Background: an optimization exercise with open tools, aiming at small area and a short achievable clock period. Do not read the settings as production practice.
In this exercise RTL edits were held to simulation tests only and were not proved equivalent to the original.
Some runs may be left out. An edit can pass the tests and still lose a function that they never use.

## flow/design.v in outline (module list and top-level ports)
// module alu_operations_five: 2762 lines
// module alu_fa: 4 lines
// module alu_ha: 4 lines
// module alu_a21o: 3 lines
// module alu_a221o: 3 lines
// module alu_and2: 3 lines
// module alu_and3: 3 lines
// module alu_inv: 3 lines
// module alu_nand2: 3 lines
// module alu_nand3: 3 lines
// module alu_nor2: 3 lines
// module alu_o22ai: 3 lines
// module alu_xnor2: 3 lines
// module alu_xor2: 3 lines
module alu_operations_five (
    input  clk,
    input  rst_n,
    input  load,
    input  signed [31:0]  ID_EX_A,
    input  signed [31:0]  ID_EX_B,
    input  signed [5:0]   opcode,
    output reg signed [31:0] ALU_result
);
  // ...
==> flow/flow/run.sh <==
#!/bin/bash
set -euo pipefail
bash standard.sh BUFFER_PORTS_ARGS="-buffer_cell sky130_fd_sc_hd__buf_1" finish > standard.log 2>&1
==> flow/standard.sh <==
#!/bin/bash
# synth_recipe.tcl (not shown) runs the flow's synth.tcl, then flattens the netlist and writes it again
# the make line also repeats each setting of config.mk as NAME=value (left out here)
make -C /OpenROAD-flow-scripts/flow DESIGN_CONFIG=/design/flow/config.mk WORK_HOME=/design/flow/orfs CLKGATE_MAP_FILE= SYNTH_SCRIPT=/design/flow/synth_recipe.tcl "${@:-finish}"
==> flow/config.mk <==
export PLATFORM = sky130hd
export DESIGN_NAME = alu_operations_five
export DESIGN_NICKNAME = alu_operations_five
export VERILOG_FILES = /design/flow/design.v
export SDC_FILE = /design/flow/constraint.sdc
export NUM_CORES = 4
export LEC_CHECK = 0
export CAP_MARGIN = 20
export CORE_MARGIN = 2
export CORE_UTILIZATION = 40
export CTS_BUF_LIST = sky130_fd_sc_hd__clkbuf_4 sky130_fd_sc_hd__clkbuf_8
export SETUP_SLACK_MARGIN = 3.8
export SLEW_MARGIN = 20
export SYNTH_HIERARCHICAL = 1
==> flow/constraint.sdc <==
create_clock -name core_clock -period 8.5 [get_ports {clk}]
set_input_delay 1.7000 -clock core_clock [delete_from_list [all_inputs] [get_ports {clk}]]
set_output_delay 1.7000 -clock core_clock [all_outputs]
set_load 0.01 [all_outputs]
### Cell outlines without signal wires, run 1

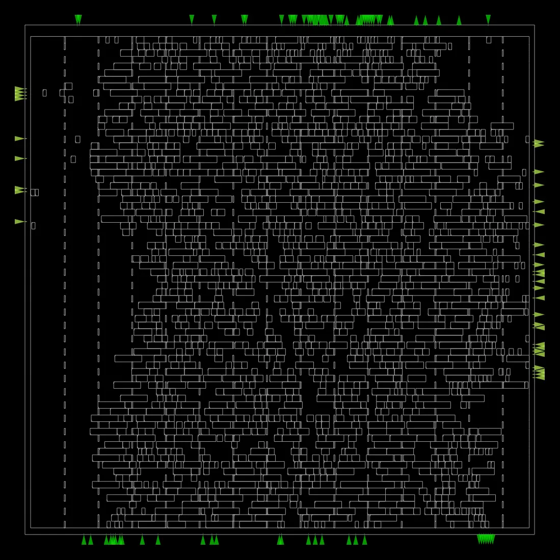
Row Count: 74
fraction of area in registers: 22.20%
Finished Core Util: 46.17%

### Signal wires by layer, run 1

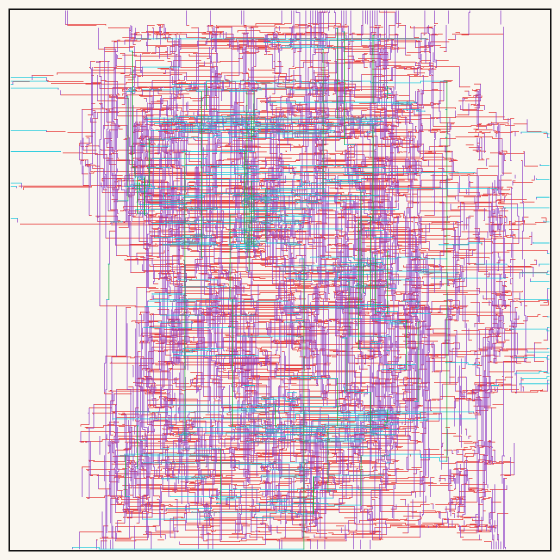
[met2] purple | wire length: 25.6 mm
[met1] red | wire length: 23.6 mm
[met3] cyan | wire length: 5210 um
[met4] green | wire length: 1520 um
drt wl/cell: 25.69 um
final wirelength: 55.87 mm
Total GRT Usage: 25.92%

### Local utilization, run 1

The die is cut into 21 by 21 equal tiles; dark purple is low, yellow is high, 0 to 100% covered.
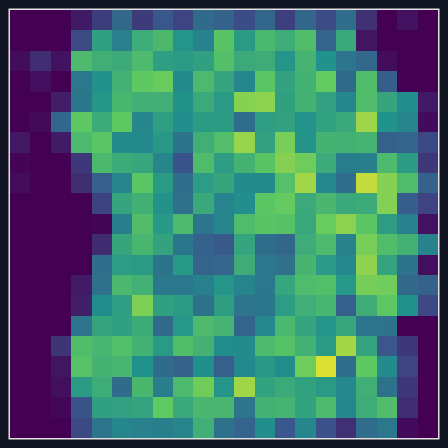
tiles over 75% full: 6.3%
nearly empty tiles: 16%
emptiest ninth of the die: middle left

### Clock distribution, run 1

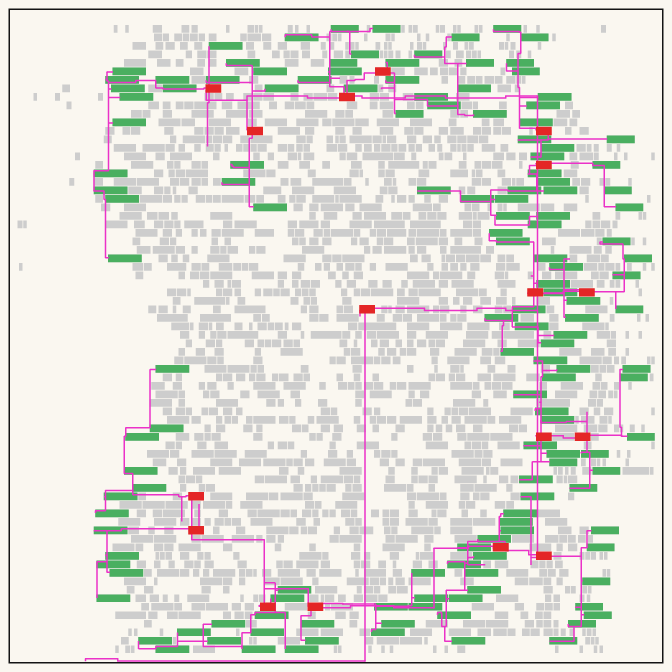
[cells driving clock nets] red | count: 17
[clock wires] magenta | length: 2320 um
[flip-flops] green | count: 146
routed clock nets: 18
flops lie: all over the die
Clk Latency, worst-skew pair: 0.52 ns
Final Skew: 0.01420 ns

==> summary.md, run 1 <==
| Metric | Value |
|---|---|
| ANT nets after route | `0` |
| Least-Margin Pin Slew | `around 1 ns` |
| RSZ-0062 raised after global routing | `true` |
| Delay of the slowest cell on the worst path | `0.48 ns` |
| Status | `finished clean` |
| Post-synthesis cell count | `approximately 1500` |
| Nets@finish | `1977` |
| Initial antenna violation count | `3` |
| Largest family of logic cells by synthesized area | `adder cells` |
| Most common cell in the synthesized netlist | `xor2_1` |
| Family with the most delay on the worst path | `adder cells` |
| Hold slack | `approximately 0.5 ns` |
| H-tree Lvls | `4` |
| Crit path depth | `10` |
| Top area cells in the synthesized netlist | `fa_1 (25%), edfxtp_1 (20%), xor2_1 (19%)` |
| Sequential area share after synthesis | `about 25%` |
| Starting Density | `a little over 40%` |
| Setup CP Type | `in -> reg` |
| Clk sinks | `approximately 150` |
| Synth Cell Area | `roughly 17000 um2` |
| Core Area | `between 40000 and 50000 um2` |
| IO Pins | `between 100 and 150` |
| First-pass iteration count of the detailed router | `5` |
| CTS root buf | `clkbuf_8` |
| Hold crit path type | `reg -> reg` |
| Post-route setup TNS | `0 ns` |
| Gpl congestion | `between 0.9 and 1` |
| Register-to-Register Path Depth | `13` |
| Share of the synthesized area in the top cell type | `around a quarter` |
| Post-synthesis simple-gate area fraction | `5.218%` |
run 1: cell families (layout without fill, tap and decap cells):
kind of cell,Yosys count,in the layout
AO/OA/AOI/OAI,451,451
XOR/XNOR,382,382
adder cells (fa/ha/maj),277,277
AND/OR/NAND/NOR,169,169
flip-flops,146,146
buffers and inverters,47,213
other,1,5
run 1: repair_timing:
| action | in CTS | in global routing |
|---|---|---|
| pin swaps | 8 | 2 |
| gates cloned | 0 | 0 |
| endpoints found under the hold margin | 0 | 0 |
| buffers inserted | 8 | 6 |
| resized for setup | 76 | 20 |
| setup endpoints to repair | 94 | 51 |
run 1: per-stage QoR:
| stage | area (um2) |
|---|---|
| 3_3_place_gp | 18070 |
| 3_5_place_dp | 18070 |
| 5_1_grt | 18980 |
| 6_report | 18980 |
| 4_1_cts | 18910 |
| 2_1_floorplan | 16870 |
run 1: layer usage:
metal | track usage, % | share of wire (%) | vias to the layer above
met3 | 7.259 | 9.3 | 108
met1 | 35.19 | 42 | 6847
li1 | - | - | 5778
met5 | 0 | 0 | -
met4 | 8.079 | 2.7 | 0
met2 | 40.30 | 46 | 705
run 1: layout make-up:
type / instances / area, um2
Fill cell: 3896 / 22130
Sequential cell: 146 / 4214
Clock buffer: 20 / 262.8
Clock inverter: 12 / 108.9
Inverter: 35 / 135.1
Multi-Input combinational cell: 1281 / 12820
Antenna cell: 3 / 7.507
Tap cell: 532 / 665.6
Timing Repair Buffer: 146 / 765.7
run 1: cell usage in the layout (no fill, tap or decap), drive strengths merged, types with 3 or more instances in the layout:
| master | instances |
|---|---|
| xor2 | 360 |
| a221o | 32 |
| o22ai | 257 |
| a21o | 124 |
| nand2 | 29 |
| inv | 35 |
| diode | 3 |
| edfxtp | 112 |
| fa | 210 |
| xnor2 | 22 |
| and2 | 28 |
| and3 | 24 |
| clkinv | 6 |
| nand3 | 64 |
| dfrtp | 34 |
| nor2 | 19 |
| clkinvlp | 5 |
| buf | 132 |
| clkbuf | 34 |
| o21ai | 33 |
| ha | 67 |
### The whole layout, all layers, run 1

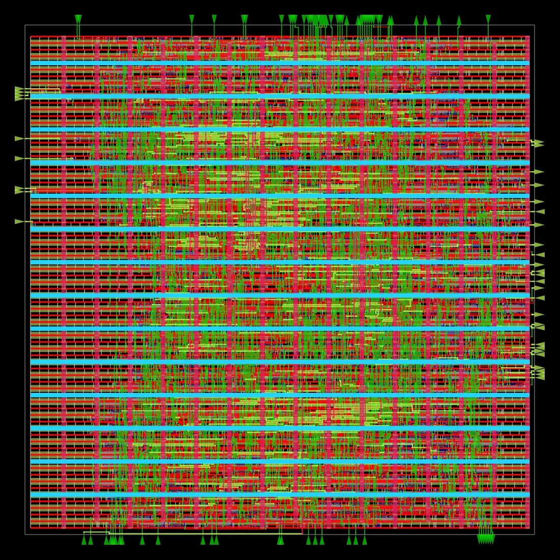

--- run 2 (diff from run 1) ---
--- a/flow/config.mk
+++ b/flow/config.mk
@@ -9,6 +9,6 @@
 export CORE_MARGIN = 2
 export CORE_UTILIZATION = 40
 export CTS_BUF_LIST = sky130_fd_sc_hd__clkbuf_4 sky130_fd_sc_hd__clkbuf_8
-export SETUP_SLACK_MARGIN = 3.8
+export SETUP_SLACK_MARGIN = 4.1
 export SLEW_MARGIN = 20
 export SYNTH_HIERARCHICAL = 1
### The whole layout, all layers, run 2

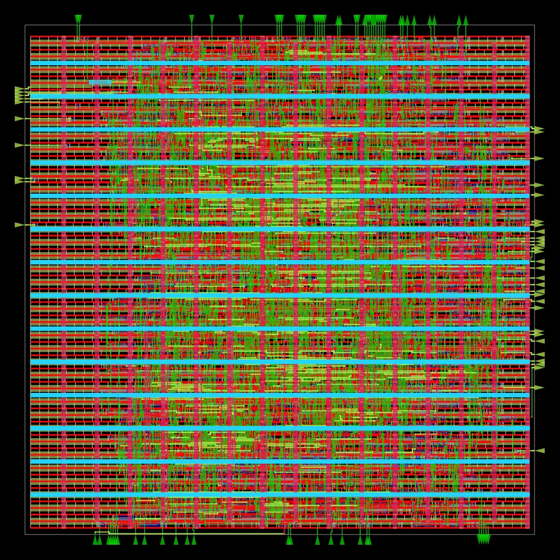
final wirelength: 54.60 mm
Final Non-Filler Cells: 2163
Die ar.: 43560 um2
IO Pins: 105

### Clock distribution, run 2

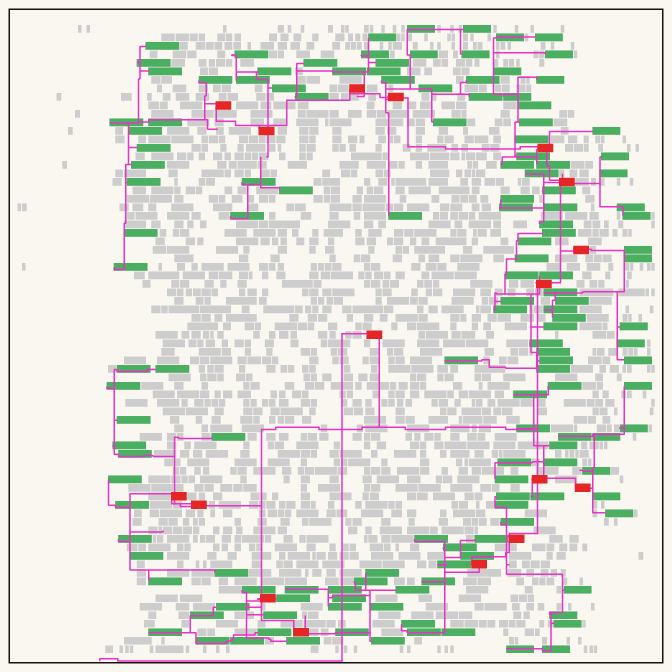
[clock wires] magenta | length: 2410 um
[flip-flops] green | count: 146
[cells driving clock nets] red | count: 17
flops lie: all over the die
routed clock nets: 18

### Cell outlines without signal wires, run 2

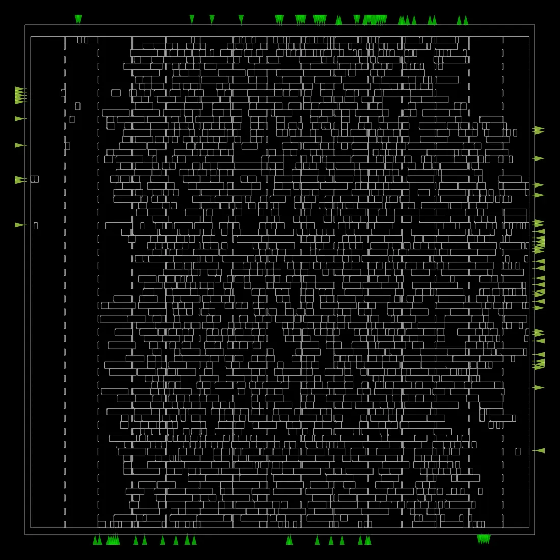
Finished Core Util: 46.63%
fraction of area in registers: 21.98%
Core Area: 41110 um2
Fillers: 3802

### Local utilization, run 2

The die is cut into 21 by 21 equal tiles; dark purple is low, yellow is high, 0 to 100% covered.
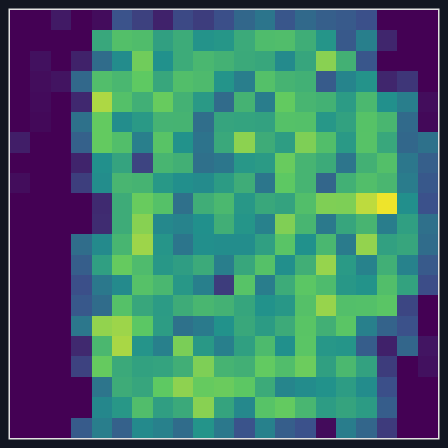
mean over tiles: 43%
tiles over 75% full: 7.9%
fullest tile: 98%
nearly empty tiles: 18%
Starting Density: 40.77%

==> run 2 against run 1 <==
Net effect:
- clock-buffer cell count is 1 lower
- critical path type unchanged
- setup slack gained 0.40 ns
- register-to-register slack worse by 0.19 ns
==> summary.md, run 2 <==
| Metric | Value |
|---|---|
| Status | `finished clean` |
| Initial antenna violation count | `2` |
| Max Used Layer | `met5` |
| Post-synthesis cell count | `1473` |
| Sequential area share after synthesis | `approximately a quarter` |
| Placed cell areas | `18210 um2` |
| Row Count | `74` |
| Clk sinks | `roughly 150` |
| Most common cell in the synthesized netlist | `xor2_1` |
| Hold crit path type | `reg -> reg` |
| Met3 wire len | `around 4.8 mm` |
| Setup CP Type | `in -> reg` |
| Total GRT Usage | `around a quarter` |
| Register-to-Register Path Depth | `13` |
| H-tree Lvls | `4` |
| Top area cells in the synthesized netlist | `fa_1 (25%), edfxtp_1 (20%), xor2_1 (19%)` |
| Synth Cell Area | `~17000 um2` |
| Post-route setup TNS | `0 ns` |
| Family with the most delay on the worst path | `adder cells` |
| Delay of the slowest cell on the worst path | `0.55 ns` |
| Least-Margin Pin Slew | `about 0.9 ns` |
| Crit path depth | `8` |
| Most common cell after layout, fill and taps aside | `xor2_1` |
| First-pass iteration count of the detailed router | `5` |
| RSZ-0062 raised after global routing | `true` |
| Nets@finish | `slightly below 2000` |
| CTS root buf | `clkbuf_8` |
| Gpl congestion | `between 0.9 and 1` |
| Metal-1 WL | `~23 mm` |
run 2: cell counts after synthesis:
Identical to the previous run, type by type.
run 2: logic make-up after synthesis:
group / after synthesis / share of synthesized area (%)
compound gates: 451 / 18.26
simple gates: 169 / 5.218
xor+xnor: 382 / 19.96
buf+inv: 47 / 1.321
other cells: 1 / 0.02237
fa+ha+maj: 277 / 30.08
flops: 146 / 25.14
run 2: what timing repair did:
action / CTS / global route
setup endpoints to repair: 102 / 35
resized for setup: 78 / 30
setup buffers: 17 / 2
pin swaps: 16 / 2
run 2: final cells by class:
class	instances	area (um2)	share of cell area [%]
Tap cell	532	665.6	3.473
Clock buffer	19	249.0	1.299
Inverter	35	138.9	0.7245
Sequential cell	146	4214	21.98
Antenna cell	1	2.502	0.01305
Multi-Input combinational cell	1281	13050	68.07
Clock inverter	13	138.9	0.7245
Timing Repair Buffer	136	711.9	3.714
run 2: layer usage:
layer / global-route usage (%) / up-vias
li1: - / 5777
met1: 35.57 / 6708
met2: 40.10 / 636
met3: 6.072 / 91
met4: 7.315 / 2
met5: 0 / -
run 2: stage by stage:
| step | worst slack, ns | hold slack [ns] |
|---|---|---|
| 3_5_place_dp | 2.517 | 0.5040 |
| 3_3_place_gp | 2.600 | 0.4987 |
| 2_1_floorplan | 4.108 | 0.5320 |
| 6_report | 4.074 | 0.5099 |
| 5_1_grt | 4.035 | 0.5328 |
| 4_1_cts | 4.107 | 0.5173 |
run 2: worst register-to-register path, delay by kind of cell (launching register included):
| kind | cells | cell delay (ns) |
|---|---|---|
| AO/OA/AOI/OAI | 4 | 0.76 |
| adder cells (fa/ha/maj) | 4 | 1.81 |
| AND/OR/NAND/NOR | 4 | 0.63 |
| flip-flops | 1 | 0.42 |
| XOR/XNOR | 1 | 0.42 |
### Signal wires by layer, run 2

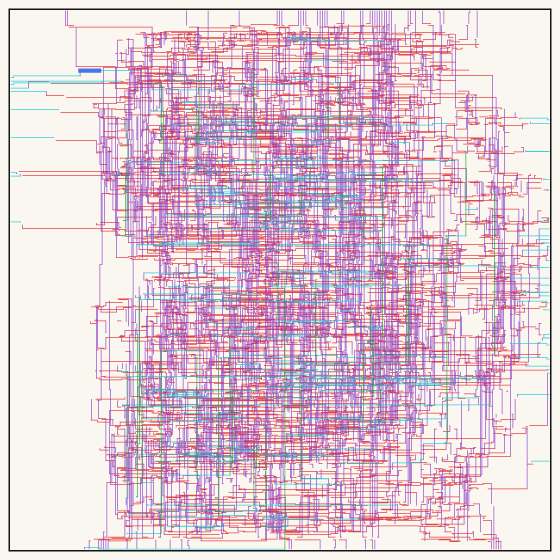

--- run 3 (diff from run 2) ---
--- a/flow/config.mk
+++ b/flow/config.mk
@@ -9,6 +9,6 @@
 export CORE_MARGIN = 2
 export CORE_UTILIZATION = 40
 export CTS_BUF_LIST = sky130_fd_sc_hd__clkbuf_4 sky130_fd_sc_hd__clkbuf_8
-export SETUP_SLACK_MARGIN = 4.1
+export SETUP_SLACK_MARGIN = 4.4
 export SLEW_MARGIN = 20
 export SYNTH_HIERARCHICAL = 1
### Signal wires by layer, run 3

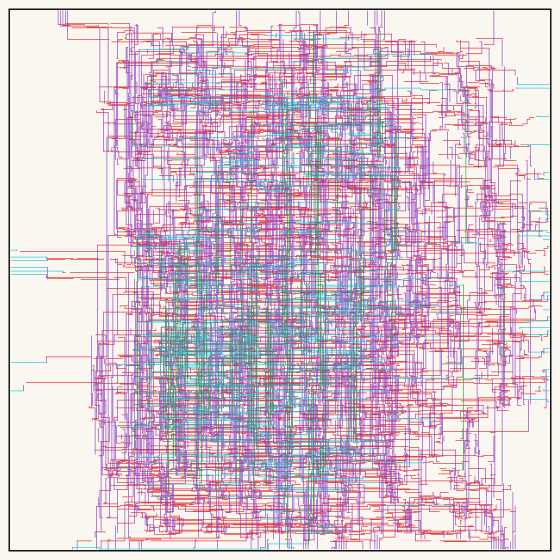
[met2] purple | wire length: 28.6 mm
[met1] red | wire length: 25.4 mm
[met4] green | wire length: 3840 um
[met3] cyan | wire length: 7470 um

### Cell outlines without signal wires, run 3

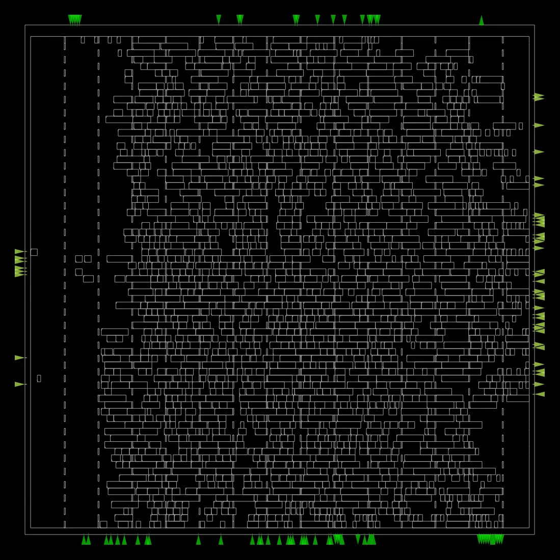
Fillers: 3584
Final Non-Filler Cells: 2269
Finished Core Util: 51.82%
n_taps: 532

==> run 3 against run 2 <==
Net effect:
- non-clock buffer count grew 84
- final area grew 11%
- hold slack is essentially flat
- die area is the same
- critical path depth grew 1
- final cell count grew 4.9%
- synthesized cell count is the same
==> summary.md, run 3 <==
| Metric | Value |
|---|---|
| Most common cell after layout, fill and taps aside | `xor2_1` |
| Top area cells in the synthesized netlist | `fa_1 (25%), edfxtp_1 (20%), xor2_1 (19%)` |
| Initial antenna violation count | `1` |
| H-tree Lvls | `4` |
| Data required time of the worst path | `approximately 8.8 ns` |
| Pin count of the biggest net entering global routing | `about 120` |
| Grt total ovfl | `0` |
| Hold crit path type | `reg -> reg` |
| Starting Density | `approximately 41%` |
| Commonest cells post-synth | `xor2_1 (360), o22ai_1 (257), fa_1 (210), a21o_1 (124), edfxtp_1 (112)` |
| Commonest non-fill, non-tap cells in the layout | `xor2_1 (336), o22ai_1 (225), fa_1 (189)` |
| Row Count | `74` |
| Sequential cell area | `4215 um2` |
| Die ar. | `43560 um2` |
| Final WS setup | `approximately 4.3 ns` |
| CTS root buf | `clkbuf_8` |
| CTS tree | `done` |
| ANT nets after route | `0` |
| Grt met1 use | `approximately two fifths` |
| Least-Margin Pin Slew | `roughly 1.1 ns` |
| Sequential area share after synthesis | `25.14%` |
| Via count | `roughly 15000` |
| Grt met2 use | `between 40% and 50%` |
| Clk sinks | `between 100 and 150` |
| Final Hold Viols | `0` |
| Pre-CTS WS | `2.535 ns` |
| Post-synthesis cell count | `between 1000 and 1500` |
| CP Launch Type | `primary input` |
| Hold slack | `0.5103 ns` |
| R2r setup slk | `between 4 and 5 ns` |
| Share of the synthesized area in the top cell type | `25.08%` |
| GRT met3 Usage | `~6.9%` |
| Placed cell areas | `about 19000 um2` |
| Post-route setup TNS | `0 ns` |
| Setup CP Type | `in -> reg` |
| Iter 0 DRT Violations | `approximately 1500` |
| Final Critical Period | `4.164 ns` |
| Status | `finished clean` |
| IO Pins | `roughly 110` |
| Share of post-route cells with drive strength above 1 | `around 22%` |
| Maxcap violations | `0` |
| Core Area | `about 40000 um2` |
| Design Area, Final | `around 21000 um2` |
| Placed Cells | `~2100` |
| Gr busiest metal | `met2` |
| Final wirelength | `approximately 65 mm` |
| Nets@finish | `just over 2000` |
| Gpl congestion | `approximately 0.91` |
| Most common cell in the synthesized netlist | `xor2_1` |
| Post-synth EDFFs | `112` |
| Synth Cell Area | `16760 um2` |
| First-pass iteration count of the detailed router | `5` |
| Register-to-Register Path Depth | `14` |
| Total GRT Usage | `just under 30%` |
| Drt wl/cell | `~29 um` |
| RSZ-0062 raised after global routing | `true` |
| Fin crit share | `48.99%` |
| Area occupied by multi-input gates | `14020 um2` |
### Clock distribution, run 3

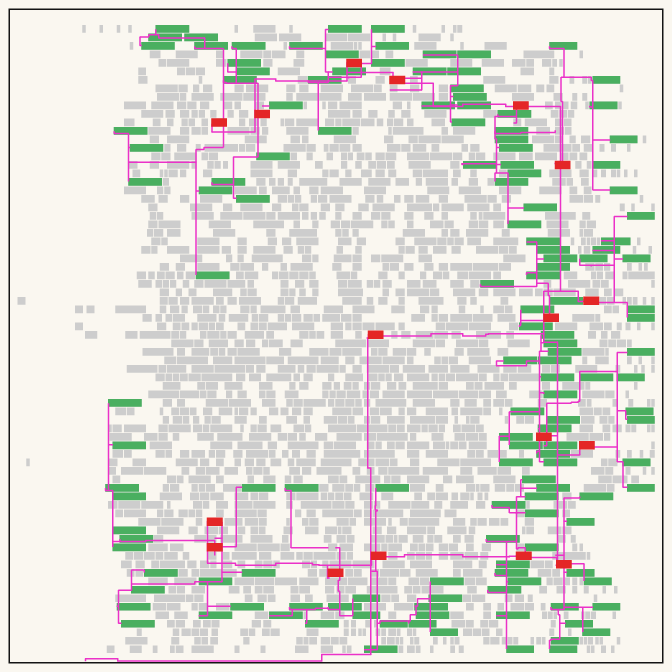
[flip-flops] green | count: 146
[cells driving clock nets] red | count: 17
[clock wires] magenta | length: 2360 um
routed clock nets: 18
flops lie: all over the die
Final Skew: 0.01851 ns
Clk Latency, worst-skew pair: 0.51 ns

### Sequential cells grouped by signal name, run 3

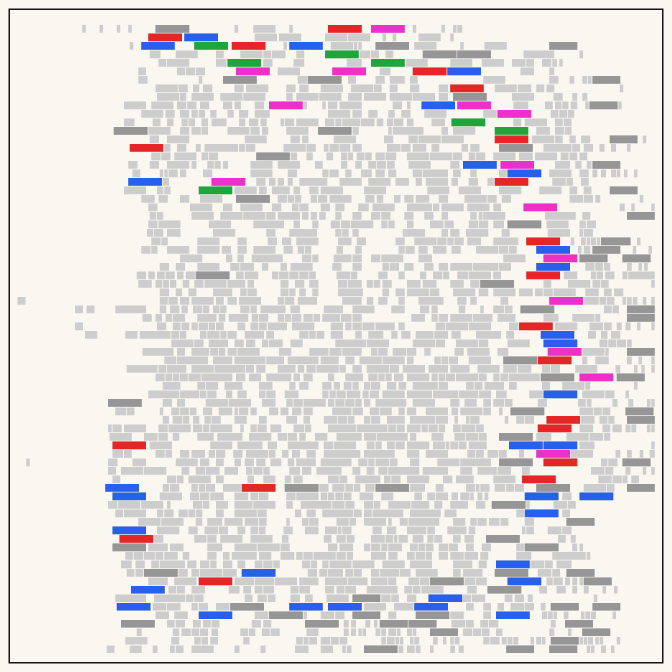
[`q2`] red | placed flops: 20 | where: all over the die
[`q4`] green | placed flops: 7 | where: top center
[`q1`] blue | placed flops: 32 | where: all over the die
[`q3`] magenta | placed flops: 14
not colored: 73

run 3: final cells by class:
cell class	count	share of cell area, %
diodes	1	0.01175
clock inverters	14	0.7400
clock buffers	18	1.134
inverters	35	0.6519
multi-input cells	1303	65.82
flip-flops and latches	146	19.79
repair buffers	220	8.728
well taps	532	3.125
run 3: worst max-delay path, stage by stage:
cell and delay [ns]:
buf_2 0.25, nand3_4 0.31, buf_6 0.22, o22ai_2 0.12, xor2_1 0.23, fa_1 0.46
fa_1 0.47, fa_1 0.38, a221o_1 0.27
run 3: through the flow:
stage,util [%]
after floorplan,-
final,51.82
after detailed placement,45.06
after CTS,49.13
after global placement,45.06
after global routing,51.82
run 3: cells by family after synthesis:
| family | synth area share [%] |
|---|---|
| AOI/OAI and AO/OA | 18.26 |
| xor gates and xnor gates | 19.96 |
| adders and majority gates | 30.08 |
| buffers and inverters | 1.321 |
| DFF | 25.14 |
| other | 0.02237 |
| and+or+nand+nor | 5.218 |
run 3: metal layers:
layer	routed length, um	vias to the layer above
met5	0	-
met4	3840	0
met3	7472	238
met2	28600	1041
met1	25400	7297
li1	-	6016
run 3: timing repair:
action                                  4_1_cts  5_1_grt
gates cloned                                 19       12
resized for setup                           160      102
pin swaps                                    37       38
buffers inserted                             43       54
endpoints found under the setup margin      105       47
hold endpoints to repair                      0        0
hold buffers                                  0        0
### Local utilization, run 3

The die is cut into 21 by 21 equal tiles; dark purple is low, yellow is high, 0 to 100% covered.
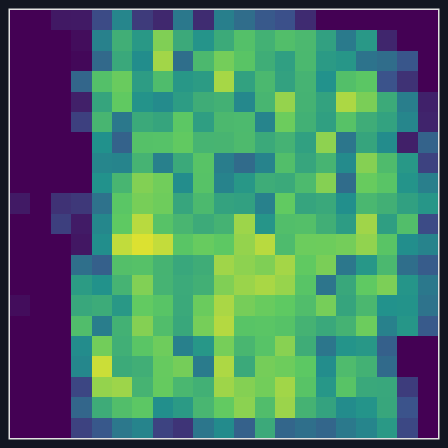

--- run 4 (diff from run 3) ---
--- a/flow/config.mk
+++ b/flow/config.mk
@@ -7,8 +7,8 @@
 export LEC_CHECK = 0
 export CAP_MARGIN = 20
 export CORE_MARGIN = 2
-export CORE_UTILIZATION = 40
+export CORE_UTILIZATION = 65
 export CTS_BUF_LIST = sky130_fd_sc_hd__clkbuf_4 sky130_fd_sc_hd__clkbuf_8
-export SETUP_SLACK_MARGIN = 4.4
+export SETUP_SLACK_MARGIN = 4.1
 export SLEW_MARGIN = 20
 export SYNTH_HIERARCHICAL = 1
### Local utilization, run 4

The die is cut into 16 by 16 equal tiles; dark purple is low, yellow is high, 0 to 100% covered.
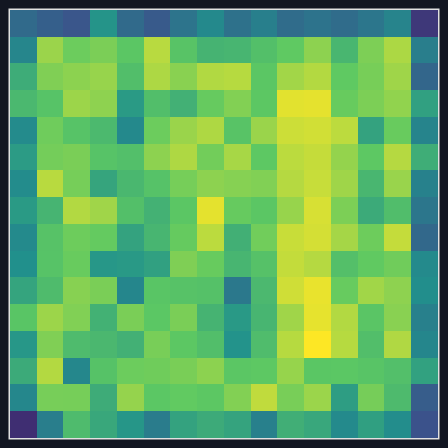
fullest tile: 100%
tiles over 75% full: 46%
mean over tiles: 70%
Core Area: 25250 um2
Finished Core Util: 76.49%
Starting Density: 66.37%

### Sequential cells grouped by signal name, run 4

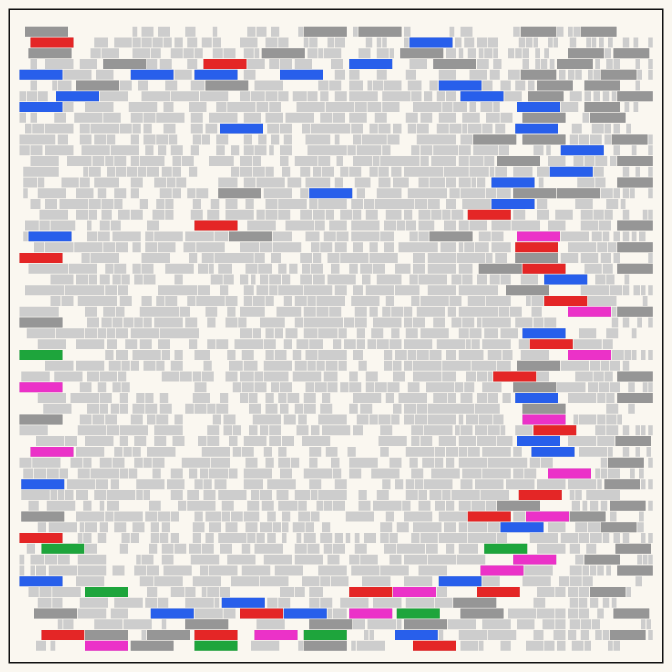
[`q2`] red | placed flops: 20 | where: all over the die
[`q4`] green | placed flops: 7
[`q3`] magenta | placed flops: 14
[`q1`] blue | placed flops: 32 | where: all over the die

### The whole layout, all layers, run 4

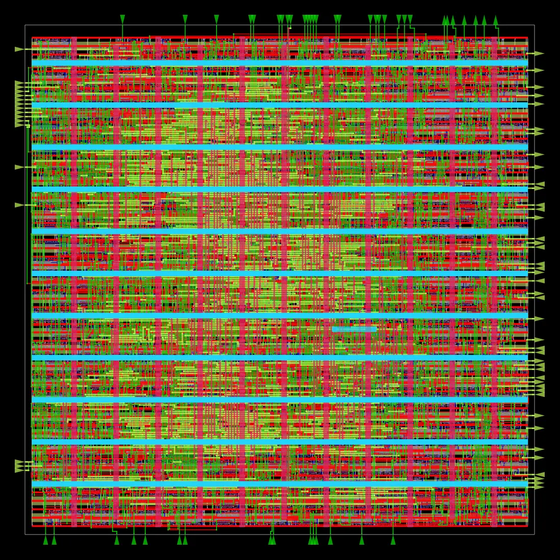
die width: 164.6 um
Die ar.: 27090 um2
die height: 164.6 um
Final Non-Filler Cells: 1988

### Clock distribution, run 4

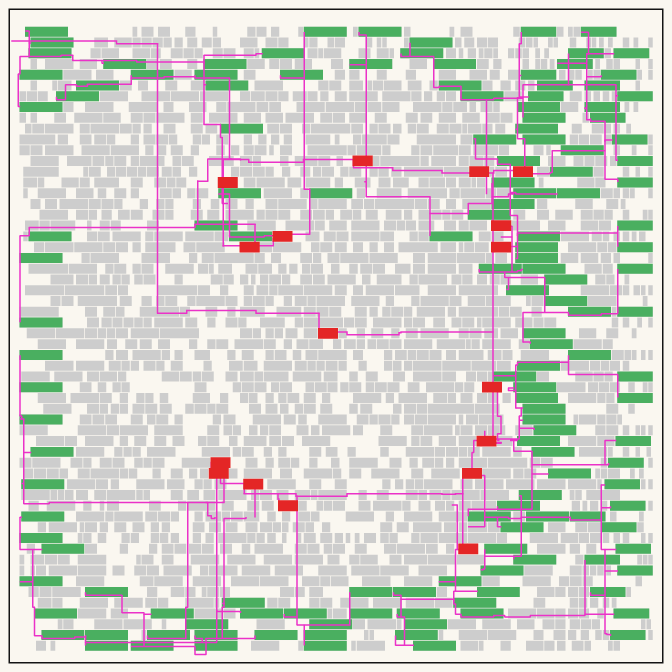
[cells driving clock nets] red | count: 17
[flip-flops] green | count: 146
[clock wires] magenta | length: 2400 um
flops lie: all over the die
routed clock nets: 18
Clk Latency, worst-skew pair: 0.50 ns
Final Skew: 0.02672 ns

==> run 4 against run 3 <==
Net effect:
- critical path type unchanged
- die area fell by 38%
- first-iteration DRC count rose by 48%
- final cell count fell by 12%
- non-clock buffer count fell by 68
- still clean
- synthesized cell count did not move
- setup slack got worse by 0.32 ns
- critical path depth fell by 1
- critical endpoint is now q0[16]
- maximum frequency fell by 7.1%
- hold slack got worse by 0.00078 ns
- global-route usage rose by 13 points
==> summary.md, run 4 <==
| Metric | Value |
|---|---|
| Slowest CP cell | `and3_2` |
| Top area cells in the synthesized netlist | `fa_1 (25%), edfxtp_1 (20%), xor2_1 (19%)` |
| Commonest non-fill, non-tap cells in the layout | `xor2_1 (359), o22ai_1 (257), fa_1 (210)` |
| R2r setup slk | `~4.5 ns` |
| Data required time of the worst path | `between 8 and 9 ns` |
| Hold crit path type | `reg -> reg` |
| CP most frequent cell | `fa_1` |
| Via count | `about 14000` |
| Fin crit share | `52.76%` |
| Grt total ovfl | `0` |
| CP Launch Type | `primary input` |
| Final Hold Viols | `0` |
| Placed Cells | `approximately 1900` |
| RSZ-0062 raised after global routing | `true` |
| Iter 0 DRT Violations | `roughly 2200` |
| Family with the most delay on the worst path | `adder cells` |
| Sequential area share after synthesis | `25.14%` |
| Post-synth EDFFs | `112` |
| Clk sinks | `146` |
| Pin count of the biggest net entering global routing | `93` |
| Hold slack | `between 0.5 and 0.6 ns` |
| Final wirelength | `between 50 and 60 mm` |
| Most common cell in the synthesized netlist | `xor2_1` |
| Gpl congestion | `approximately 0.99` |
| Register-to-Register Path Depth | `13` |
| ANT nets after route | `0` |
| Status | `finished clean` |
| Total GRT Usage | `42.20%` |
| Most common cell after layout, fill and taps aside | `xor2_1` |
| Commonest cells post-synth | `xor2_1 (360), o22ai_1 (257), fa_1 (210), a21o_1 (124), edfxtp_1 (112)` |
| Setup CP Type | `in -> reg` |
| Worst path cell trace | `clkbuf_16, buf_16, and3_2, xor2_1, fa_1, fa_1, fa_1, a221o_1` |
run 4: changes by cell type in the layout (fill, tap and decap cells not counted), sizes merged:
cell | before | now
diode | 1 | 0
nand3 | 82 | 76
clkinvlp | 8 | 3
inv | 36 | 41
nand2 | 33 | 29
buf | 204 | 144
bufinv | 2 | 0
clkinv | 3 | 5
clkbuf | 33 | 25
run 4: worst reg2reg max path: stages, from the launching register on:
cell and delay (ns):
edfxtp_1 0.42, fa_1 0.59, fa_1 0.44, fa_1 0.45, ha_1 0.33, a21o_1 0.19
a21o_1 0.17, a21o_1 0.16, a21o_1 0.15, a21o_1 0.17, a21o_1 0.17, xor2_1 0.28
o2111ai_1 0.18, a41oi_1 0.21
run 4: cell families (layout without fill, tap and decap cells):
| group | count (synthesis) | in the layout | share of synthesized area, % |
|---|---|---|---|
| AO/OA/AOI/OAI | 451 | 451 | 18.26 |
| XOR/XNOR | 382 | 382 | 19.96 |
| adder cells (fa/ha/maj) | 277 | 277 | 30.08 |
| buffers and inverters | 47 | 219 | 1.321 |
| flip-flops | 146 | 146 | 25.14 |
| other | 1 | 2 | 0.02237 |
| AND/OR/NAND/NOR | 169 | 181 | 5.218 |
run 4: per-layer routing:
metal,GRT usage (%),part of all wire [%]
met1,57.55,38
met2,59.83,42
met3,16.35,14
met4,18.93,5.7
met5,1.136,0.021
run 4: repair_timing:
item | CTS | global route
gates resized for setup | 102 | 34
setup endpoints to repair | 102 | 53
cloned | 10 | 5
buffers inserted | 17 | 16
pin swaps | 23 | 5
run 4: per-stage QoR:
stage / util (%)
finish: 76.49
global route: 76.49
global placement: 71.09
floorplan: -
detailed placement: 71.09
CTS: 75.38
run 4: cell type report:
cell class / instances / area (um2)
well taps: 330 / 412.9
clock buffers: 18 / 247.7
inverters: 35 / 138.9
fillers: 1746 / 5937
multi-input cells: 1293 / 13240
repair buffers: 152 / 928.4
flip-flops and latches: 146 / 4214
clock inverters: 14 / 138.9
### Signal wires by layer, run 4

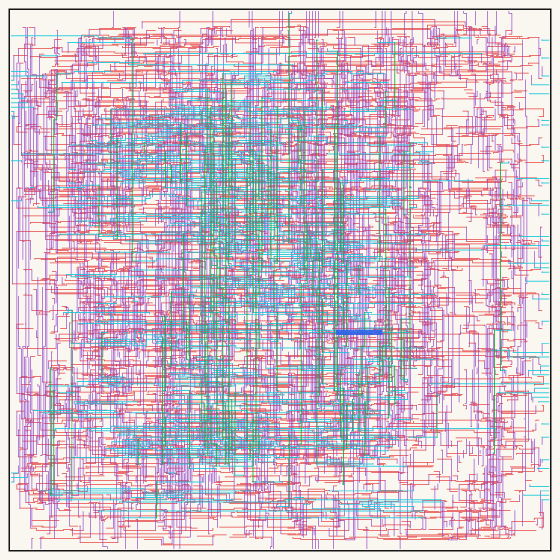

--- run 5 (diff from run 4) ---
--- a/flow/config.mk
+++ b/flow/config.mk
@@ -7,7 +7,7 @@
 export LEC_CHECK = 0
 export CAP_MARGIN = 20
 export CORE_MARGIN = 2
-export CORE_UTILIZATION = 65
+export CORE_UTILIZATION = 55
 export CTS_BUF_LIST = sky130_fd_sc_hd__clkbuf_4 sky130_fd_sc_hd__clkbuf_8
 export SETUP_SLACK_MARGIN = 4.1
 export SLEW_MARGIN = 20
### Signal wires by layer, run 5

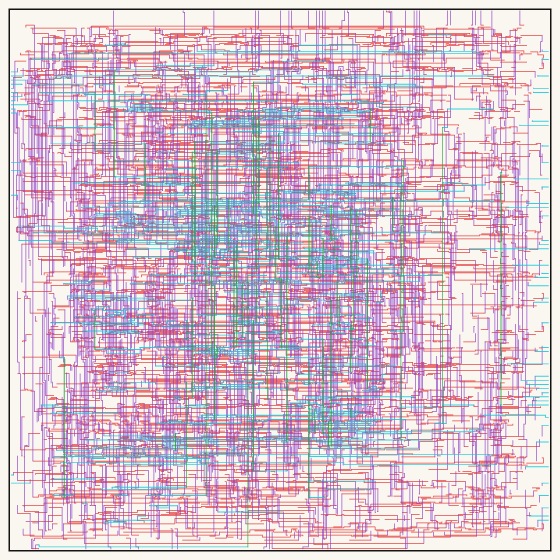
[met2] purple | wire length: 24.6 mm
[met3] cyan | wire length: 7230 um
[met1] red | wire length: 23.8 mm
[met4] green | wire length: 1940 um
via count: 13870
Total GRT Usage: 37.17%
final wirelength: 57.55 mm

### Sequential cells grouped by signal name, run 5

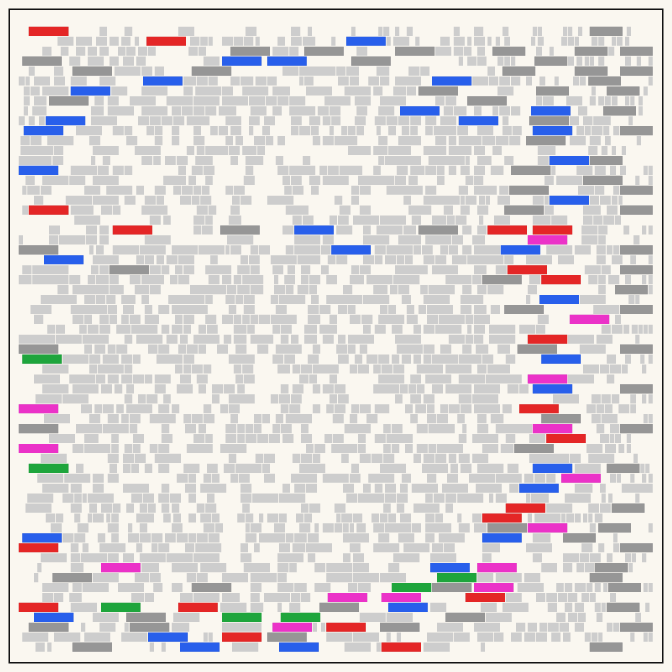
[`q1`] blue | placed flops: 32 | where: all over the die
[`q3`] magenta | placed flops: 14
[`q2`] red | placed flops: 20 | where: all over the die
[`q4`] green | placed flops: 7
not colored: 73

### Local utilization, run 5

The die is cut into 18 by 18 equal tiles; dark purple is low, yellow is high, 0 to 100% covered.
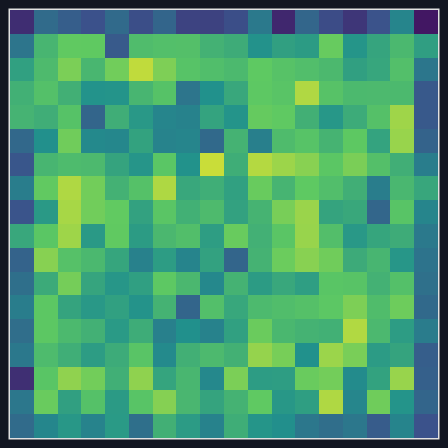
tiles over 75% full: 18%
fullest tile: 92%
mean over tiles: 59%
Starting Density: 56.26%
Finished Core Util: 65.06%

### The whole layout, all layers, run 5

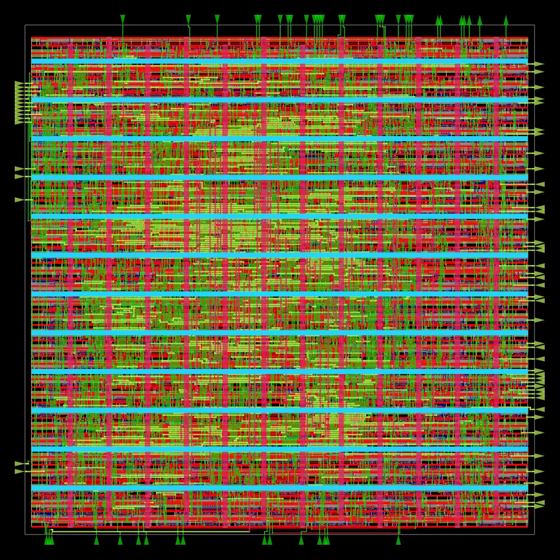
die width: 178.6 um
Die ar.: 31890 um2

==> run 5 against run 4 <==
Net effect:
- still clean
- final area is 0.36% higher
- critical path depth rose by 1
- utilization fell by 11 points
- sequential share of layout area shrank 0.077 points
- global-route usage shrank 5.0 points
- first-iteration DRC count fell by 26%
- die area rose by 18%
- register-to-register slack about the same
- via count is 3.1% lower
- largest cell class unchanged
- highest routed layer is now met4
==> summary.md, run 5 <==
| Metric | Value |
|---|---|
| Register-to-Register Path Depth | `13` |
| First-pass iteration count of the detailed router | `5` |
| Status | `finished clean` |
| RSZ-0062 raised after global routing | `true` |
| Most common cell in the synthesized netlist | `xor2_1` |
| Share of the synthesized area in the top cell type | `25.08%` |
| ANT nets after route | `0` |
| Drt wl/cell | `~28 um` |
| Nets@finish | `about 2000` |
| Least-Margin Pin Slew | `about 1.2 ns` |
| Initial antenna violation count | `0` |
| CP most frequent cell | `fa_1` |
| CTS tree | `done` |
| Setup CP Type | `in -> reg` |
| Cts hold-fix bufs | `0` |
| Clk sinks | `146` |
| Row Count | `between 60 and 70` |
| Slowest CP cell | `fa_1` |
| Core Area | `29800 um2` |
| Pin count of the biggest net entering global routing | `180` |
| Maxcap violations | `0` |
| Clk Latency, worst-skew pair | `slightly above 0.5 ns` |
| Final Skew | `0.01658 ns` |
| Synth Cell Area | `roughly 17000 um2` |
| Commonest non-fill, non-tap cells in the layout | `xor2_1 (359), o22ai_1 (257), fa_1 (210)` |
| Antenna diode count | `0` |
| Data required time of the worst path | `~8.8 ns` |
| H-tree Lvls | `4` |
| Sequential area share after synthesis | `around 25%` |
==> run 5: cell counts after synthesis <==
No cell type changed its count.
==> run 5: cell families after synthesis <==
kind of cell / after synthesis / synth area share [%]
other cells: 1 / 0.02237
flops: 146 / 25.14
simple gates: 169 / 5.218
fa+ha+maj: 277 / 30.08
buf+inv: 47 / 1.321
xor+xnor: 382 / 19.96
compound gates: 451 / 18.26
==> run 5: per-layer routing <==
layer	part of all wire (%)	routed length, um	GRT usage [%]
met1	41	23780	52.72
met5	0	0	0
met3	13	7227	12.38
met2	43	24600	53.36
met4	3.4	1938	12.91
==> run 5: metrics by stage <==
step                worst slack, ns  instance area (um2)  hold slack, ns  instances
floorplan                     4.108                17120          0.5320       1474
global placement              2.352                18050          0.4975       1969
detailed placement            2.491                18050          0.5003       1969
CTS                           4.104                19110          0.5146       2025
global route                  4.075                19390          0.5397       2048
finish                        4.094                19390          0.5114       2048
==> run 5: critical path: cells and delay by family <==
kind | cells | cell delay, ns
compound gates | 2 | 0.47
xor+xnor | 1 | 0.14
simple gates | 1 | 0.43
buf+inv | 2 | 0.53
fa+ha+maj | 3 | 1.39
==> run 5: repair_timing <==
item | CTS | global route
cloned | 10 | 2
pin swaps | 23 | 8
setup buffers | 14 | 21
gates resized for setup | 98 | 21
endpoints found under the setup margin | 102 | 41
==> run 5: layout make-up <==
class | instances | area [um2] | share of cell area, %
inverter | 35 | 138.9 | 0.7164
clock buffer | 18 | 241.5 | 1.246
tap | 390 | 488.0 | 2.517
clock inverter | 14 | 157.7 | 0.8132
timing repair buffer | 154 | 942.2 | 4.860
sequential | 146 | 4214 | 21.74
multi-input combinational | 1291 | 13200 | 68.11
--- run 6 (diff from run 5) ---
--- a/flow/config.mk
+++ b/flow/config.mk
@@ -5,10 +5,10 @@
 export SDC_FILE = /design/flow/constraint.sdc
 export NUM_CORES = 4
 export LEC_CHECK = 0
-export CAP_MARGIN = 20
+export CAP_MARGIN = 10
 export CORE_MARGIN = 2
-export CORE_UTILIZATION = 55
+export CORE_UTILIZATION = 40
 export CTS_BUF_LIST = sky130_fd_sc_hd__clkbuf_4 sky130_fd_sc_hd__clkbuf_8
 export SETUP_SLACK_MARGIN = 4.1
-export SLEW_MARGIN = 20
+export SLEW_MARGIN = 10
 export SYNTH_HIERARCHICAL = 1
### Sequential cells grouped by signal name, run 6

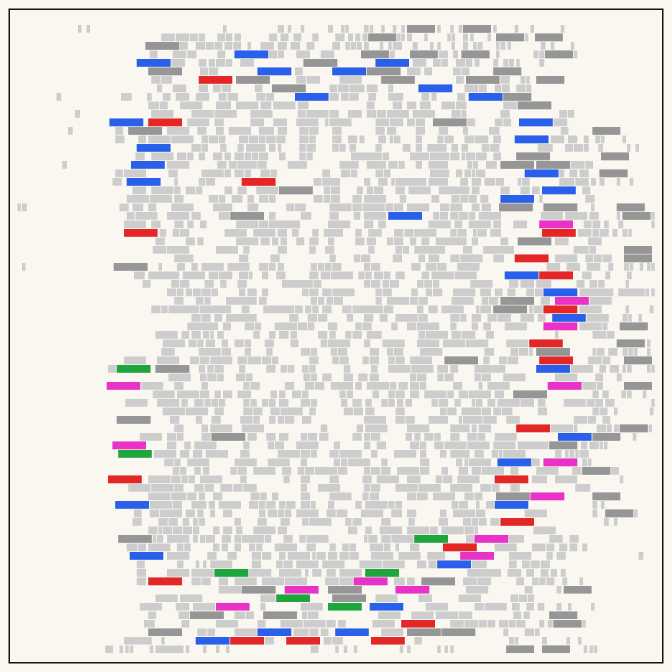
[`q2`] red | placed flops: 20 | where: all over the die
[`q3`] magenta | placed flops: 14
[`q1`] blue | placed flops: 32 | where: all over the die
[`q4`] green | placed flops: 7
not colored: 73

==> run 6 against run 5 <==
Net effect:
- wire length fell by 5.1%
- largest cell class unchanged
- highest routed layer is now met5
- synthesized cell count is the same
- critical path type unchanged
- still clean on timing, DRC and antenna
- clock-buffer cell count up 1
==> summary.md, run 6 <==
| Metric | Value |
|---|---|
| Status | `finished clean` |
| Hold slack | `about 0.5 ns` |
| Mux contribution to synthesized area | `0%` |
| CP most frequent cell | `fa_1` |
| Share of the synthesized area in the top cell type | `between 20% and 30%` |
| Row Count | `74` |
| Drt wl/cell | `about 25 um` |
| Fin crit share | `about 52%` |
| Final Skew | `between 0.02 and 0.025 ns` |
| Post-synthesis cell count | `around 1500` |
| Slowest CP cell | `fa_1` |
| Largest family of logic cells by synthesized area | `adder cells` |
| Least-Margin Pin Slew | `about 0.9 ns` |
| Register-to-Register Path Depth | `13` |
| Worst path cell trace | `clkbuf_16, nand3_2, o22ai_1, xor2_1, fa_1, fa_1, fa_1, a21o_1` |
| Crit path buffers/inverters | `1` |
| Share of post-route cells with drive strength above 1 | `between 10% and 20%` |
| CP Launch Type | `primary input` |
| Initial antenna violation count | `2` |
| Maxcap violations | `0` |
| ANT nets after route | `0` |
| RSZ-0062 raised after global routing | `true` |
| Final wirelength | `54.60 mm` |
| Top area cells in the synthesized netlist | `fa_1 (25%), edfxtp_1 (20%), xor2_1 (19%)` |
| CTS tree | `done` |
| Post-synthesis simple-gate area fraction | `under 10%` |
| Post-synthesis compound-gate area fraction | `a little under a fifth` |
| Sequential area share after synthesis | `about a quarter` |
| Total GRT Usage | `about a quarter` |
| Gpl congestion | `around 0.96` |
| IO Pins | `roughly 110` |
| Pin count of the biggest net entering global routing | `77` |
| Design Area, Final | `about 19000 um2` |
| First-pass iteration count of the detailed router | `5` |
| Post-synth EDFFs | `~110` |
| Delay of the slowest cell on the worst path | `0.55 ns` |
| CTS root buf | `clkbuf_8` |
| Synth Area in XOR/XNOR | `between 10% and 20%` |
[run 6: cell counts after synthesis]
No cell type changed its count.
[run 6: layer usage]
metal	global-route usage [%]	routed length, um	vias up
met1	35.57	23280	6708
li1	-	-	5777
met5	0	7	-
met4	7.315	1401	2
met3	6.072	4764	91
met2	40.10	25150	636
[run 6: what timing repair did]
item | in CTS | in global routing
gates resized for setup | 78 | 30
pin swaps | 16 | 2
endpoints found under the setup margin | 102 | 35
buffers inserted | 17 | 2
[run 6: worst min-delay path, cell delays in order, from the launching register on]
cell and delay, ns:
dfrtp_1 0.38, inv_1 0.05, o21ai_1 0.05
[run 6: cell type report]
cell class              count  area [um2]
fillers                  3802       21940
multi-input cells        1281       13050
flip-flops and latches    146        4214
repair buffers            136       711.9
well taps                 532       665.6
clock buffers              19       249.0
clock inverters            13       138.9
inverters                  35       138.9
diodes                      1       2.502
[run 6: logic make-up (layout without fill, tap and decap cells)]
group                    Yosys count  count (layout)
adder cells (fa/ha/maj)          277             277
buffers and inverters             47             203
other                              1               3
XOR/XNOR                         382             382
AND/OR/NAND/NOR                  169             169
flip-flops                       146             146
AO/OA/AOI/OAI                    451             451
[run 6: through the flow]
stage	setup WS (ns)	instances	util, %
after global routing	4.035	2163	46.63
after detailed placement	2.517	2111	44.30
final	4.074	2163	46.63
after global placement	2.600	2111	44.30
after floorplan	4.108	1474	-
after CTS	4.107	2160	46.43
## Run 7: large edit since run 6, in outline
flow/design.v: 2804 -> 2784 lines; modules unchanged: 13
  alu_operations_five: edited, 2762 -> 2742 lines
--- a/flow/config.mk
+++ b/flow/config.mk
@@ -6,9 +6,9 @@
 export NUM_CORES = 4
 export LEC_CHECK = 0
-export CAP_MARGIN = 10
+export CAP_MARGIN = 20
 export CORE_MARGIN = 2
 export CORE_UTILIZATION = 40
 export CTS_BUF_LIST = sky130_fd_sc_hd__clkbuf_4 sky130_fd_sc_hd__clkbuf_8
 export SETUP_SLACK_MARGIN = 4.1
-export SLEW_MARGIN = 10
+export SLEW_MARGIN = 20
 export SYNTH_HIERARCHICAL = 1
### Cell outlines without signal wires, run 7

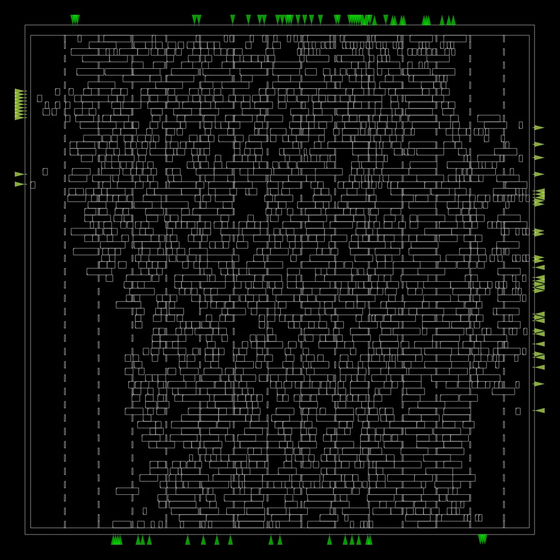
Core Area: 41020 um2
Fillers: 3795
Finished Core Util: 47.29%
fraction of area in registers: 21.73%
seq_cells: 146

### Local utilization, run 7

The die is cut into 21 by 21 equal tiles; dark purple is low, yellow is high, 0 to 100% covered.
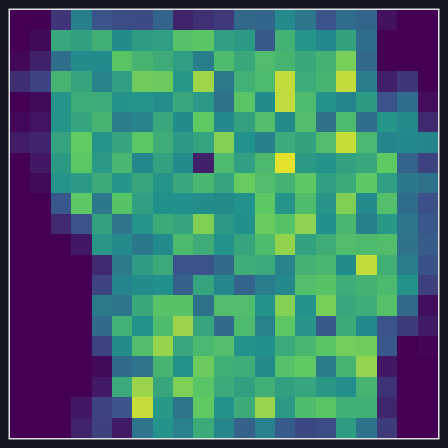
nearly empty tiles: 15%
fullest tile: 96%
emptiest ninth of the die: lower left
mean over tiles: 43%
Starting Density: 40.67%

### Clock distribution, run 7

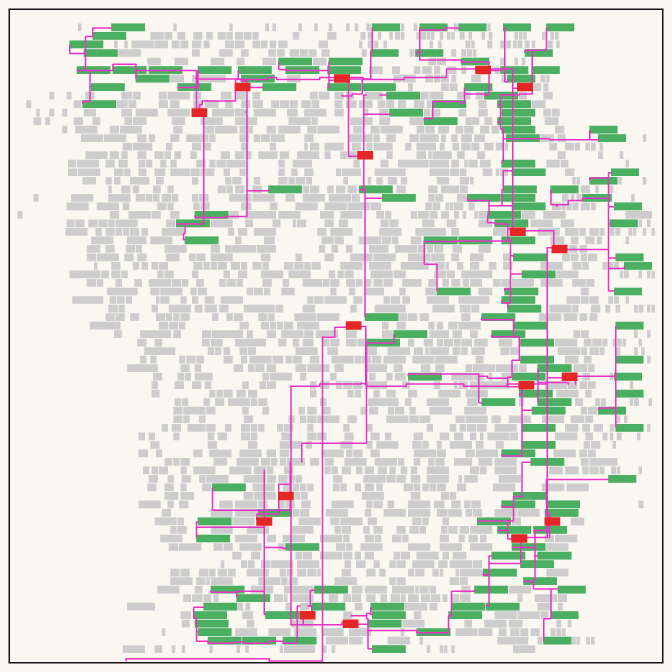
[cells driving clock nets] red | count: 17
[flip-flops] green | count: 146
[clock wires] magenta | length: 2390 um
flops lie: all over the die
Final Skew: 0.02068 ns
Clk Latency, worst-skew pair: 0.53 ns

### Sequential cells grouped by signal name, run 7

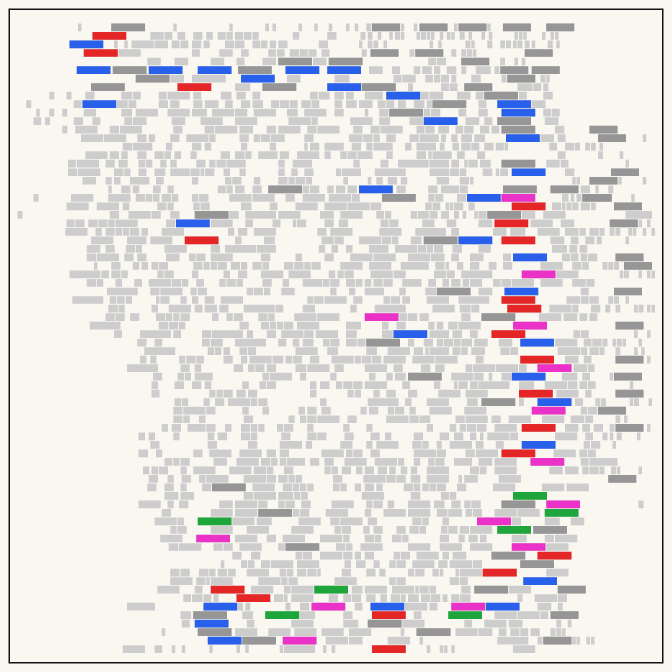
[`q3`] magenta | placed flops: 14
[`q2`] red | placed flops: 20
[`q1`] blue | placed flops: 32
[`q4`] green | placed flops: 7
not colored: 73
sequential cell area: 4215 um2

==> run 7 against run 6 <==
Net effect:
- synthesized cell count down 0.81%
- final cell count about the same
- clock skew about the same
- utilization grew 0.66 points
- global-route usage increased by 1.2 points
- hold slack better by 0.0067 ns
- sequential share of layout area fell by 0.25 points
- synthesized area fell by 0.49%
- register-to-register slack is essentially flat
- flip-flop and latch count is the same
- die area shrank 0.48%
- critical endpoint is now q0[20]
- highest routed layer is now met4
==> summary.md, run 7 <==
| Metric | Value |
|---|---|
| Grt met1 use | `37.36%` |
| Placed cell areas | `around 18000 um2` |
| Design Area, Final | `between 15000 and 20000 um2` |
| Sequential area share after synthesis | `between 20% and 30%` |
| Gr busiest metal | `met2` |
| Most common cell in the synthesized netlist | `xor2_1` |
| Initial antenna violation count | `1` |
| Synth Cell Area | `about 17000 um2` |
| CTS root buf | `clkbuf_8` |
| Post-synthesis cell count | `between 1000 and 1500` |
| Row Count | `between 70 and 80` |
| ANT nets after route | `0` |
| Post-route setup TNS | `0 ns` |
| Commonest cells post-synth | `xor2_1 (360), o22ai_1 (257), fa_1 (210), a21o_1 (119), edfxtp_1 (112)` |
| Pin count of the biggest net entering global routing | `80` |
| CP endpoint kind | `flop` |
| IO Port Bufs | `~100` |
| Die ar. | `around 43000 um2` |
| Gpl congestion | `0.9359` |
| Via count | `~14000` |
| Final Critical Period | `4.404 ns` |
| CP most frequent cell | `fa_1` |
| Most common cell after layout, fill and taps aside | `xor2_1` |
| Die width | `between 200 and 250 um` |
| IO Pins | `between 100 and 150` |
| Clk sinks | `146` |
| Delay of the slowest cell on the worst path | `0.53 ns` |
| Status | `finished clean` |
| Setup CP Type | `in -> reg` |
| Final wirelength | `about 60 mm` |
| Top area cells in the synthesized netlist | `fa_1 (25%), edfxtp_1 (20%), xor2_1 (19%)` |
| Grt total ovfl | `0` |
| Cts hold-fix bufs | `0` |
| Total GRT Usage | `26.86%` |
| RSZ-0062 raised after global routing | `true` |
| CP Launch Type | `primary input` |
| CTS tree | `done` |
| Iter 0 DRT Violations | `between 1500 and 2000` |
| Slowest CP cell | `fa_1` |
| Post-synth EDFFs | `about 110` |
| Data required time of the worst path | `between 8 and 9 ns` |
| Maxcap violations | `0` |
| Commonest non-fill, non-tap cells in the layout | `xor2_1 (357), o22ai_1 (257), fa_1 (210)` |
| H-tree Lvls | `4` |
| Share of post-route cells with drive strength above 1 | `about an eighth` |
| Least-Margin Pin Slew | `between 1 and 1.5 ns` |
| Global-route wire length before repair | `around 87 mm` |
[run 7: cell types whose count changed in the layout (fill, tap and decap cells not counted), sizes merged]
| cell | before | now |
|---|---|---|
| a21o | 124 | 119 |
| and2 | 28 | 21 |
| buf | 129 | 132 |
| bufinv | 2 | 1 |
| clkbuf | 25 | 27 |
| clkdlybuf4s18 | 1 | 0 |
| clkinv | 8 | 4 |
| inv | 34 | 41 |
| nand3 | 64 | 71 |
[run 7: stage by stage]
step	cells	worst slack, ns	utilization (%)	hold WS [ns]
2_1_floorplan	1462	4.108	-	0.5320
3_3_place_gp	2099	2.507	44.20	0.4960
3_5_place_dp	2099	2.421	44.20	0.5062
4_1_cts	2149	4.086	46.73	0.5202
5_1_grt	2163	4.056	47.28	0.5491
6_report	2164	4.096	47.29	0.5166
[run 7: cells by family after synthesis]
kind of cell / synth area share [%]
xor+xnor: 20.06
buf+inv: 1.328
compound gates: 18.12
flops: 25.26
other cells: 0.02248
fa+ha+maj: 30.23
simple gates: 4.981
[run 7: layout make-up]
cell class / count / area [um2] / share of cell area (%)
well taps: 532 / 665.6 / 3.432
multi-input cells: 1276 / 13120 / 67.64
diodes: 1 / 2.502 / 0.01290
inverters: 35 / 138.9 / 0.7161
clock buffers: 17 / 234.0 / 1.206
clock inverters: 15 / 166.4 / 0.8580
flip-flops and latches: 146 / 4215 / 21.73
repair buffers: 142 / 853.3 / 4.400
[run 7: what timing repair did]
action,in CTS,in global routing
endpoints found under the setup margin,104,49
pin swaps,16,13
cloned,1,9
setup buffers,17,5
endpoints found under the hold margin,0,0
gates resized for setup,108,37
[run 7: routing by layer]
metal  vias up  share of wire [%]
li1       5757                  -
met4         0                4.2
met2       893                 44
met5         -                  0
met3       181                 11
met1      6838                 41
[run 7: critical path, delay by kind of cell]
kind | cells | cell delay [ns]
simple gates | 1 | 0.48
compound gates | 1 | 0.27
fa+ha+maj | 3 | 1.43
buf+inv | 2 | 0.46
xor+xnor | 1 | 0.29
### The whole layout, all layers, run 7

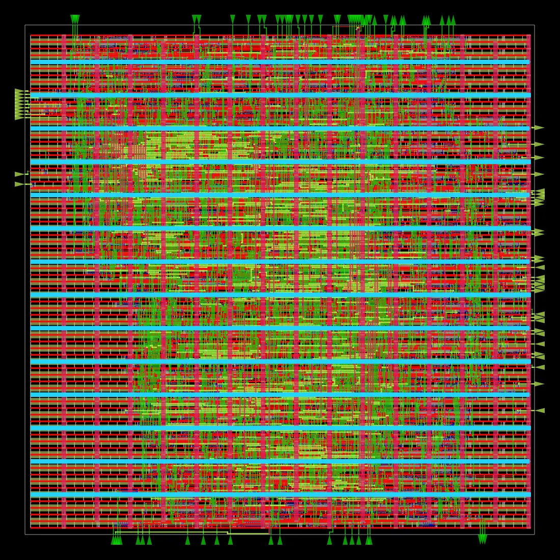

==> run 8: too many edits to list; what changed since run 7 <==
flow/design.v: 2784 -> 2910 lines; modules unchanged: 10
  alu_operations_five: edited, 2742 -> 2874 lines
  alu_a22o: new, 3 lines
  removed: alu_a221o, alu_and3, alu_nand3
==> module alu_a22o as of run 8 <==
module alu_a22o (input a, input b, input c, input d, output y);
    assign y = (a & b) | (c & d);
endmodule
--- a/flow/config.mk
+++ b/flow/config.mk
@@ -10,5 +10,5 @@
 export CORE_UTILIZATION = 40
 export CTS_BUF_LIST = sky130_fd_sc_hd__clkbuf_4 sky130_fd_sc_hd__clkbuf_8
-export SETUP_SLACK_MARGIN = 4.1
+export SETUP_SLACK_MARGIN = 4.3
 export SLEW_MARGIN = 20
 export SYNTH_HIERARCHICAL = 1
### The whole layout, all layers, run 8

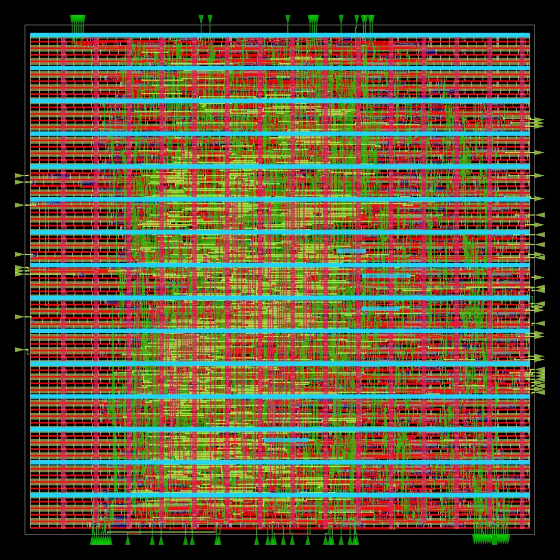
die height: 210.9 um
Row Count: 75

### Local utilization, run 8

The die is cut into 21 by 21 equal tiles; dark purple is low, yellow is high, 0 to 100% covered.
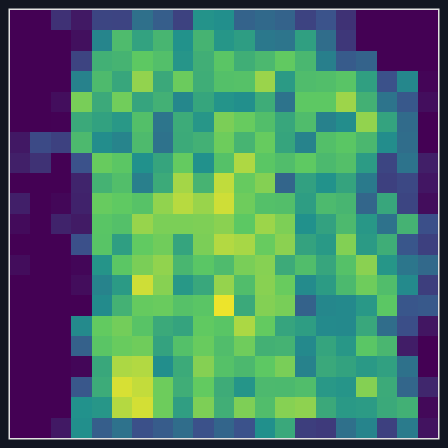
fullest tile: 98%
nearly empty tiles: 16%
tiles over 75% full: 19%
densest ninth of the die: center
mean over tiles: 47%
Core Area: 42130 um2
Starting Density: 40.64%
Finished Core Util: 51.26%

==> run 8 against run 7 <==
Net effect:
- sequential share of layout area is 2.1 points lower
- final area is 11% higher
- synthesized cell count is 4.4% higher
- register-to-register slack worse by 0.10 ns
- highest routed layer is now met5
- hold slack worse by 0.0065 ns
- largest cell class unchanged
- utilization is 4.0 points higher
- flip-flop and latch count is 1 higher
- maximum frequency is 4.0% higher
- setup slack better by 0.17 ns
==> summary.md, run 8 <==
| Metric | Value |
|---|---|
| Share of post-route cells with drive strength above 1 | `between 20% and 30%` |
| Register-to-Register Path Depth | `15` |
| Hold crit path type | `reg -> reg` |
| Final WS setup | `roughly 4.3 ns` |
| Top area cells in the synthesized netlist | `fa_1 (25%), edfxtp_1 (20%), xor2_1 (18%)` |
| H-tree Lvls | `4` |
| Iter 0 DRT Violations | `1789` |
| Final Hold Viols | `0` |
| Clk sinks | `between 100 and 150` |
| RSZ-0062 raised after global routing | `true` |
| Most common cell after layout, fill and taps aside | `xor2_1` |
| Data required time of the worst path | `8.80 ns` |
| Total GRT Usage | `27.82%` |
| Share of the synthesized area in the top cell type | `between 20% and 30%` |
| Die ar. | `44480 um2` |
| Post-synth EDFFs | `around 110` |
| ANT nets after route | `0` |
| Drt wl/cell | `between 20 and 30 um` |
| Sequential area share after synthesis | `roughly 25%` |
| Global-route wire length before repair | `around 91 mm` |
| Gpl congestion | `0.9072` |
| Final Skew | `~0.015 ns` |
| Synth Cell Area | `roughly 17000 um2` |
| Post-synthesis cell count | `1526` |
| IO Pins | `~110` |
| Pin count of the biggest net entering global routing | `between 90 and 100` |
| Most common cell in the synthesized netlist | `xor2_1` |
| Post-route setup TNS | `0 ns` |
| Initial antenna violation count | `6` |
| Setup CP Type | `in -> reg` |
| Fin crit share | `49.81%` |
| CP endpoint kind | `flop` |
| IO Port Bufs | `approximately 100` |
| Status | `finished clean` |
| Die width | `~210 um` |
### Cell outlines without signal wires, run 8

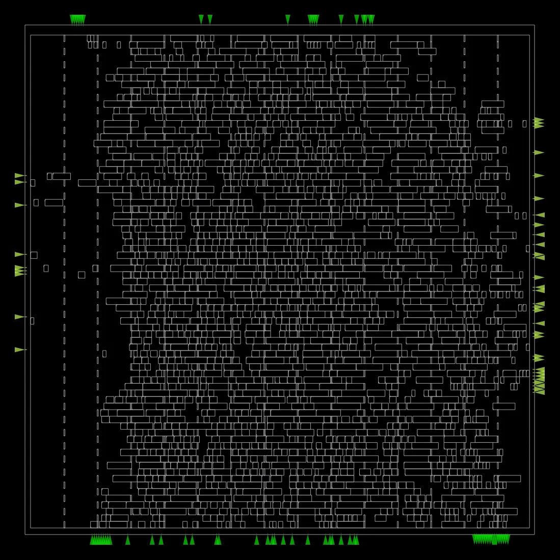
n_taps: 539
fraction of area in registers: 19.65%
Fillers: 3660
seq_cells: 147
Final Non-Filler Cells: 2389

### Sequential cells grouped by signal name, run 8

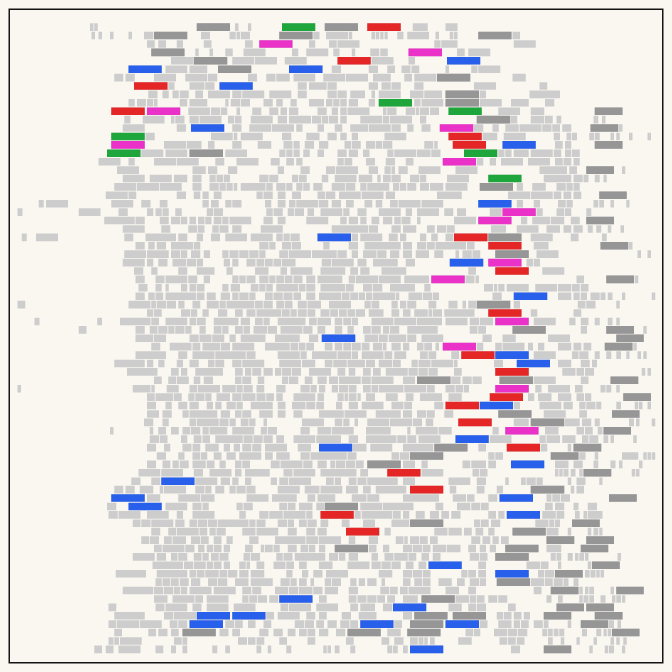
[`q4`] green | placed flops: 7
[`q1`] blue | placed flops: 32
[`q2`] red | placed flops: 20
[`q3`] magenta | placed flops: 14
not colored: 74

[run 8: critical path, stage by stage]
cell	delay (ns)
clkbuf_4	0.19
buf_12	0.18
xnor2_4	0.15
buf_4	0.19
o22ai_1	0.31
xor2_1	0.16
fa_1	0.56
fa_1	0.45
fa_1	0.44
a21o_1	0.20
[run 8: logic make-up (layout without fill, tap and decap cells)]
logic type | count (synthesis) | after routing | synth area share (%)
other | 0 | 2 | 0
and+or+nand+nor | 163 | 167 | 5.100
xor gates and xnor gates | 382 | 382 | 19.54
adders and majority gates | 277 | 277 | 29.45
buffers and inverters | 78 | 396 | 1.980
DFF | 147 | 147 | 24.78
AOI/OAI and AO/OA | 479 | 479 | 19.15
[run 8: timing repair]
action                     CTS  global route
buffers inserted            81            68
gates cloned                13            14
pin swaps                   19            38
resized for setup           84            86
setup endpoints to repair   98            51
[run 8: stage by stage]
step | util, % | cells | area (um2) | hold WS, ns
CTS | 48.69 | 2305 | 20520 | 0.5177
global route | 51.26 | 2389 | 21600 | 0.5356
global placement | 44.86 | 2179 | 18900 | 0.5041
floorplan | - | 1526 | 17740 | 0.5400
finish | 51.26 | 2389 | 21600 | 0.5101
detailed placement | 44.86 | 2179 | 18900 | 0.5030
[run 8: per-layer routing]
layer / wire (um) / vias up / global-route usage (%) / share of wire [%]
li1: - / 6183 / - / -
met5: 58 / - / 0 / 0.090
met2: 27480 / 1037 / 41.41 / 43
met1: 25820 / 7243 / 39.55 / 40
met3: 7525 / 237 / 6.096 / 12
met4: 3599 / 8 / 10.83 / 5.6
[run 8: area by class of cell]
type	count	area (um2)	area share (%)
multi-input cells	1305	13490	62.45
diodes	2	5.005	0.02317
inverters	67	319.1	1.477
well taps	539	674.4	3.123
clock inverters	15	198.9	0.9212
repair buffers	284	2337	10.82
flip-flops and latches	147	4244	19.65
repair inverters	13	97.59	0.4519
clock buffers	17	234.0	1.083
### Clock distribution, run 8

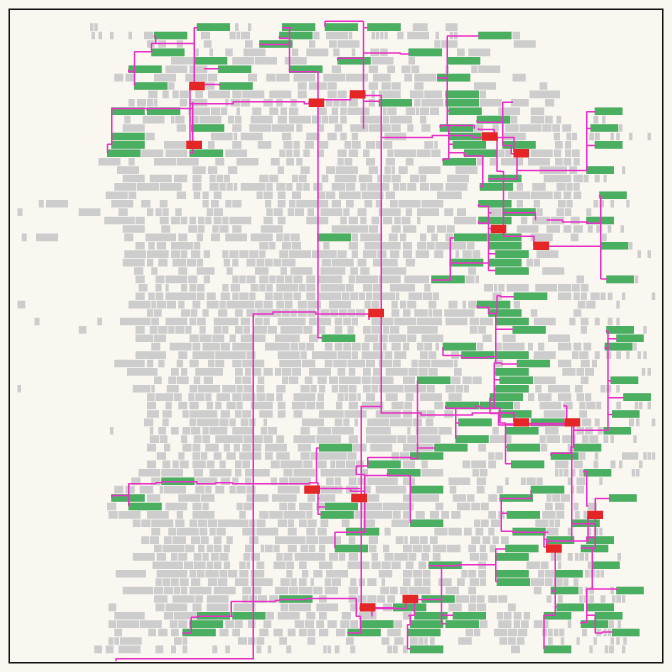

--- run 9 (diff from run 8) ---
--- a/flow/config.mk
+++ b/flow/config.mk
@@ -9,6 +9,6 @@
 export CORE_MARGIN = 2
 export CORE_UTILIZATION = 40
 export CTS_BUF_LIST = sky130_fd_sc_hd__clkbuf_4 sky130_fd_sc_hd__clkbuf_8
-export SETUP_SLACK_MARGIN = 4.3
+export SETUP_SLACK_MARGIN = 4.1
 export SLEW_MARGIN = 20
 export SYNTH_HIERARCHICAL = 1
### Clock distribution, run 9

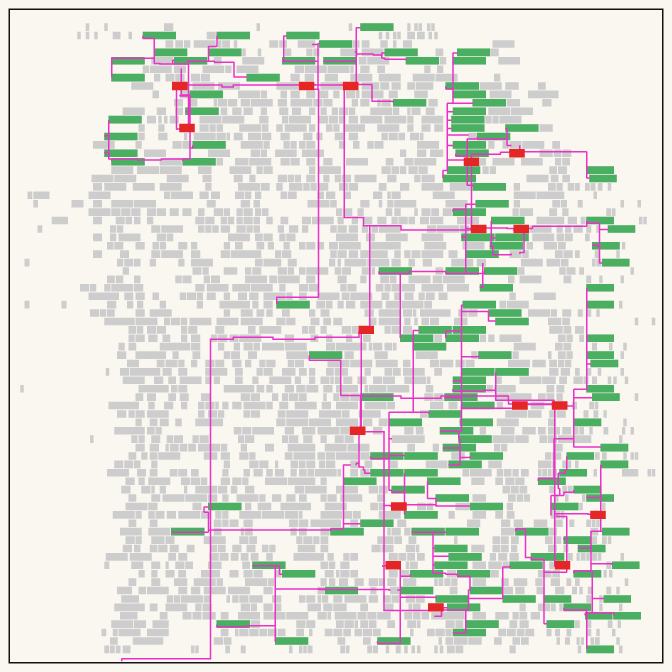
[flip-flops] green | count: 147
[cells driving clock nets] red | count: 17
[clock wires] magenta | length: 2440 um
routed clock nets: 18

### The whole layout, all layers, run 9

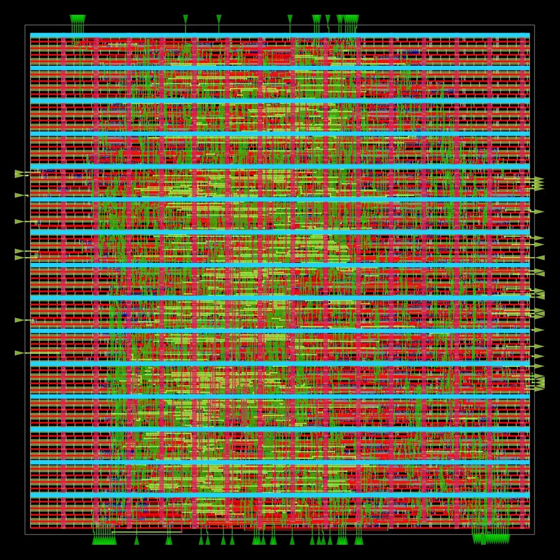
Final Non-Filler Cells: 2287
Finished Core Util: 47.73%
final wirelength: 58.75 mm
Design Area, Final: 20110 um2
Die ar.: 44480 um2

==> run 9 against run 8 <==
Net effect:
- first-iteration DRC count down 14%
- largest cell class unchanged
- maximum frequency decreased by 5.8%
- clock skew grew 0.0083 ns
- sequential share of layout area is 1.5 points higher
- synthesized area is the same
- register-to-register slack better by 0.02 ns
- flip-flop and latch count stayed put
==> summary.md, run 9 <==
| Metric | Value |
|---|---|
| Status | `finished clean` |
| Worst path cell trace | `buf_2, clkinvlp_4, buf_4, o22ai_1, xor2_1, fa_1, fa_1, fa_1, a22o_1` |
| Die height | `210.9 um` |
| RSZ-0062 raised after global routing | `true` |
| Share of the synthesized area in the top cell type | `between 20% and 30%` |
| First-pass iteration count of the detailed router | `5` |
| Iter 0 DRT Violations | `1546` |
| Hold crit path type | `reg -> reg` |
| Sequential area share after synthesis | `between 20% and 30%` |
| Fin crit share | `52.88%` |
| CP endpoint kind | `flop` |
| Delay of the slowest cell on the worst path | `about 0.52 ns` |
| Family with the most delay on the worst path | `adder cells` |
| Row Count | `75` |
| Global-route wire length before repair | `approximately 90 mm` |
| Grt total ovfl | `0` |
| Crit path depth | `9` |
| Pin count of the biggest net entering global routing | `89` |
| ANT nets after route | `0` |
| Clk Latency, worst-skew pair | `about 0.53 ns` |
| Post-synthesis cell count | `about 1500` |
| Nets@finish | `2085` |
| Core Area | `42130 um2` |
| Share of post-route cells with drive strength above 1 | `between 10% and 20%` |
| Commonest non-fill, non-tap cells in the layout | `xor2_1 (353), o22ai_1 (255), fa_1 (210)` |
| Final Skew | `roughly 0.023 ns` |
| Most common cell after layout, fill and taps aside | `xor2_1` |
| Post-route setup TNS | `0 ns` |
| Least-Margin Pin Slew | `approximately 1.1 ns` |
| Placed cell areas | `18630 um2` |
| Initial antenna violation count | `0` |
| Synth Cell Area | `roughly 17000 um2` |
| Top area cells in the synthesized netlist | `fa_1 (25%), edfxtp_1 (20%), xor2_1 (18%)` |
| Total GRT Usage | `approximately a quarter` |
### Local utilization, run 9

The die is cut into 21 by 21 equal tiles; dark purple is low, yellow is high, 0 to 100% covered.
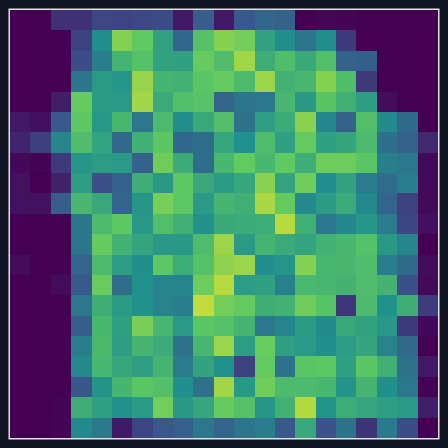
densest ninth of the die: center
tiles over 75% full: 10%
mean over tiles: 44%
fullest tile: 91%
nearly empty tiles: 16%

### Cell outlines without signal wires, run 9

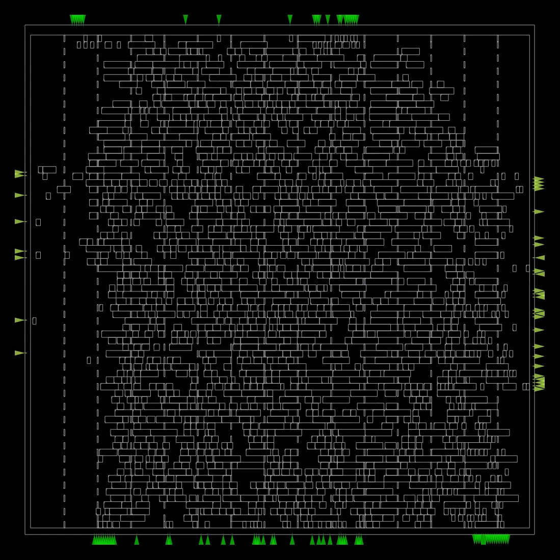
Fillers: 3905
fraction of area in registers: 21.11%

[run 9: cell counts after synthesis]
No cell type changed its count.
[run 9: layer usage]
metal	up-vias	part of all wire [%]	GRT usage [%]	wire, um
met5	-	0	0	0
li1	5975	-	-	-
met2	788	43	38.48	25500
met3	136	10	4.862	5855
met4	0	3.6	8.912	2127
met1	6916	43	38.92	25260
[run 9: what timing repair did]
action	CTS	global route
endpoints found under the setup margin	92	51
buffers inserted	14	49
pin swaps	11	12
cloned	1	7
resized for setup	59	45
[run 9: metrics by stage]
step	hold slack, ns	util [%]	cells
2_1_floorplan	0.5400	-	1526
3_5_place_dp	0.5021	44.22	2184
5_1_grt	0.5406	47.73	2287
4_1_cts	0.5171	46.14	2231
3_3_place_gp	0.5032	44.22	2184
6_report	0.5120	47.73	2287
[run 9: final cells by class]
| type | instances | share of cell area (%) |
|---|---|---|
| Inverter | 67 | 1.400 |
| Multi-Input combinational cell | 1301 | 65.08 |
| Timing Repair inverter | 4 | 0.1493 |
| Clock inverter | 15 | 1.070 |
| Sequential cell | 147 | 21.11 |
| Tap cell | 539 | 3.354 |
| Timing Repair Buffer | 197 | 6.676 |
| Clock buffer | 17 | 1.164 |
[run 9: worst min-delay path, stage by stage (launching register included)]
cell and delay (ns):
dfrtp_1 0.39, inv_1 0.05, o21ai_1 0.05
[run 9: cells by family after synthesis]
group | count (synthesis) | synth area share [%]
compound gates | 479 | 19.15
simple gates | 163 | 5.100
buf+inv | 78 | 1.980
flops | 147 | 24.78
fa+ha+maj | 277 | 29.45
xor+xnor | 382 | 19.54
### Sequential cells grouped by signal name, run 9

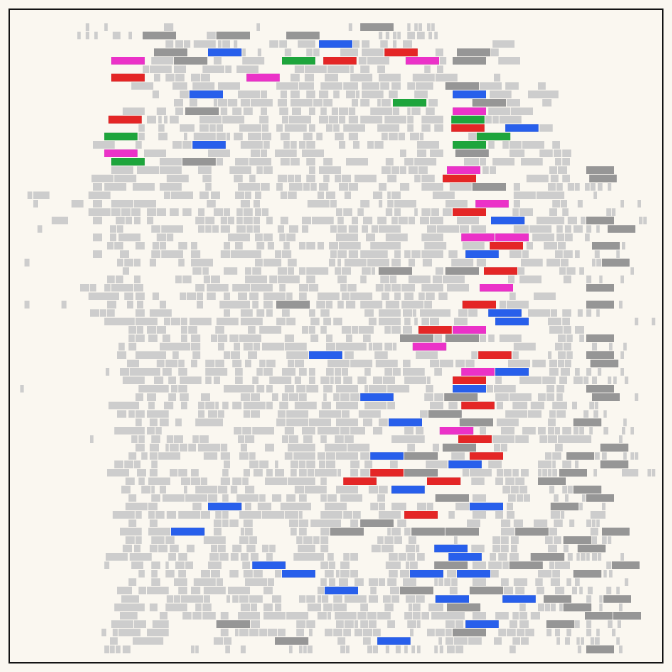

==> run 10: too many edits to list; what changed since run 9 <==
flow/design.v: 2910 -> 2848 lines; modules unchanged: 10
  alu_operations_five: edited, 2874 -> 2806 lines
  alu_a221o: new, 3 lines
  alu_and3: new, 3 lines
  alu_nand3: new, 3 lines
  removed: alu_a22o
==> module alu_nand3 as of run 10 <==
module alu_nand3 (input a, input b, input c, output y);
    assign y = ~(a & b & c);
endmodule
==> module alu_and3 as of run 10 <==
module alu_and3 (input a, input b, input c, output y);
    assign y = a & b & c;
endmodule
==> module alu_a221o as of run 10 <==
module alu_a221o (input a, input b, input c, input d, input e, output y);
    assign y = (a & b) | (c & d) | e;
endmodule
--- a/flow/config.mk
+++ b/flow/config.mk
@@ -10,5 +10,5 @@
 export CORE_UTILIZATION = 40
 export CTS_BUF_LIST = sky130_fd_sc_hd__clkbuf_4 sky130_fd_sc_hd__clkbuf_8
-export SETUP_SLACK_MARGIN = 4.1
+export SETUP_SLACK_MARGIN = 4.25
 export SLEW_MARGIN = 20
 export SYNTH_HIERARCHICAL = 1
### Sequential cells grouped by signal name, run 10

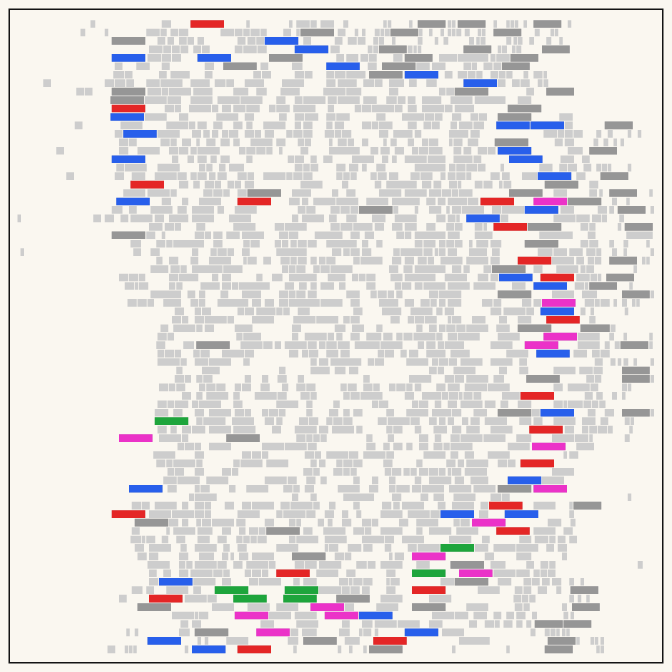
[`q1`] blue | placed flops: 32 | where: all over the die
[`q2`] red | placed flops: 20 | where: all over the die
[`q3`] magenta | placed flops: 14
[`q4`] green | placed flops: 7 | where: bottom center
fraction of area in registers: 21.18%
Finished Core Util: 47.55%

### Cell outlines without signal wires, run 10

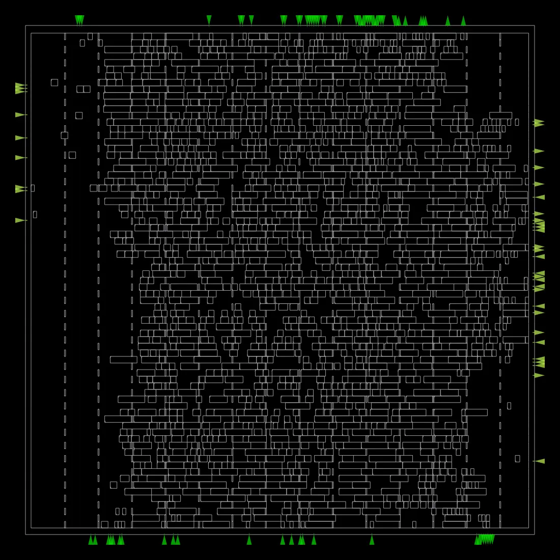
Final Non-Filler Cells: 2208
Fillers: 3831

==> run 10 against run 9 <==
Net effect:
- non-clock buffer count down 55
- utilization down 0.18 points
- final area down 1.0%
- clock skew down 0.0027 ns
- maximum frequency up 4.4%
- hold slack about the same
- still clean
- flip-flop and latch count down 1
==> summary.md, run 10 <==
| Metric | Value |
|---|---|
| Hold slack | `slightly above 0.5 ns` |
| RSZ-0062 raised after global routing | `true` |
| Cts hold-fix bufs | `0` |
| ANT nets after route | `0` |
| Gpl congestion | `0.9483` |
| Final Critical Period | `4.303 ns` |
| Grt met2 use | `around two fifths` |
| CP Launch Type | `primary input` |
| Gr busiest metal | `met2` |
| Synth Cell Area | `approximately 17000 um2` |
| CTS root buf | `clkbuf_8` |
| Final wirelength | `between 50 and 60 mm` |
| Iter 0 DRT Violations | `about 1500` |
| Global-route wire length before repair | `87.45 mm` |
| Maxcap violations | `0` |
| Grt total ovfl | `0` |
| CP endpoint kind | `flop` |
| Delay of the slowest cell on the worst path | `between 0.5 and 0.6 ns` |
| H-tree Lvls | `4` |
| Most common cell after layout, fill and taps aside | `xor2_1` |
| Final Hold Viols | `0` |
| Share of the synthesized area in the top cell type | `between 20% and 30%` |
| IO Pins | `about 110` |
| Slowest CP cell | `xnor2_4` |
| Nets@finish | `between 2000 and 2500` |
| Post-route setup TNS | `0 ns` |
| Initial antenna violation count | `1` |
| Data required time of the worst path | `8.79 ns` |
| Sequential cell area | `between 4000 and 5000 um2` |
| Sequential area share after synthesis | `24.85%` |
| CTS tree | `done` |
| Commonest non-fill, non-tap cells in the layout | `xor2_1 (353), o22ai_1 (252), fa_1 (209)` |
| Die ar. | `roughly 44000 um2` |
| Post-synth EDFFs | `between 100 and 150` |
| Via count | `~14000` |
| Clk Latency, worst-skew pair | `roughly 0.54 ns` |
| Setup CP Type | `in -> reg` |
| Grt met1 use | `a little under two fifths` |
| Least-Margin Pin Slew | `1.017 ns` |
| Die height | `209.9 um` |
| Post-synthesis cell count | `around 1500` |
| Fin crit share | `between 50% and 60%` |
| Share of post-route cells with drive strength above 1 | `around 13%` |
| Register-to-Register Path Depth | `13` |
| R2r setup slk | `around 4.5 ns` |
| Row Count | `75` |
| Total GRT Usage | `26.62%` |
| Clk sinks | `around 150` |
| Die width | `about 210 um` |
| Design Area, Final | `approximately 20000 um2` |
| CP most frequent cell | `fa_1` |
| IO Port Bufs | `104` |
| Status | `finished clean` |
| Drt wl/cell | `27.07 um` |
| GRT met3 Usage | `5.282%` |
| Worst path cell trace | `clkbuf_4, xnor2_4, o22ai_1, xor2_1, fa_1, fa_1, fa_1, a221o_1` |
### Signal wires by layer, run 10

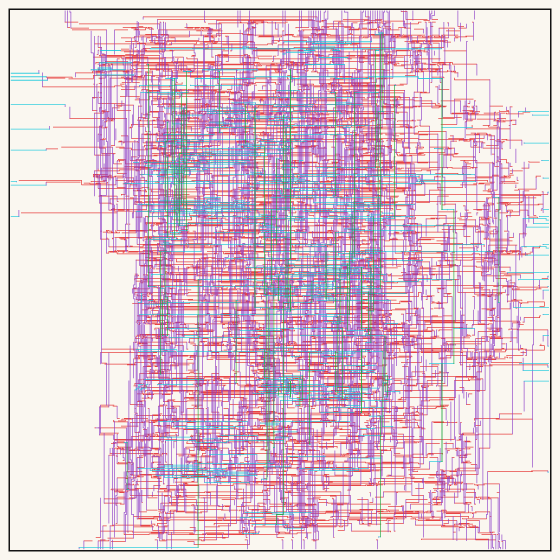
[met2] purple | wire length: 27.0 mm
[met1] red | wire length: 24.8 mm
[met4] green | wire length: 2510 um
[met3] cyan | wire length: 5480 um

### Local utilization, run 10

The die is cut into 21 by 21 equal tiles; dark purple is low, yellow is high, 0 to 100% covered.
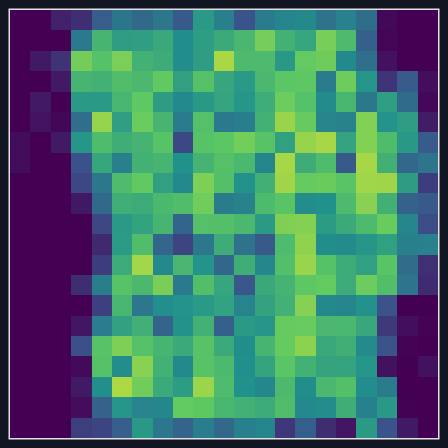
nearly empty tiles: 17%
tiles over 75% full: 11%
mean over tiles: 44%
fullest tile: 87%
Starting Density: 40.51%
Core Area: 41850 um2

-- run 10: cell types whose count changed after synthesis, moves of 22 or more --
cell     previous run  this run
a22o_1             62         1
and2_1             78        28
a221o_1             0        32
inv_1              67        35
nand3_1            32        64
and3_1              0        24
xnor2_1            22        44
-- run 10: cells by family (layout without fill, tap and decap cells) --
family	after synthesis	after routing	synth area share [%]
AO/OA/AOI/OAI	451	451	18.05
XOR/XNOR	404	404	20.87
adder cells (fa/ha/maj)	277	277	29.74
AND/OR/NAND/NOR	169	179	5.158
flip-flops	146	146	24.85
buffers and inverters	47	209	1.306
other	1	3	0.02212
-- run 10: stage by stage --
step | instances | setup WS [ns]
2_1_floorplan | 1496 | 4.250
3_3_place_gp | 2137 | 2.505
3_5_place_dp | 2137 | 2.379
4_1_cts | 2180 | 4.248
5_1_grt | 2208 | 4.200
6_report | 2208 | 4.197
-- run 10: cell type report --
class | instances | area share [%]
Sequential cell | 146 | 21.18
Inverter | 35 | 0.6979
Tap cell | 539 | 3.389
Antenna cell | 1 | 0.01257
Timing Repair Buffer | 142 | 4.728
Clock inverter | 15 | 0.8802
Clock buffer | 17 | 1.176
Multi-Input combinational cell | 1313 | 67.93
-- run 10: metal layers --
layer / up-vias / part of all wire [%]
li1: 5868 / -
met1: 6979 / 41
met2: 777 / 45
met3: 165 / 9.2
met4: 0 / 4.2
met5: - / 0
-- run 10: critical path, delay by kind of cell --
kind            cells  cell delay [ns]
fa+ha+maj           3             1.40
xor+xnor            2             0.79
compound gates      2             0.45
buf+inv             1             0.23
-- run 10: repair_timing --
item	CTS	global route
resized for setup	112	61
buffers inserted	8	17
gates cloned	3	10
pin swaps	5	16
setup endpoints to repair	104	47
### The whole layout, all layers, run 10

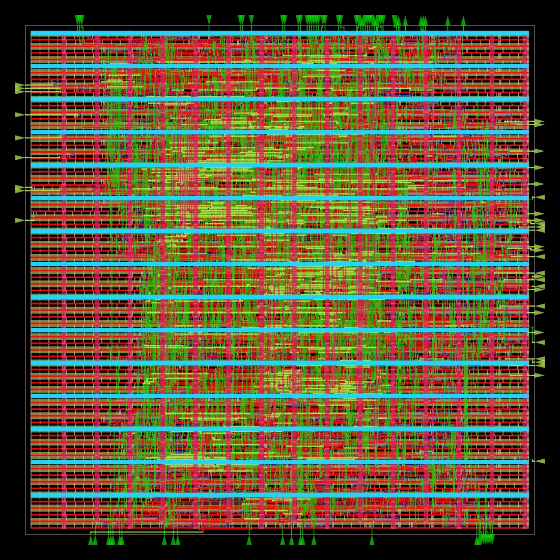

--- run 11 (diff from run 10) ---
--- a/flow/config.mk
+++ b/flow/config.mk
@@ -9,6 +9,6 @@
 export CORE_MARGIN = 2
 export CORE_UTILIZATION = 40
 export CTS_BUF_LIST = sky130_fd_sc_hd__clkbuf_4 sky130_fd_sc_hd__clkbuf_8
-export SETUP_SLACK_MARGIN = 4.25
+export SETUP_SLACK_MARGIN = 4.1
 export SLEW_MARGIN = 20
 export SYNTH_HIERARCHICAL = 1
### The whole layout, all layers, run 11

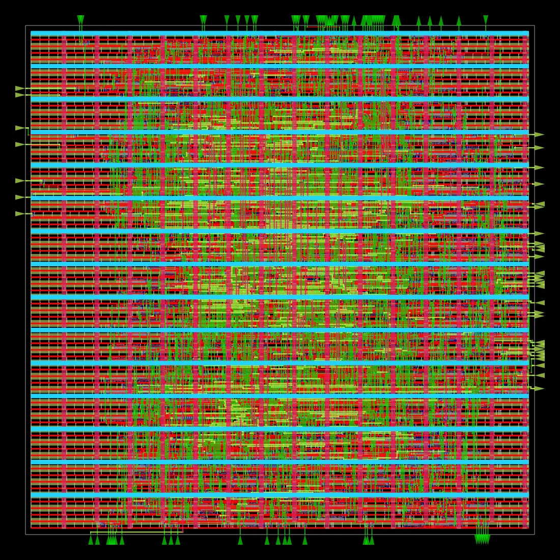
die width: 209.9 um
Final Non-Filler Cells: 2197
Finished Core Util: 46.63%

### Local utilization, run 11

The die is cut into 21 by 21 equal tiles; dark purple is low, yellow is high, 0 to 100% covered.
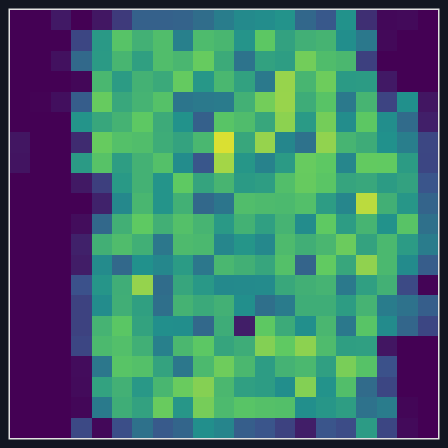
fullest tile: 95%
tiles over 75% full: 7.9%
mean over tiles: 43%
nearly empty tiles: 18%

==> run 11 against run 10 <==
Net effect:
- maximum frequency down 2.6%
- final area down 1.9%
- clock skew down 0.0049 ns
- setup slack worse by 0.11 ns
- critical path type unchanged
==> summary.md, run 11 <==
| Metric | Value |
|---|---|
| Least-Margin Pin Slew | `just over 1 ns` |
| R2r setup slk | `roughly 4.5 ns` |
| First-pass iteration count of the detailed router | `6` |
| Setup CP Type | `in -> reg` |
| IO Pins | `about 110` |
| Row Count | `75` |
| Initial antenna violation count | `0` |
| Delay of the slowest cell on the worst path | `approximately 0.57 ns` |
| Status | `finished clean` |
| H-tree Lvls | `4` |
| Cts hold-fix bufs | `0` |
| Share of post-route cells with drive strength above 1 | `between 10% and 20%` |
| Data required time of the worst path | `8.78 ns` |
| Iter 0 DRT Violations | `~1500` |
| Maxcap violations | `0` |
| CP Launch Type | `primary input` |
| Crit path buffers/inverters | `2` |
| Clk Latency, worst-skew pair | `0.53 ns` |
| Pin count of the biggest net entering global routing | `75` |
| Worst path cell trace | `clkbuf_16, buf_16, and3_2, xor2_1, fa_1, fa_1, fa_1, a221o_1` |
| Final Critical Period | `around 4.4 ns` |
| CP endpoint kind | `flop` |
| Crit path depth | `8` |
| Hold crit path type | `reg -> reg` |
| RSZ-0062 raised after global routing | `true` |
| Final Skew | `0.01566 ns` |
| Starting Density | `between 40% and 50%` |
| Final Hold Viols | `0` |
| CTS tree | `done` |
| Family with the most delay on the worst path | `adder cells` |
| Fin crit share | `between 50% and 60%` |
| Register-to-Register Path Depth | `13` |
| Commonest cells post-synth | `xor2_1 (360), o22ai_1 (257), fa_1 (210), a21o_1 (124), edfxtp_1 (112)` |
| Die ar. | `44050 um2` |
### Signal wires by layer, run 11

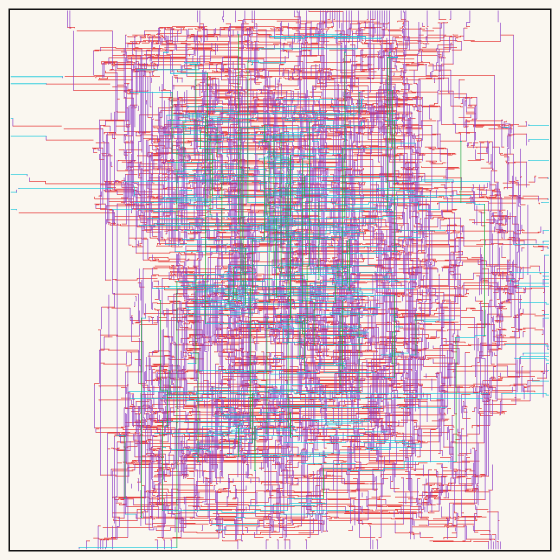
[met4] green | wire length: 2420 um
[met2] purple | wire length: 26.5 mm
[met3] cyan | wire length: 5580 um
[met1] red | wire length: 24.2 mm
final wirelength: 58.72 mm
Total GRT Usage: 27.10%
drt wl/cell: 26.73 um

### Sequential cells grouped by signal name, run 11

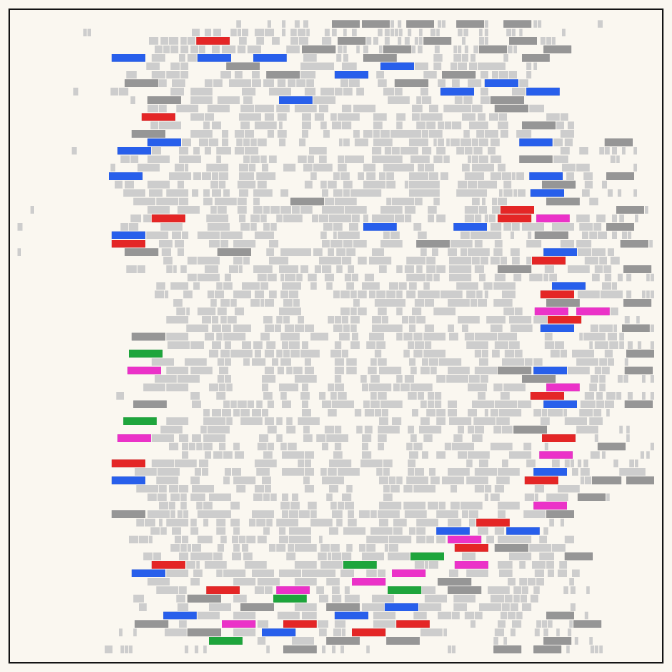
[`q2`] red | placed flops: 20 | where: all over the die
[`q4`] green | placed flops: 7
[`q3`] magenta | placed flops: 14
[`q1`] blue | placed flops: 32 | where: all over the die
fraction of area in registers: 21.60%

==> run 11: cell counts after synthesis <==
Identical to the previous run, type by type.
==> run 11: stage by stage <==
step / instances / utilization (%) / hold WS [ns] / instance area [um2]
detailed placement: 2141 / 43.46 / 0.5007 / 18190
CTS: 2187 / 45.96 / 0.5142 / 19240
global placement: 2141 / 43.45 / 0.4967 / 18190
finish: 2197 / 46.63 / 0.5093 / 19520
floorplan: 1496 / - / 0.5320 / 17080
global route: 2197 / 46.63 / 0.5327 / 19520
==> run 11: routing by layer <==
metal | GRT usage [%] | vias to the layer above | part of all wire [%]
met5 | 0 | - | 0
met4 | 10.96 | 0 | 4.1
met3 | 6.120 | 165 | 9.5
met2 | 41.56 | 787 | 45
met1 | 37.24 | 7049 | 41
li1 | - | 5853 | -
==> run 11: final cells by class <==
type | instances | area (um2)
Clock buffer | 19 | 255.2
Multi-Input combinational cell | 1314 | 13300
Timing Repair Buffer | 131 | 752.0
Sequential cell | 146 | 4215
Inverter | 35 | 138.9
Tap cell | 539 | 674.4
Clock inverter | 13 | 181.4
Fill cell | 3894 | 22340
==> run 11: repair_timing <==
action,in CTS,in global routing
gates resized for setup,100,38
pin swaps,7,2
setup endpoints to repair,102,42
cloned,11,2
setup buffers,3,8
==> run 11: worst reg2reg max path, delay by kind of cell, from the launching register on <==
kind                     cells  cell delay (ns)
adder cells (fa/ha/maj)      4             1.80
flip-flops                   1             0.40
XOR/XNOR                     1             0.37
AO/OA/AOI/OAI                7             1.22
AND/OR/NAND/NOR              1             0.18
==> run 11: logic make-up after synthesis <==
kind of cell | synth area share, %
DFF | 24.85
other | 0.02212
xor gates and xnor gates | 20.87
and+or+nand+nor | 5.158
buffers and inverters | 1.306
adders and majority gates | 29.74
AOI/OAI and AO/OA | 18.05
### Cell outlines without signal wires, run 11

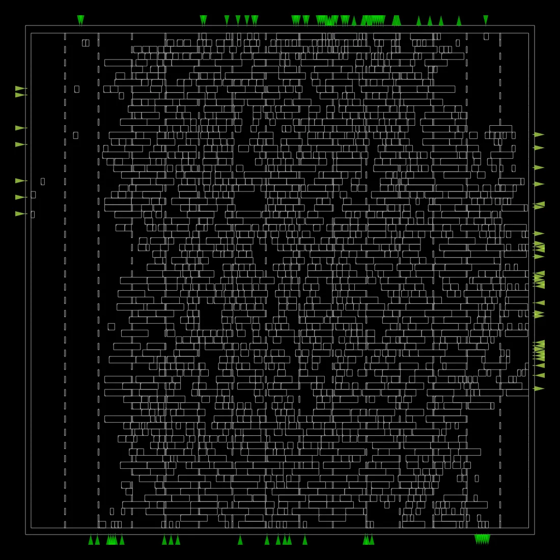

==> run 12: too many edits to list; what changed since run 11 <==
flow/design.v: 2848 -> 2770 lines; modules unchanged: 13
  alu_operations_five: edited, 2806 -> 2728 lines
### Cell outlines without signal wires, run 12

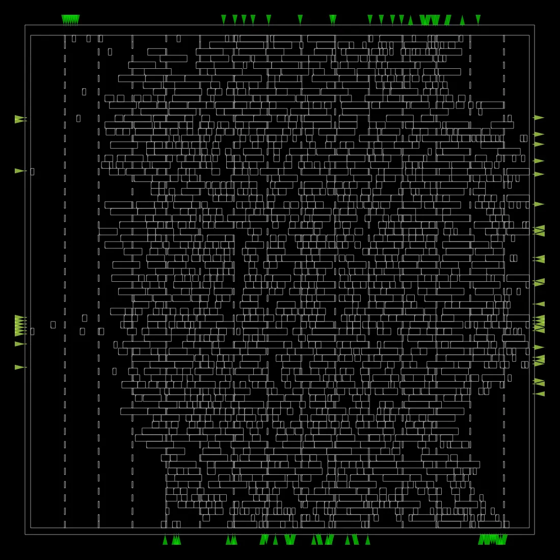
Row Count: 74
Final Non-Filler Cells: 2143
Core Area: 41020 um2

### Sequential cells grouped by signal name, run 12

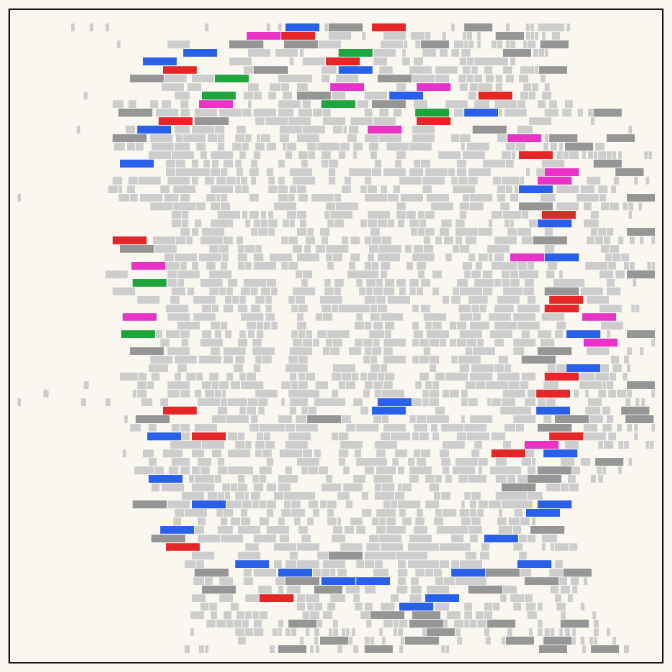
[`q1`] blue | placed flops: 32 | where: all over the die
[`q2`] red | placed flops: 20
[`q4`] green | placed flops: 7
[`q3`] magenta | placed flops: 14
not colored: 73
sequential cell area: 4214 um2
fraction of area in registers: 21.95%
Finished Core Util: 46.80%

### Signal wires by layer, run 12

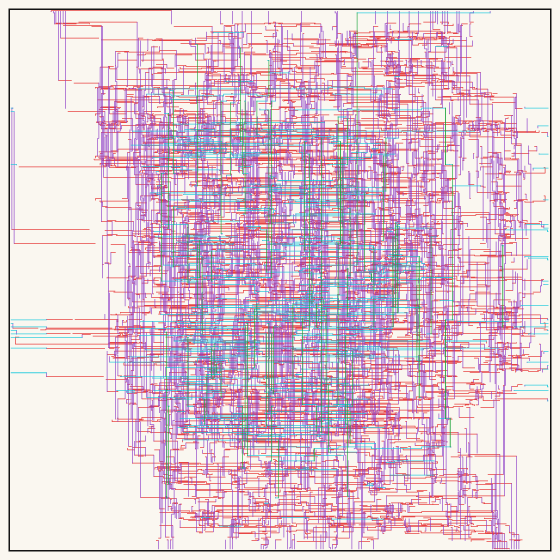
[met2] purple | wire length: 25.6 mm
[met4] green | wire length: 2450 um
[met1] red | wire length: 23.0 mm
[met3] cyan | wire length: 5670 um
final wirelength: 56.70 mm
drt wl/cell: 26.46 um
Total GRT Usage: 26.24%

### Clock distribution, run 12

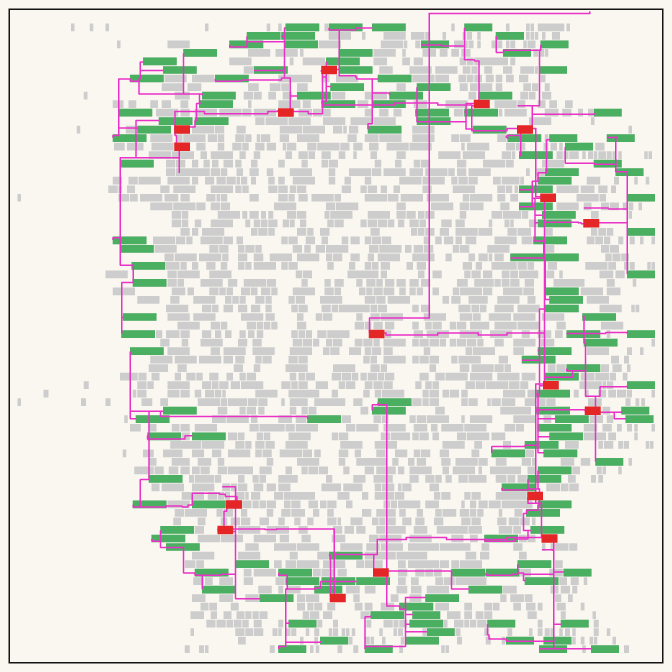
[cells driving clock nets] red | count: 17
[clock wires] magenta | length: 2370 um
[flip-flops] green | count: 146
flops lie: all over the die

==> run 12 against run 11 <==
Net effect:
- still clean on timing, DRC and antenna
- final area decreased by 1.6%
- sequential share of layout area up 0.35 points
- largest cell class unchanged
- highest routed layer unchanged
==> summary.md, run 12 <==
| Metric | Value |
|---|---|
| Share of post-route cells with drive strength above 1 | `a little under a tenth` |
| Commonest cells post-synth | `xor2_1 (352), o22ai_1 (257), fa_1 (210), a21o_1 (124), edfxtp_1 (112)` |
| Die width | `between 200 and 250 um` |
| H-tree Lvls | `4` |
| Final Critical Period | `~4.4 ns` |
| Post-synth EDFFs | `between 100 and 150` |
| Cts hold-fix bufs | `0` |
| GRT met3 Usage | `6.702%` |
| Pin count of the biggest net entering global routing | `slightly below 90` |
| Most common cell in the synthesized netlist | `xor2_1` |
| Status | `finished clean` |
| Data required time of the worst path | `8.77 ns` |
| Nets@finish | `about 2000` |
| Grt met1 use | `35.67%` |
| Fin crit share | `~52%` |
| Most common cell after layout, fill and taps aside | `xor2_1` |
| Clk Latency, worst-skew pair | `~0.52 ns` |
| CTS tree | `done` |
| Share of the synthesized area in the top cell type | `roughly 25%` |
| Mux contribution to synthesized area | `0%` |
| Synth Cell Area | `16680 um2` |
| Clk sinks | `146` |
| IO Pins | `~110` |
| RSZ-0062 raised after global routing | `false` |
| Hold crit path type | `reg -> reg` |
| Final Hold Viols | `0` |
| Initial antenna violation count | `0` |
| Commonest non-fill, non-tap cells in the layout | `xor2_1 (348), o22ai_1 (257), fa_1 (207)` |
[run 12: timing repair]
item,in CTS,in global routing
pin swaps,5,5
gates resized for setup,76,42
cloned,6,4
setup buffers,3,0
endpoints found under the setup margin,102,37
[run 12: cell type report]
| type | count | area share [%] |
|---|---|---|
| clock buffer | 21 | 1.408 |
| clock inverter | 11 | 0.7170 |
| inverter | 34 | 0.6844 |
| multi-input combinational | 1274 | 68.11 |
| sequential | 146 | 21.95 |
| tap | 532 | 3.468 |
| timing repair buffer | 124 | 3.618 |
| timing repair inverter | 1 | 0.03911 |
[run 12: critical path: stages]
cell and delay, ns:
buf_2 0.32, xor2_4 0.29, nand2_2 0.32, o22ai_1 0.24, xor2_1 0.21, fa_1 0.48, fa_1 0.48, fa_1 0.43
a21o_1 0.16
[run 12: logic make-up (layout without fill, tap and decap cells)]
| group | Yosys count | after routing |
|---|---|---|
| and+or+nand+nor | 153 | 158 |
| other | 1 | 2 |
| DFF | 146 | 146 |
| adders and majority gates | 277 | 277 |
| buffers and inverters | 46 | 191 |
| xor gates and xnor gates | 382 | 386 |
| AOI/OAI and AO/OA | 451 | 451 |
[run 12: metal layers]
layer | vias up | part of all wire, % | wire, um
li1 | 5709 | - | -
met1 | 6833 | 41 | 22990
met2 | 763 | 45 | 25590
met3 | 189 | 10 | 5666
met4 | 0 | 4.3 | 2451
met5 | - | 0 | 0
[run 12: through the flow]
step / std cells / area (um2) / setup WS [ns]
2_1_floorplan: 1457 / 16900 / 4.090
3_3_place_gp: 2097 / 18020 / 2.779
3_5_place_dp: 2098 / 18040 / 2.686
4_1_cts: 2139 / 18900 / 4.096
5_1_grt: 2143 / 19200 / 4.096
6_report: 2143 / 19200 / 4.118
### The whole layout, all layers, run 12

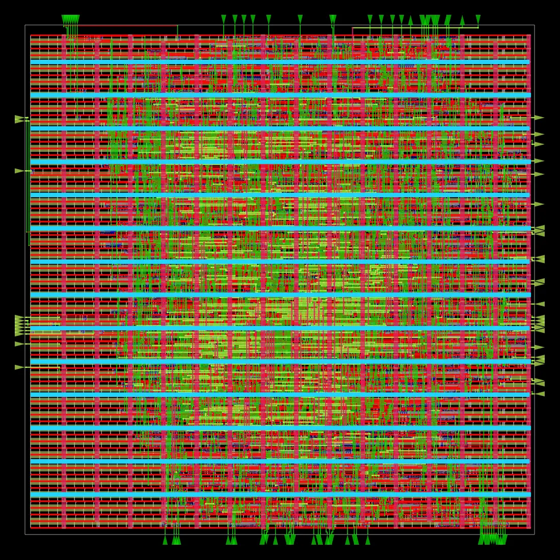

--- run 13 (diff from run 12) ---
--- a/flow/config.mk
+++ b/flow/config.mk
@@ -9,6 +9,6 @@
 export CORE_MARGIN = 2
 export CORE_UTILIZATION = 40
 export CTS_BUF_LIST = sky130_fd_sc_hd__clkbuf_4 sky130_fd_sc_hd__clkbuf_8
-export SETUP_SLACK_MARGIN = 4.1
+export SETUP_SLACK_MARGIN = 4.0
 export SLEW_MARGIN = 20
 export SYNTH_HIERARCHICAL = 1
### The whole layout, all layers, run 13

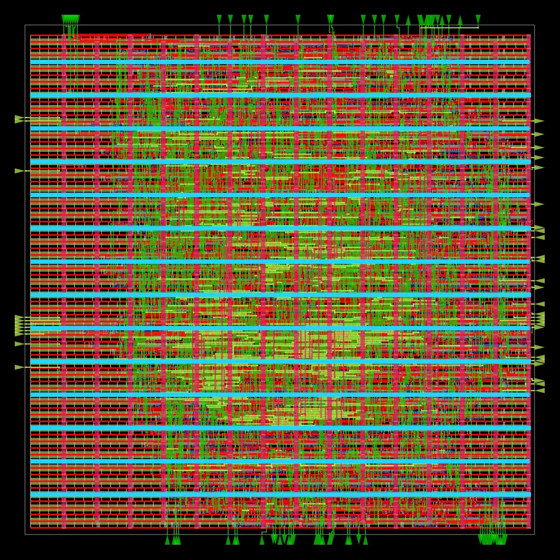
final wirelength: 55.26 mm
Final Non-Filler Cells: 2150
Die ar.: 43350 um2
die height: 208.2 um
Finished Core Util: 46.42%

### Local utilization, run 13

The die is cut into 21 by 21 equal tiles; dark purple is low, yellow is high, 0 to 100% covered.
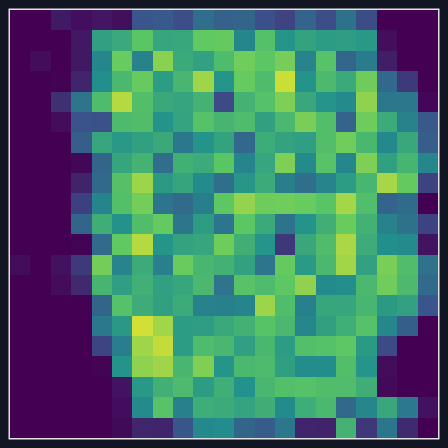
nearly empty tiles: 20%
tiles over 75% full: 11%
mean over tiles: 42%
Starting Density: 40.66%

### Clock distribution, run 13

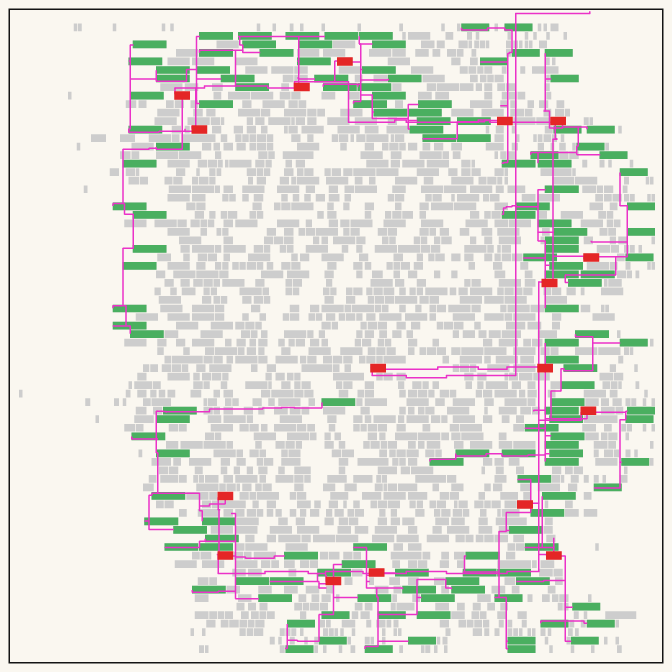
[flip-flops] green | count: 146
[clock wires] magenta | length: 2330 um
[cells driving clock nets] red | count: 17
flops lie: all over the die

### Signal wires by layer, run 13

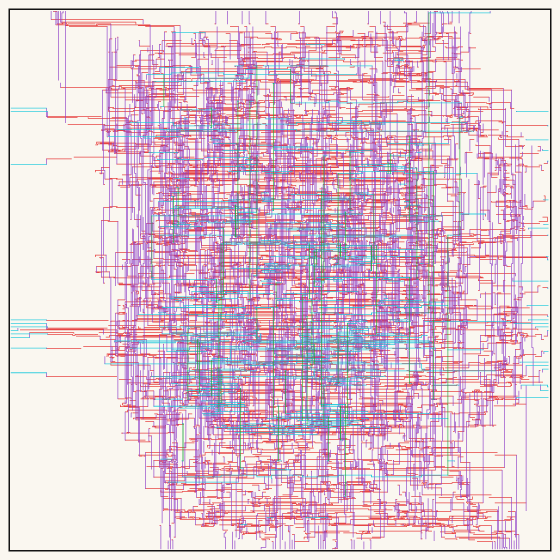
[met3] cyan | wire length: 5200 um
[met1] red | wire length: 22.8 mm
[met4] green | wire length: 1740 um
[met2] purple | wire length: 25.5 mm
Total GRT Usage: 25.66%
via count: 13360
drt wl/cell: 25.70 um

==> run 13 against run 12 <==
Net effect:
- critical path type unchanged
- final area decreased by 0.81%
- via count shrank 1.0%
- critical endpoint unchanged
- hold slack about the same
- sequential share of layout area increased by 0.18 points
- maximum frequency shrank 1.8%
- non-clock buffer count up 8
- wire length is 2.5% lower
==> summary.md, run 13 <==
| Metric | Value |
|---|---|
| Final Hold Viols | `0` |
| Global-route wire length before repair | `84.32 mm` |
| Share of the synthesized area in the top cell type | `about 25%` |
| Commonest non-fill, non-tap cells in the layout | `xor2_1 (350), o22ai_1 (257), fa_1 (210)` |
| Pin count of the biggest net entering global routing | `74` |
| Crit path depth | `9` |
| Placed cell areas | `around 18000 um2` |
| First-pass iteration count of the detailed router | `5` |
| Die width | `about 210 um` |
| Clk sinks | `about 150` |
| Status | `finished clean` |
| Final WS setup | `roughly 4 ns` |
| Fin crit share | `between 50% and 60%` |
| Sequential area share after synthesis | `between 20% and 30%` |
| Cts hold-fix bufs | `0` |
| CP Launch Type | `primary input` |
| Clk Latency, worst-skew pair | `0.52 ns` |
| Crit path buffers/inverters | `2` |
| Iter 0 DRT Violations | `between 1000 and 1500` |
| Maxcap violations | `0` |
| Row Count | `74` |
| IO Port Bufs | `approximately 100` |
| Setup CP Type | `in -> reg` |
| RSZ-0062 raised after global routing | `true` |
| Post-synthesis cell count | `1456` |
[run 13: timing repair]
item                       in CTS  in global routing
resized for setup              58                 34
setup endpoints to repair     101                 46
gates cloned                    6                  2
buffers inserted                3                  0
pin swaps                       5                  2
[run 13: cells by family after synthesis]
| group | after synthesis | synth area share (%) |
|---|---|---|
| compound gates | 451 | 18.35 |
| xor+xnor | 382 | 20.06 |
| fa+ha+maj | 277 | 30.23 |
| buf+inv | 46 | 1.305 |
| flops | 146 | 25.27 |
| other cells | 1 | 0.02248 |
| simple gates | 153 | 4.764 |
[run 13: worst register-to-register path, cell delays in order (launching register included)]
cell	delay (ns)
edfxtp_1	0.41
fa_1	0.59
fa_1	0.44
fa_1	0.45
ha_1	0.34
and2_1	0.17
and2_1	0.18
and2_1	0.16
and2_1	0.16
a21o_1	0.19
a21o_1	0.17
xor2_1	0.34
o2111ai_1	0.17
a41oi_1	0.20
[run 13: routing by layer]
metal  up-vias  global-route usage (%)  part of all wire [%]
met3       130                   6.566                   9.4
met5         -                       0                     0
met1      6799                   34.45                    41
met4         0                   7.988                   3.1
met2       709                   40.80                    46
li1       5720                       -                     -
[run 13: final cells by class]
type	count	area [um2]	area share (%)
clock buffer	18	241.5	1.268
multi-input combinational	1272	12850	67.47
antenna	1	2.502	0.01314
timing repair inverter	1	7.507	0.03943
sequential	146	4214	22.13
clock inverter	14	187.7	0.9857
timing repair buffer	132	743.2	3.903
tap	532	665.6	3.496
inverter	34	131.4	0.6900

## Gallery

Signal wires by layer.
shot_01.png
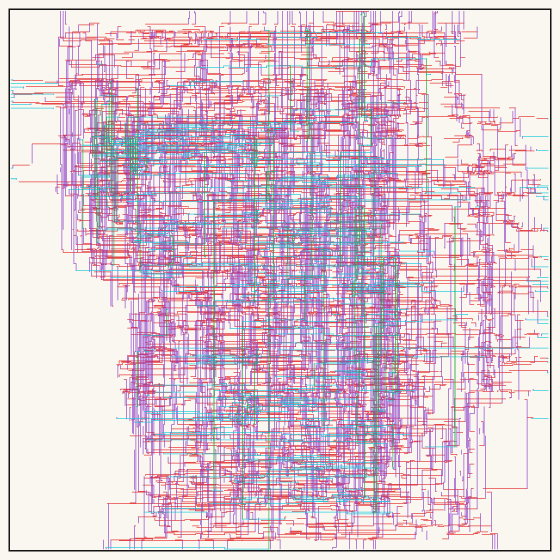
shot_02.png
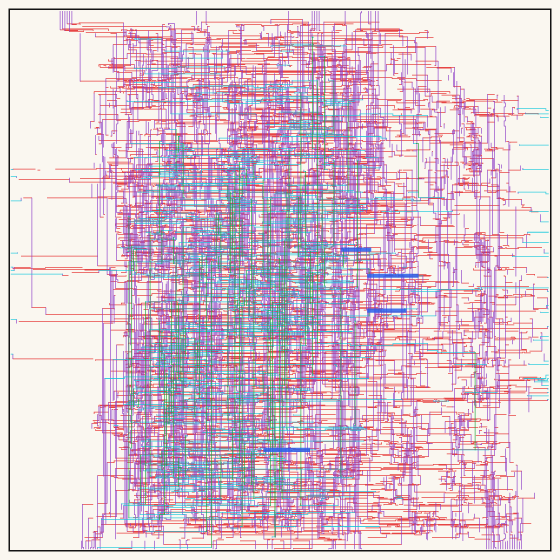
shot_01.png: run 7
shot_02.png: run 8

Key to shot_02.png:
[met1] red | wire length: 25.8 mm
[met5] blue | wire length: 58.9 um
[met2] purple | wire length: 27.5 mm
[met4] green | wire length: 3600 um
[met3] cyan | wire length: 7530 um


==> screenshots <==
Cell outlines without signal wires.
image #1
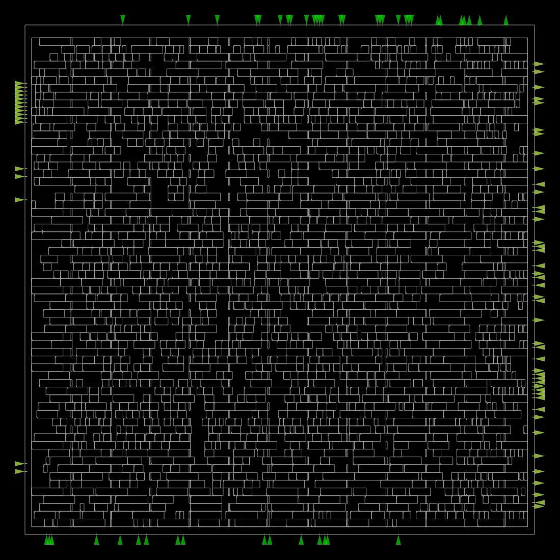
image #2
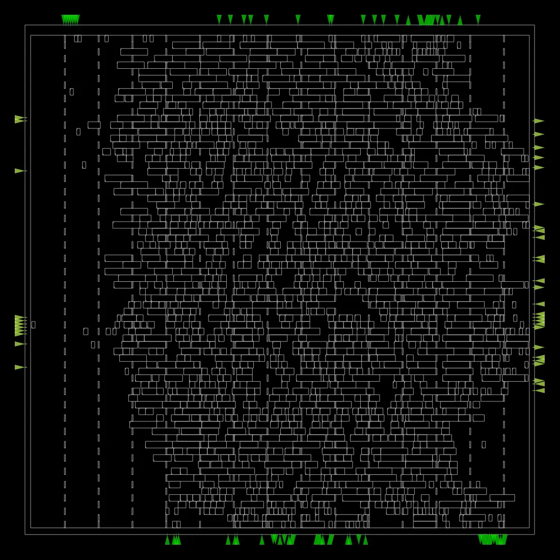
| picture | from |
|---|---|
| image #1 | run 5 |
| image #2 | run 13 |
- highest utilization: image #1

[what the ideal ports hide]
How much do the figures lean on ideal ports? The routed layouts below were timed once more, with nothing changed but the port constraints. Step 1, drivers: a clkbuf_16 drives clk and a buf_2 each remaining input, both assumed. Step 2 times the ports against the registers' clock, not the clock port: input delays grow and output delays shrink by t, the midpoint of the rising clock arrivals with the driver on. Slacks: ideal ports / drivers / drivers and shift; pairs: ideal ports / drivers.
run	shift t [ns]	slack for setup (ns)	worst register clock-pin slew, ns
run 1	0.561	3.672 / 3.701 / 3.140	0.09 / 0.09
run 2	0.560	4.074 / 4.067 / 3.506	0.09 / 0.09
run 3	0.553	4.336 / 4.105 / 3.552	0.10 / 0.10
run 4	0.530	4.016 / 3.989 / 3.459	0.12 / 0.12
run 5	0.550	4.094 / 3.947 / 3.397	0.10 / 0.10
run 6	0.560	4.074 / 4.067 / 3.506	0.09 / 0.09
run 7	0.569	4.096 / 4.059 / 3.491	0.10 / 0.10
run 8	0.575	4.267 / 4.267 / 3.720	0.11 / 0.11
run 9	0.566	4.006 / 4.037 / 3.471	0.11 / 0.11
run 10	0.585	4.197 / 4.018 / 3.434	0.11 / 0.11
run 11	0.573	4.084 / 4.065 / 3.492	0.10 / 0.10
run 12	0.557	4.118 / 4.092 / 3.534	0.10 / 0.10
run 13	0.558	4.039 / 4.036 / 3.478	0.10 / 0.10
After both steps every run listed still meets setup and hold. The setup slack of run 3, which loses most, moves by -0.231 ns with the drivers and by -0.784 ns with both steps.
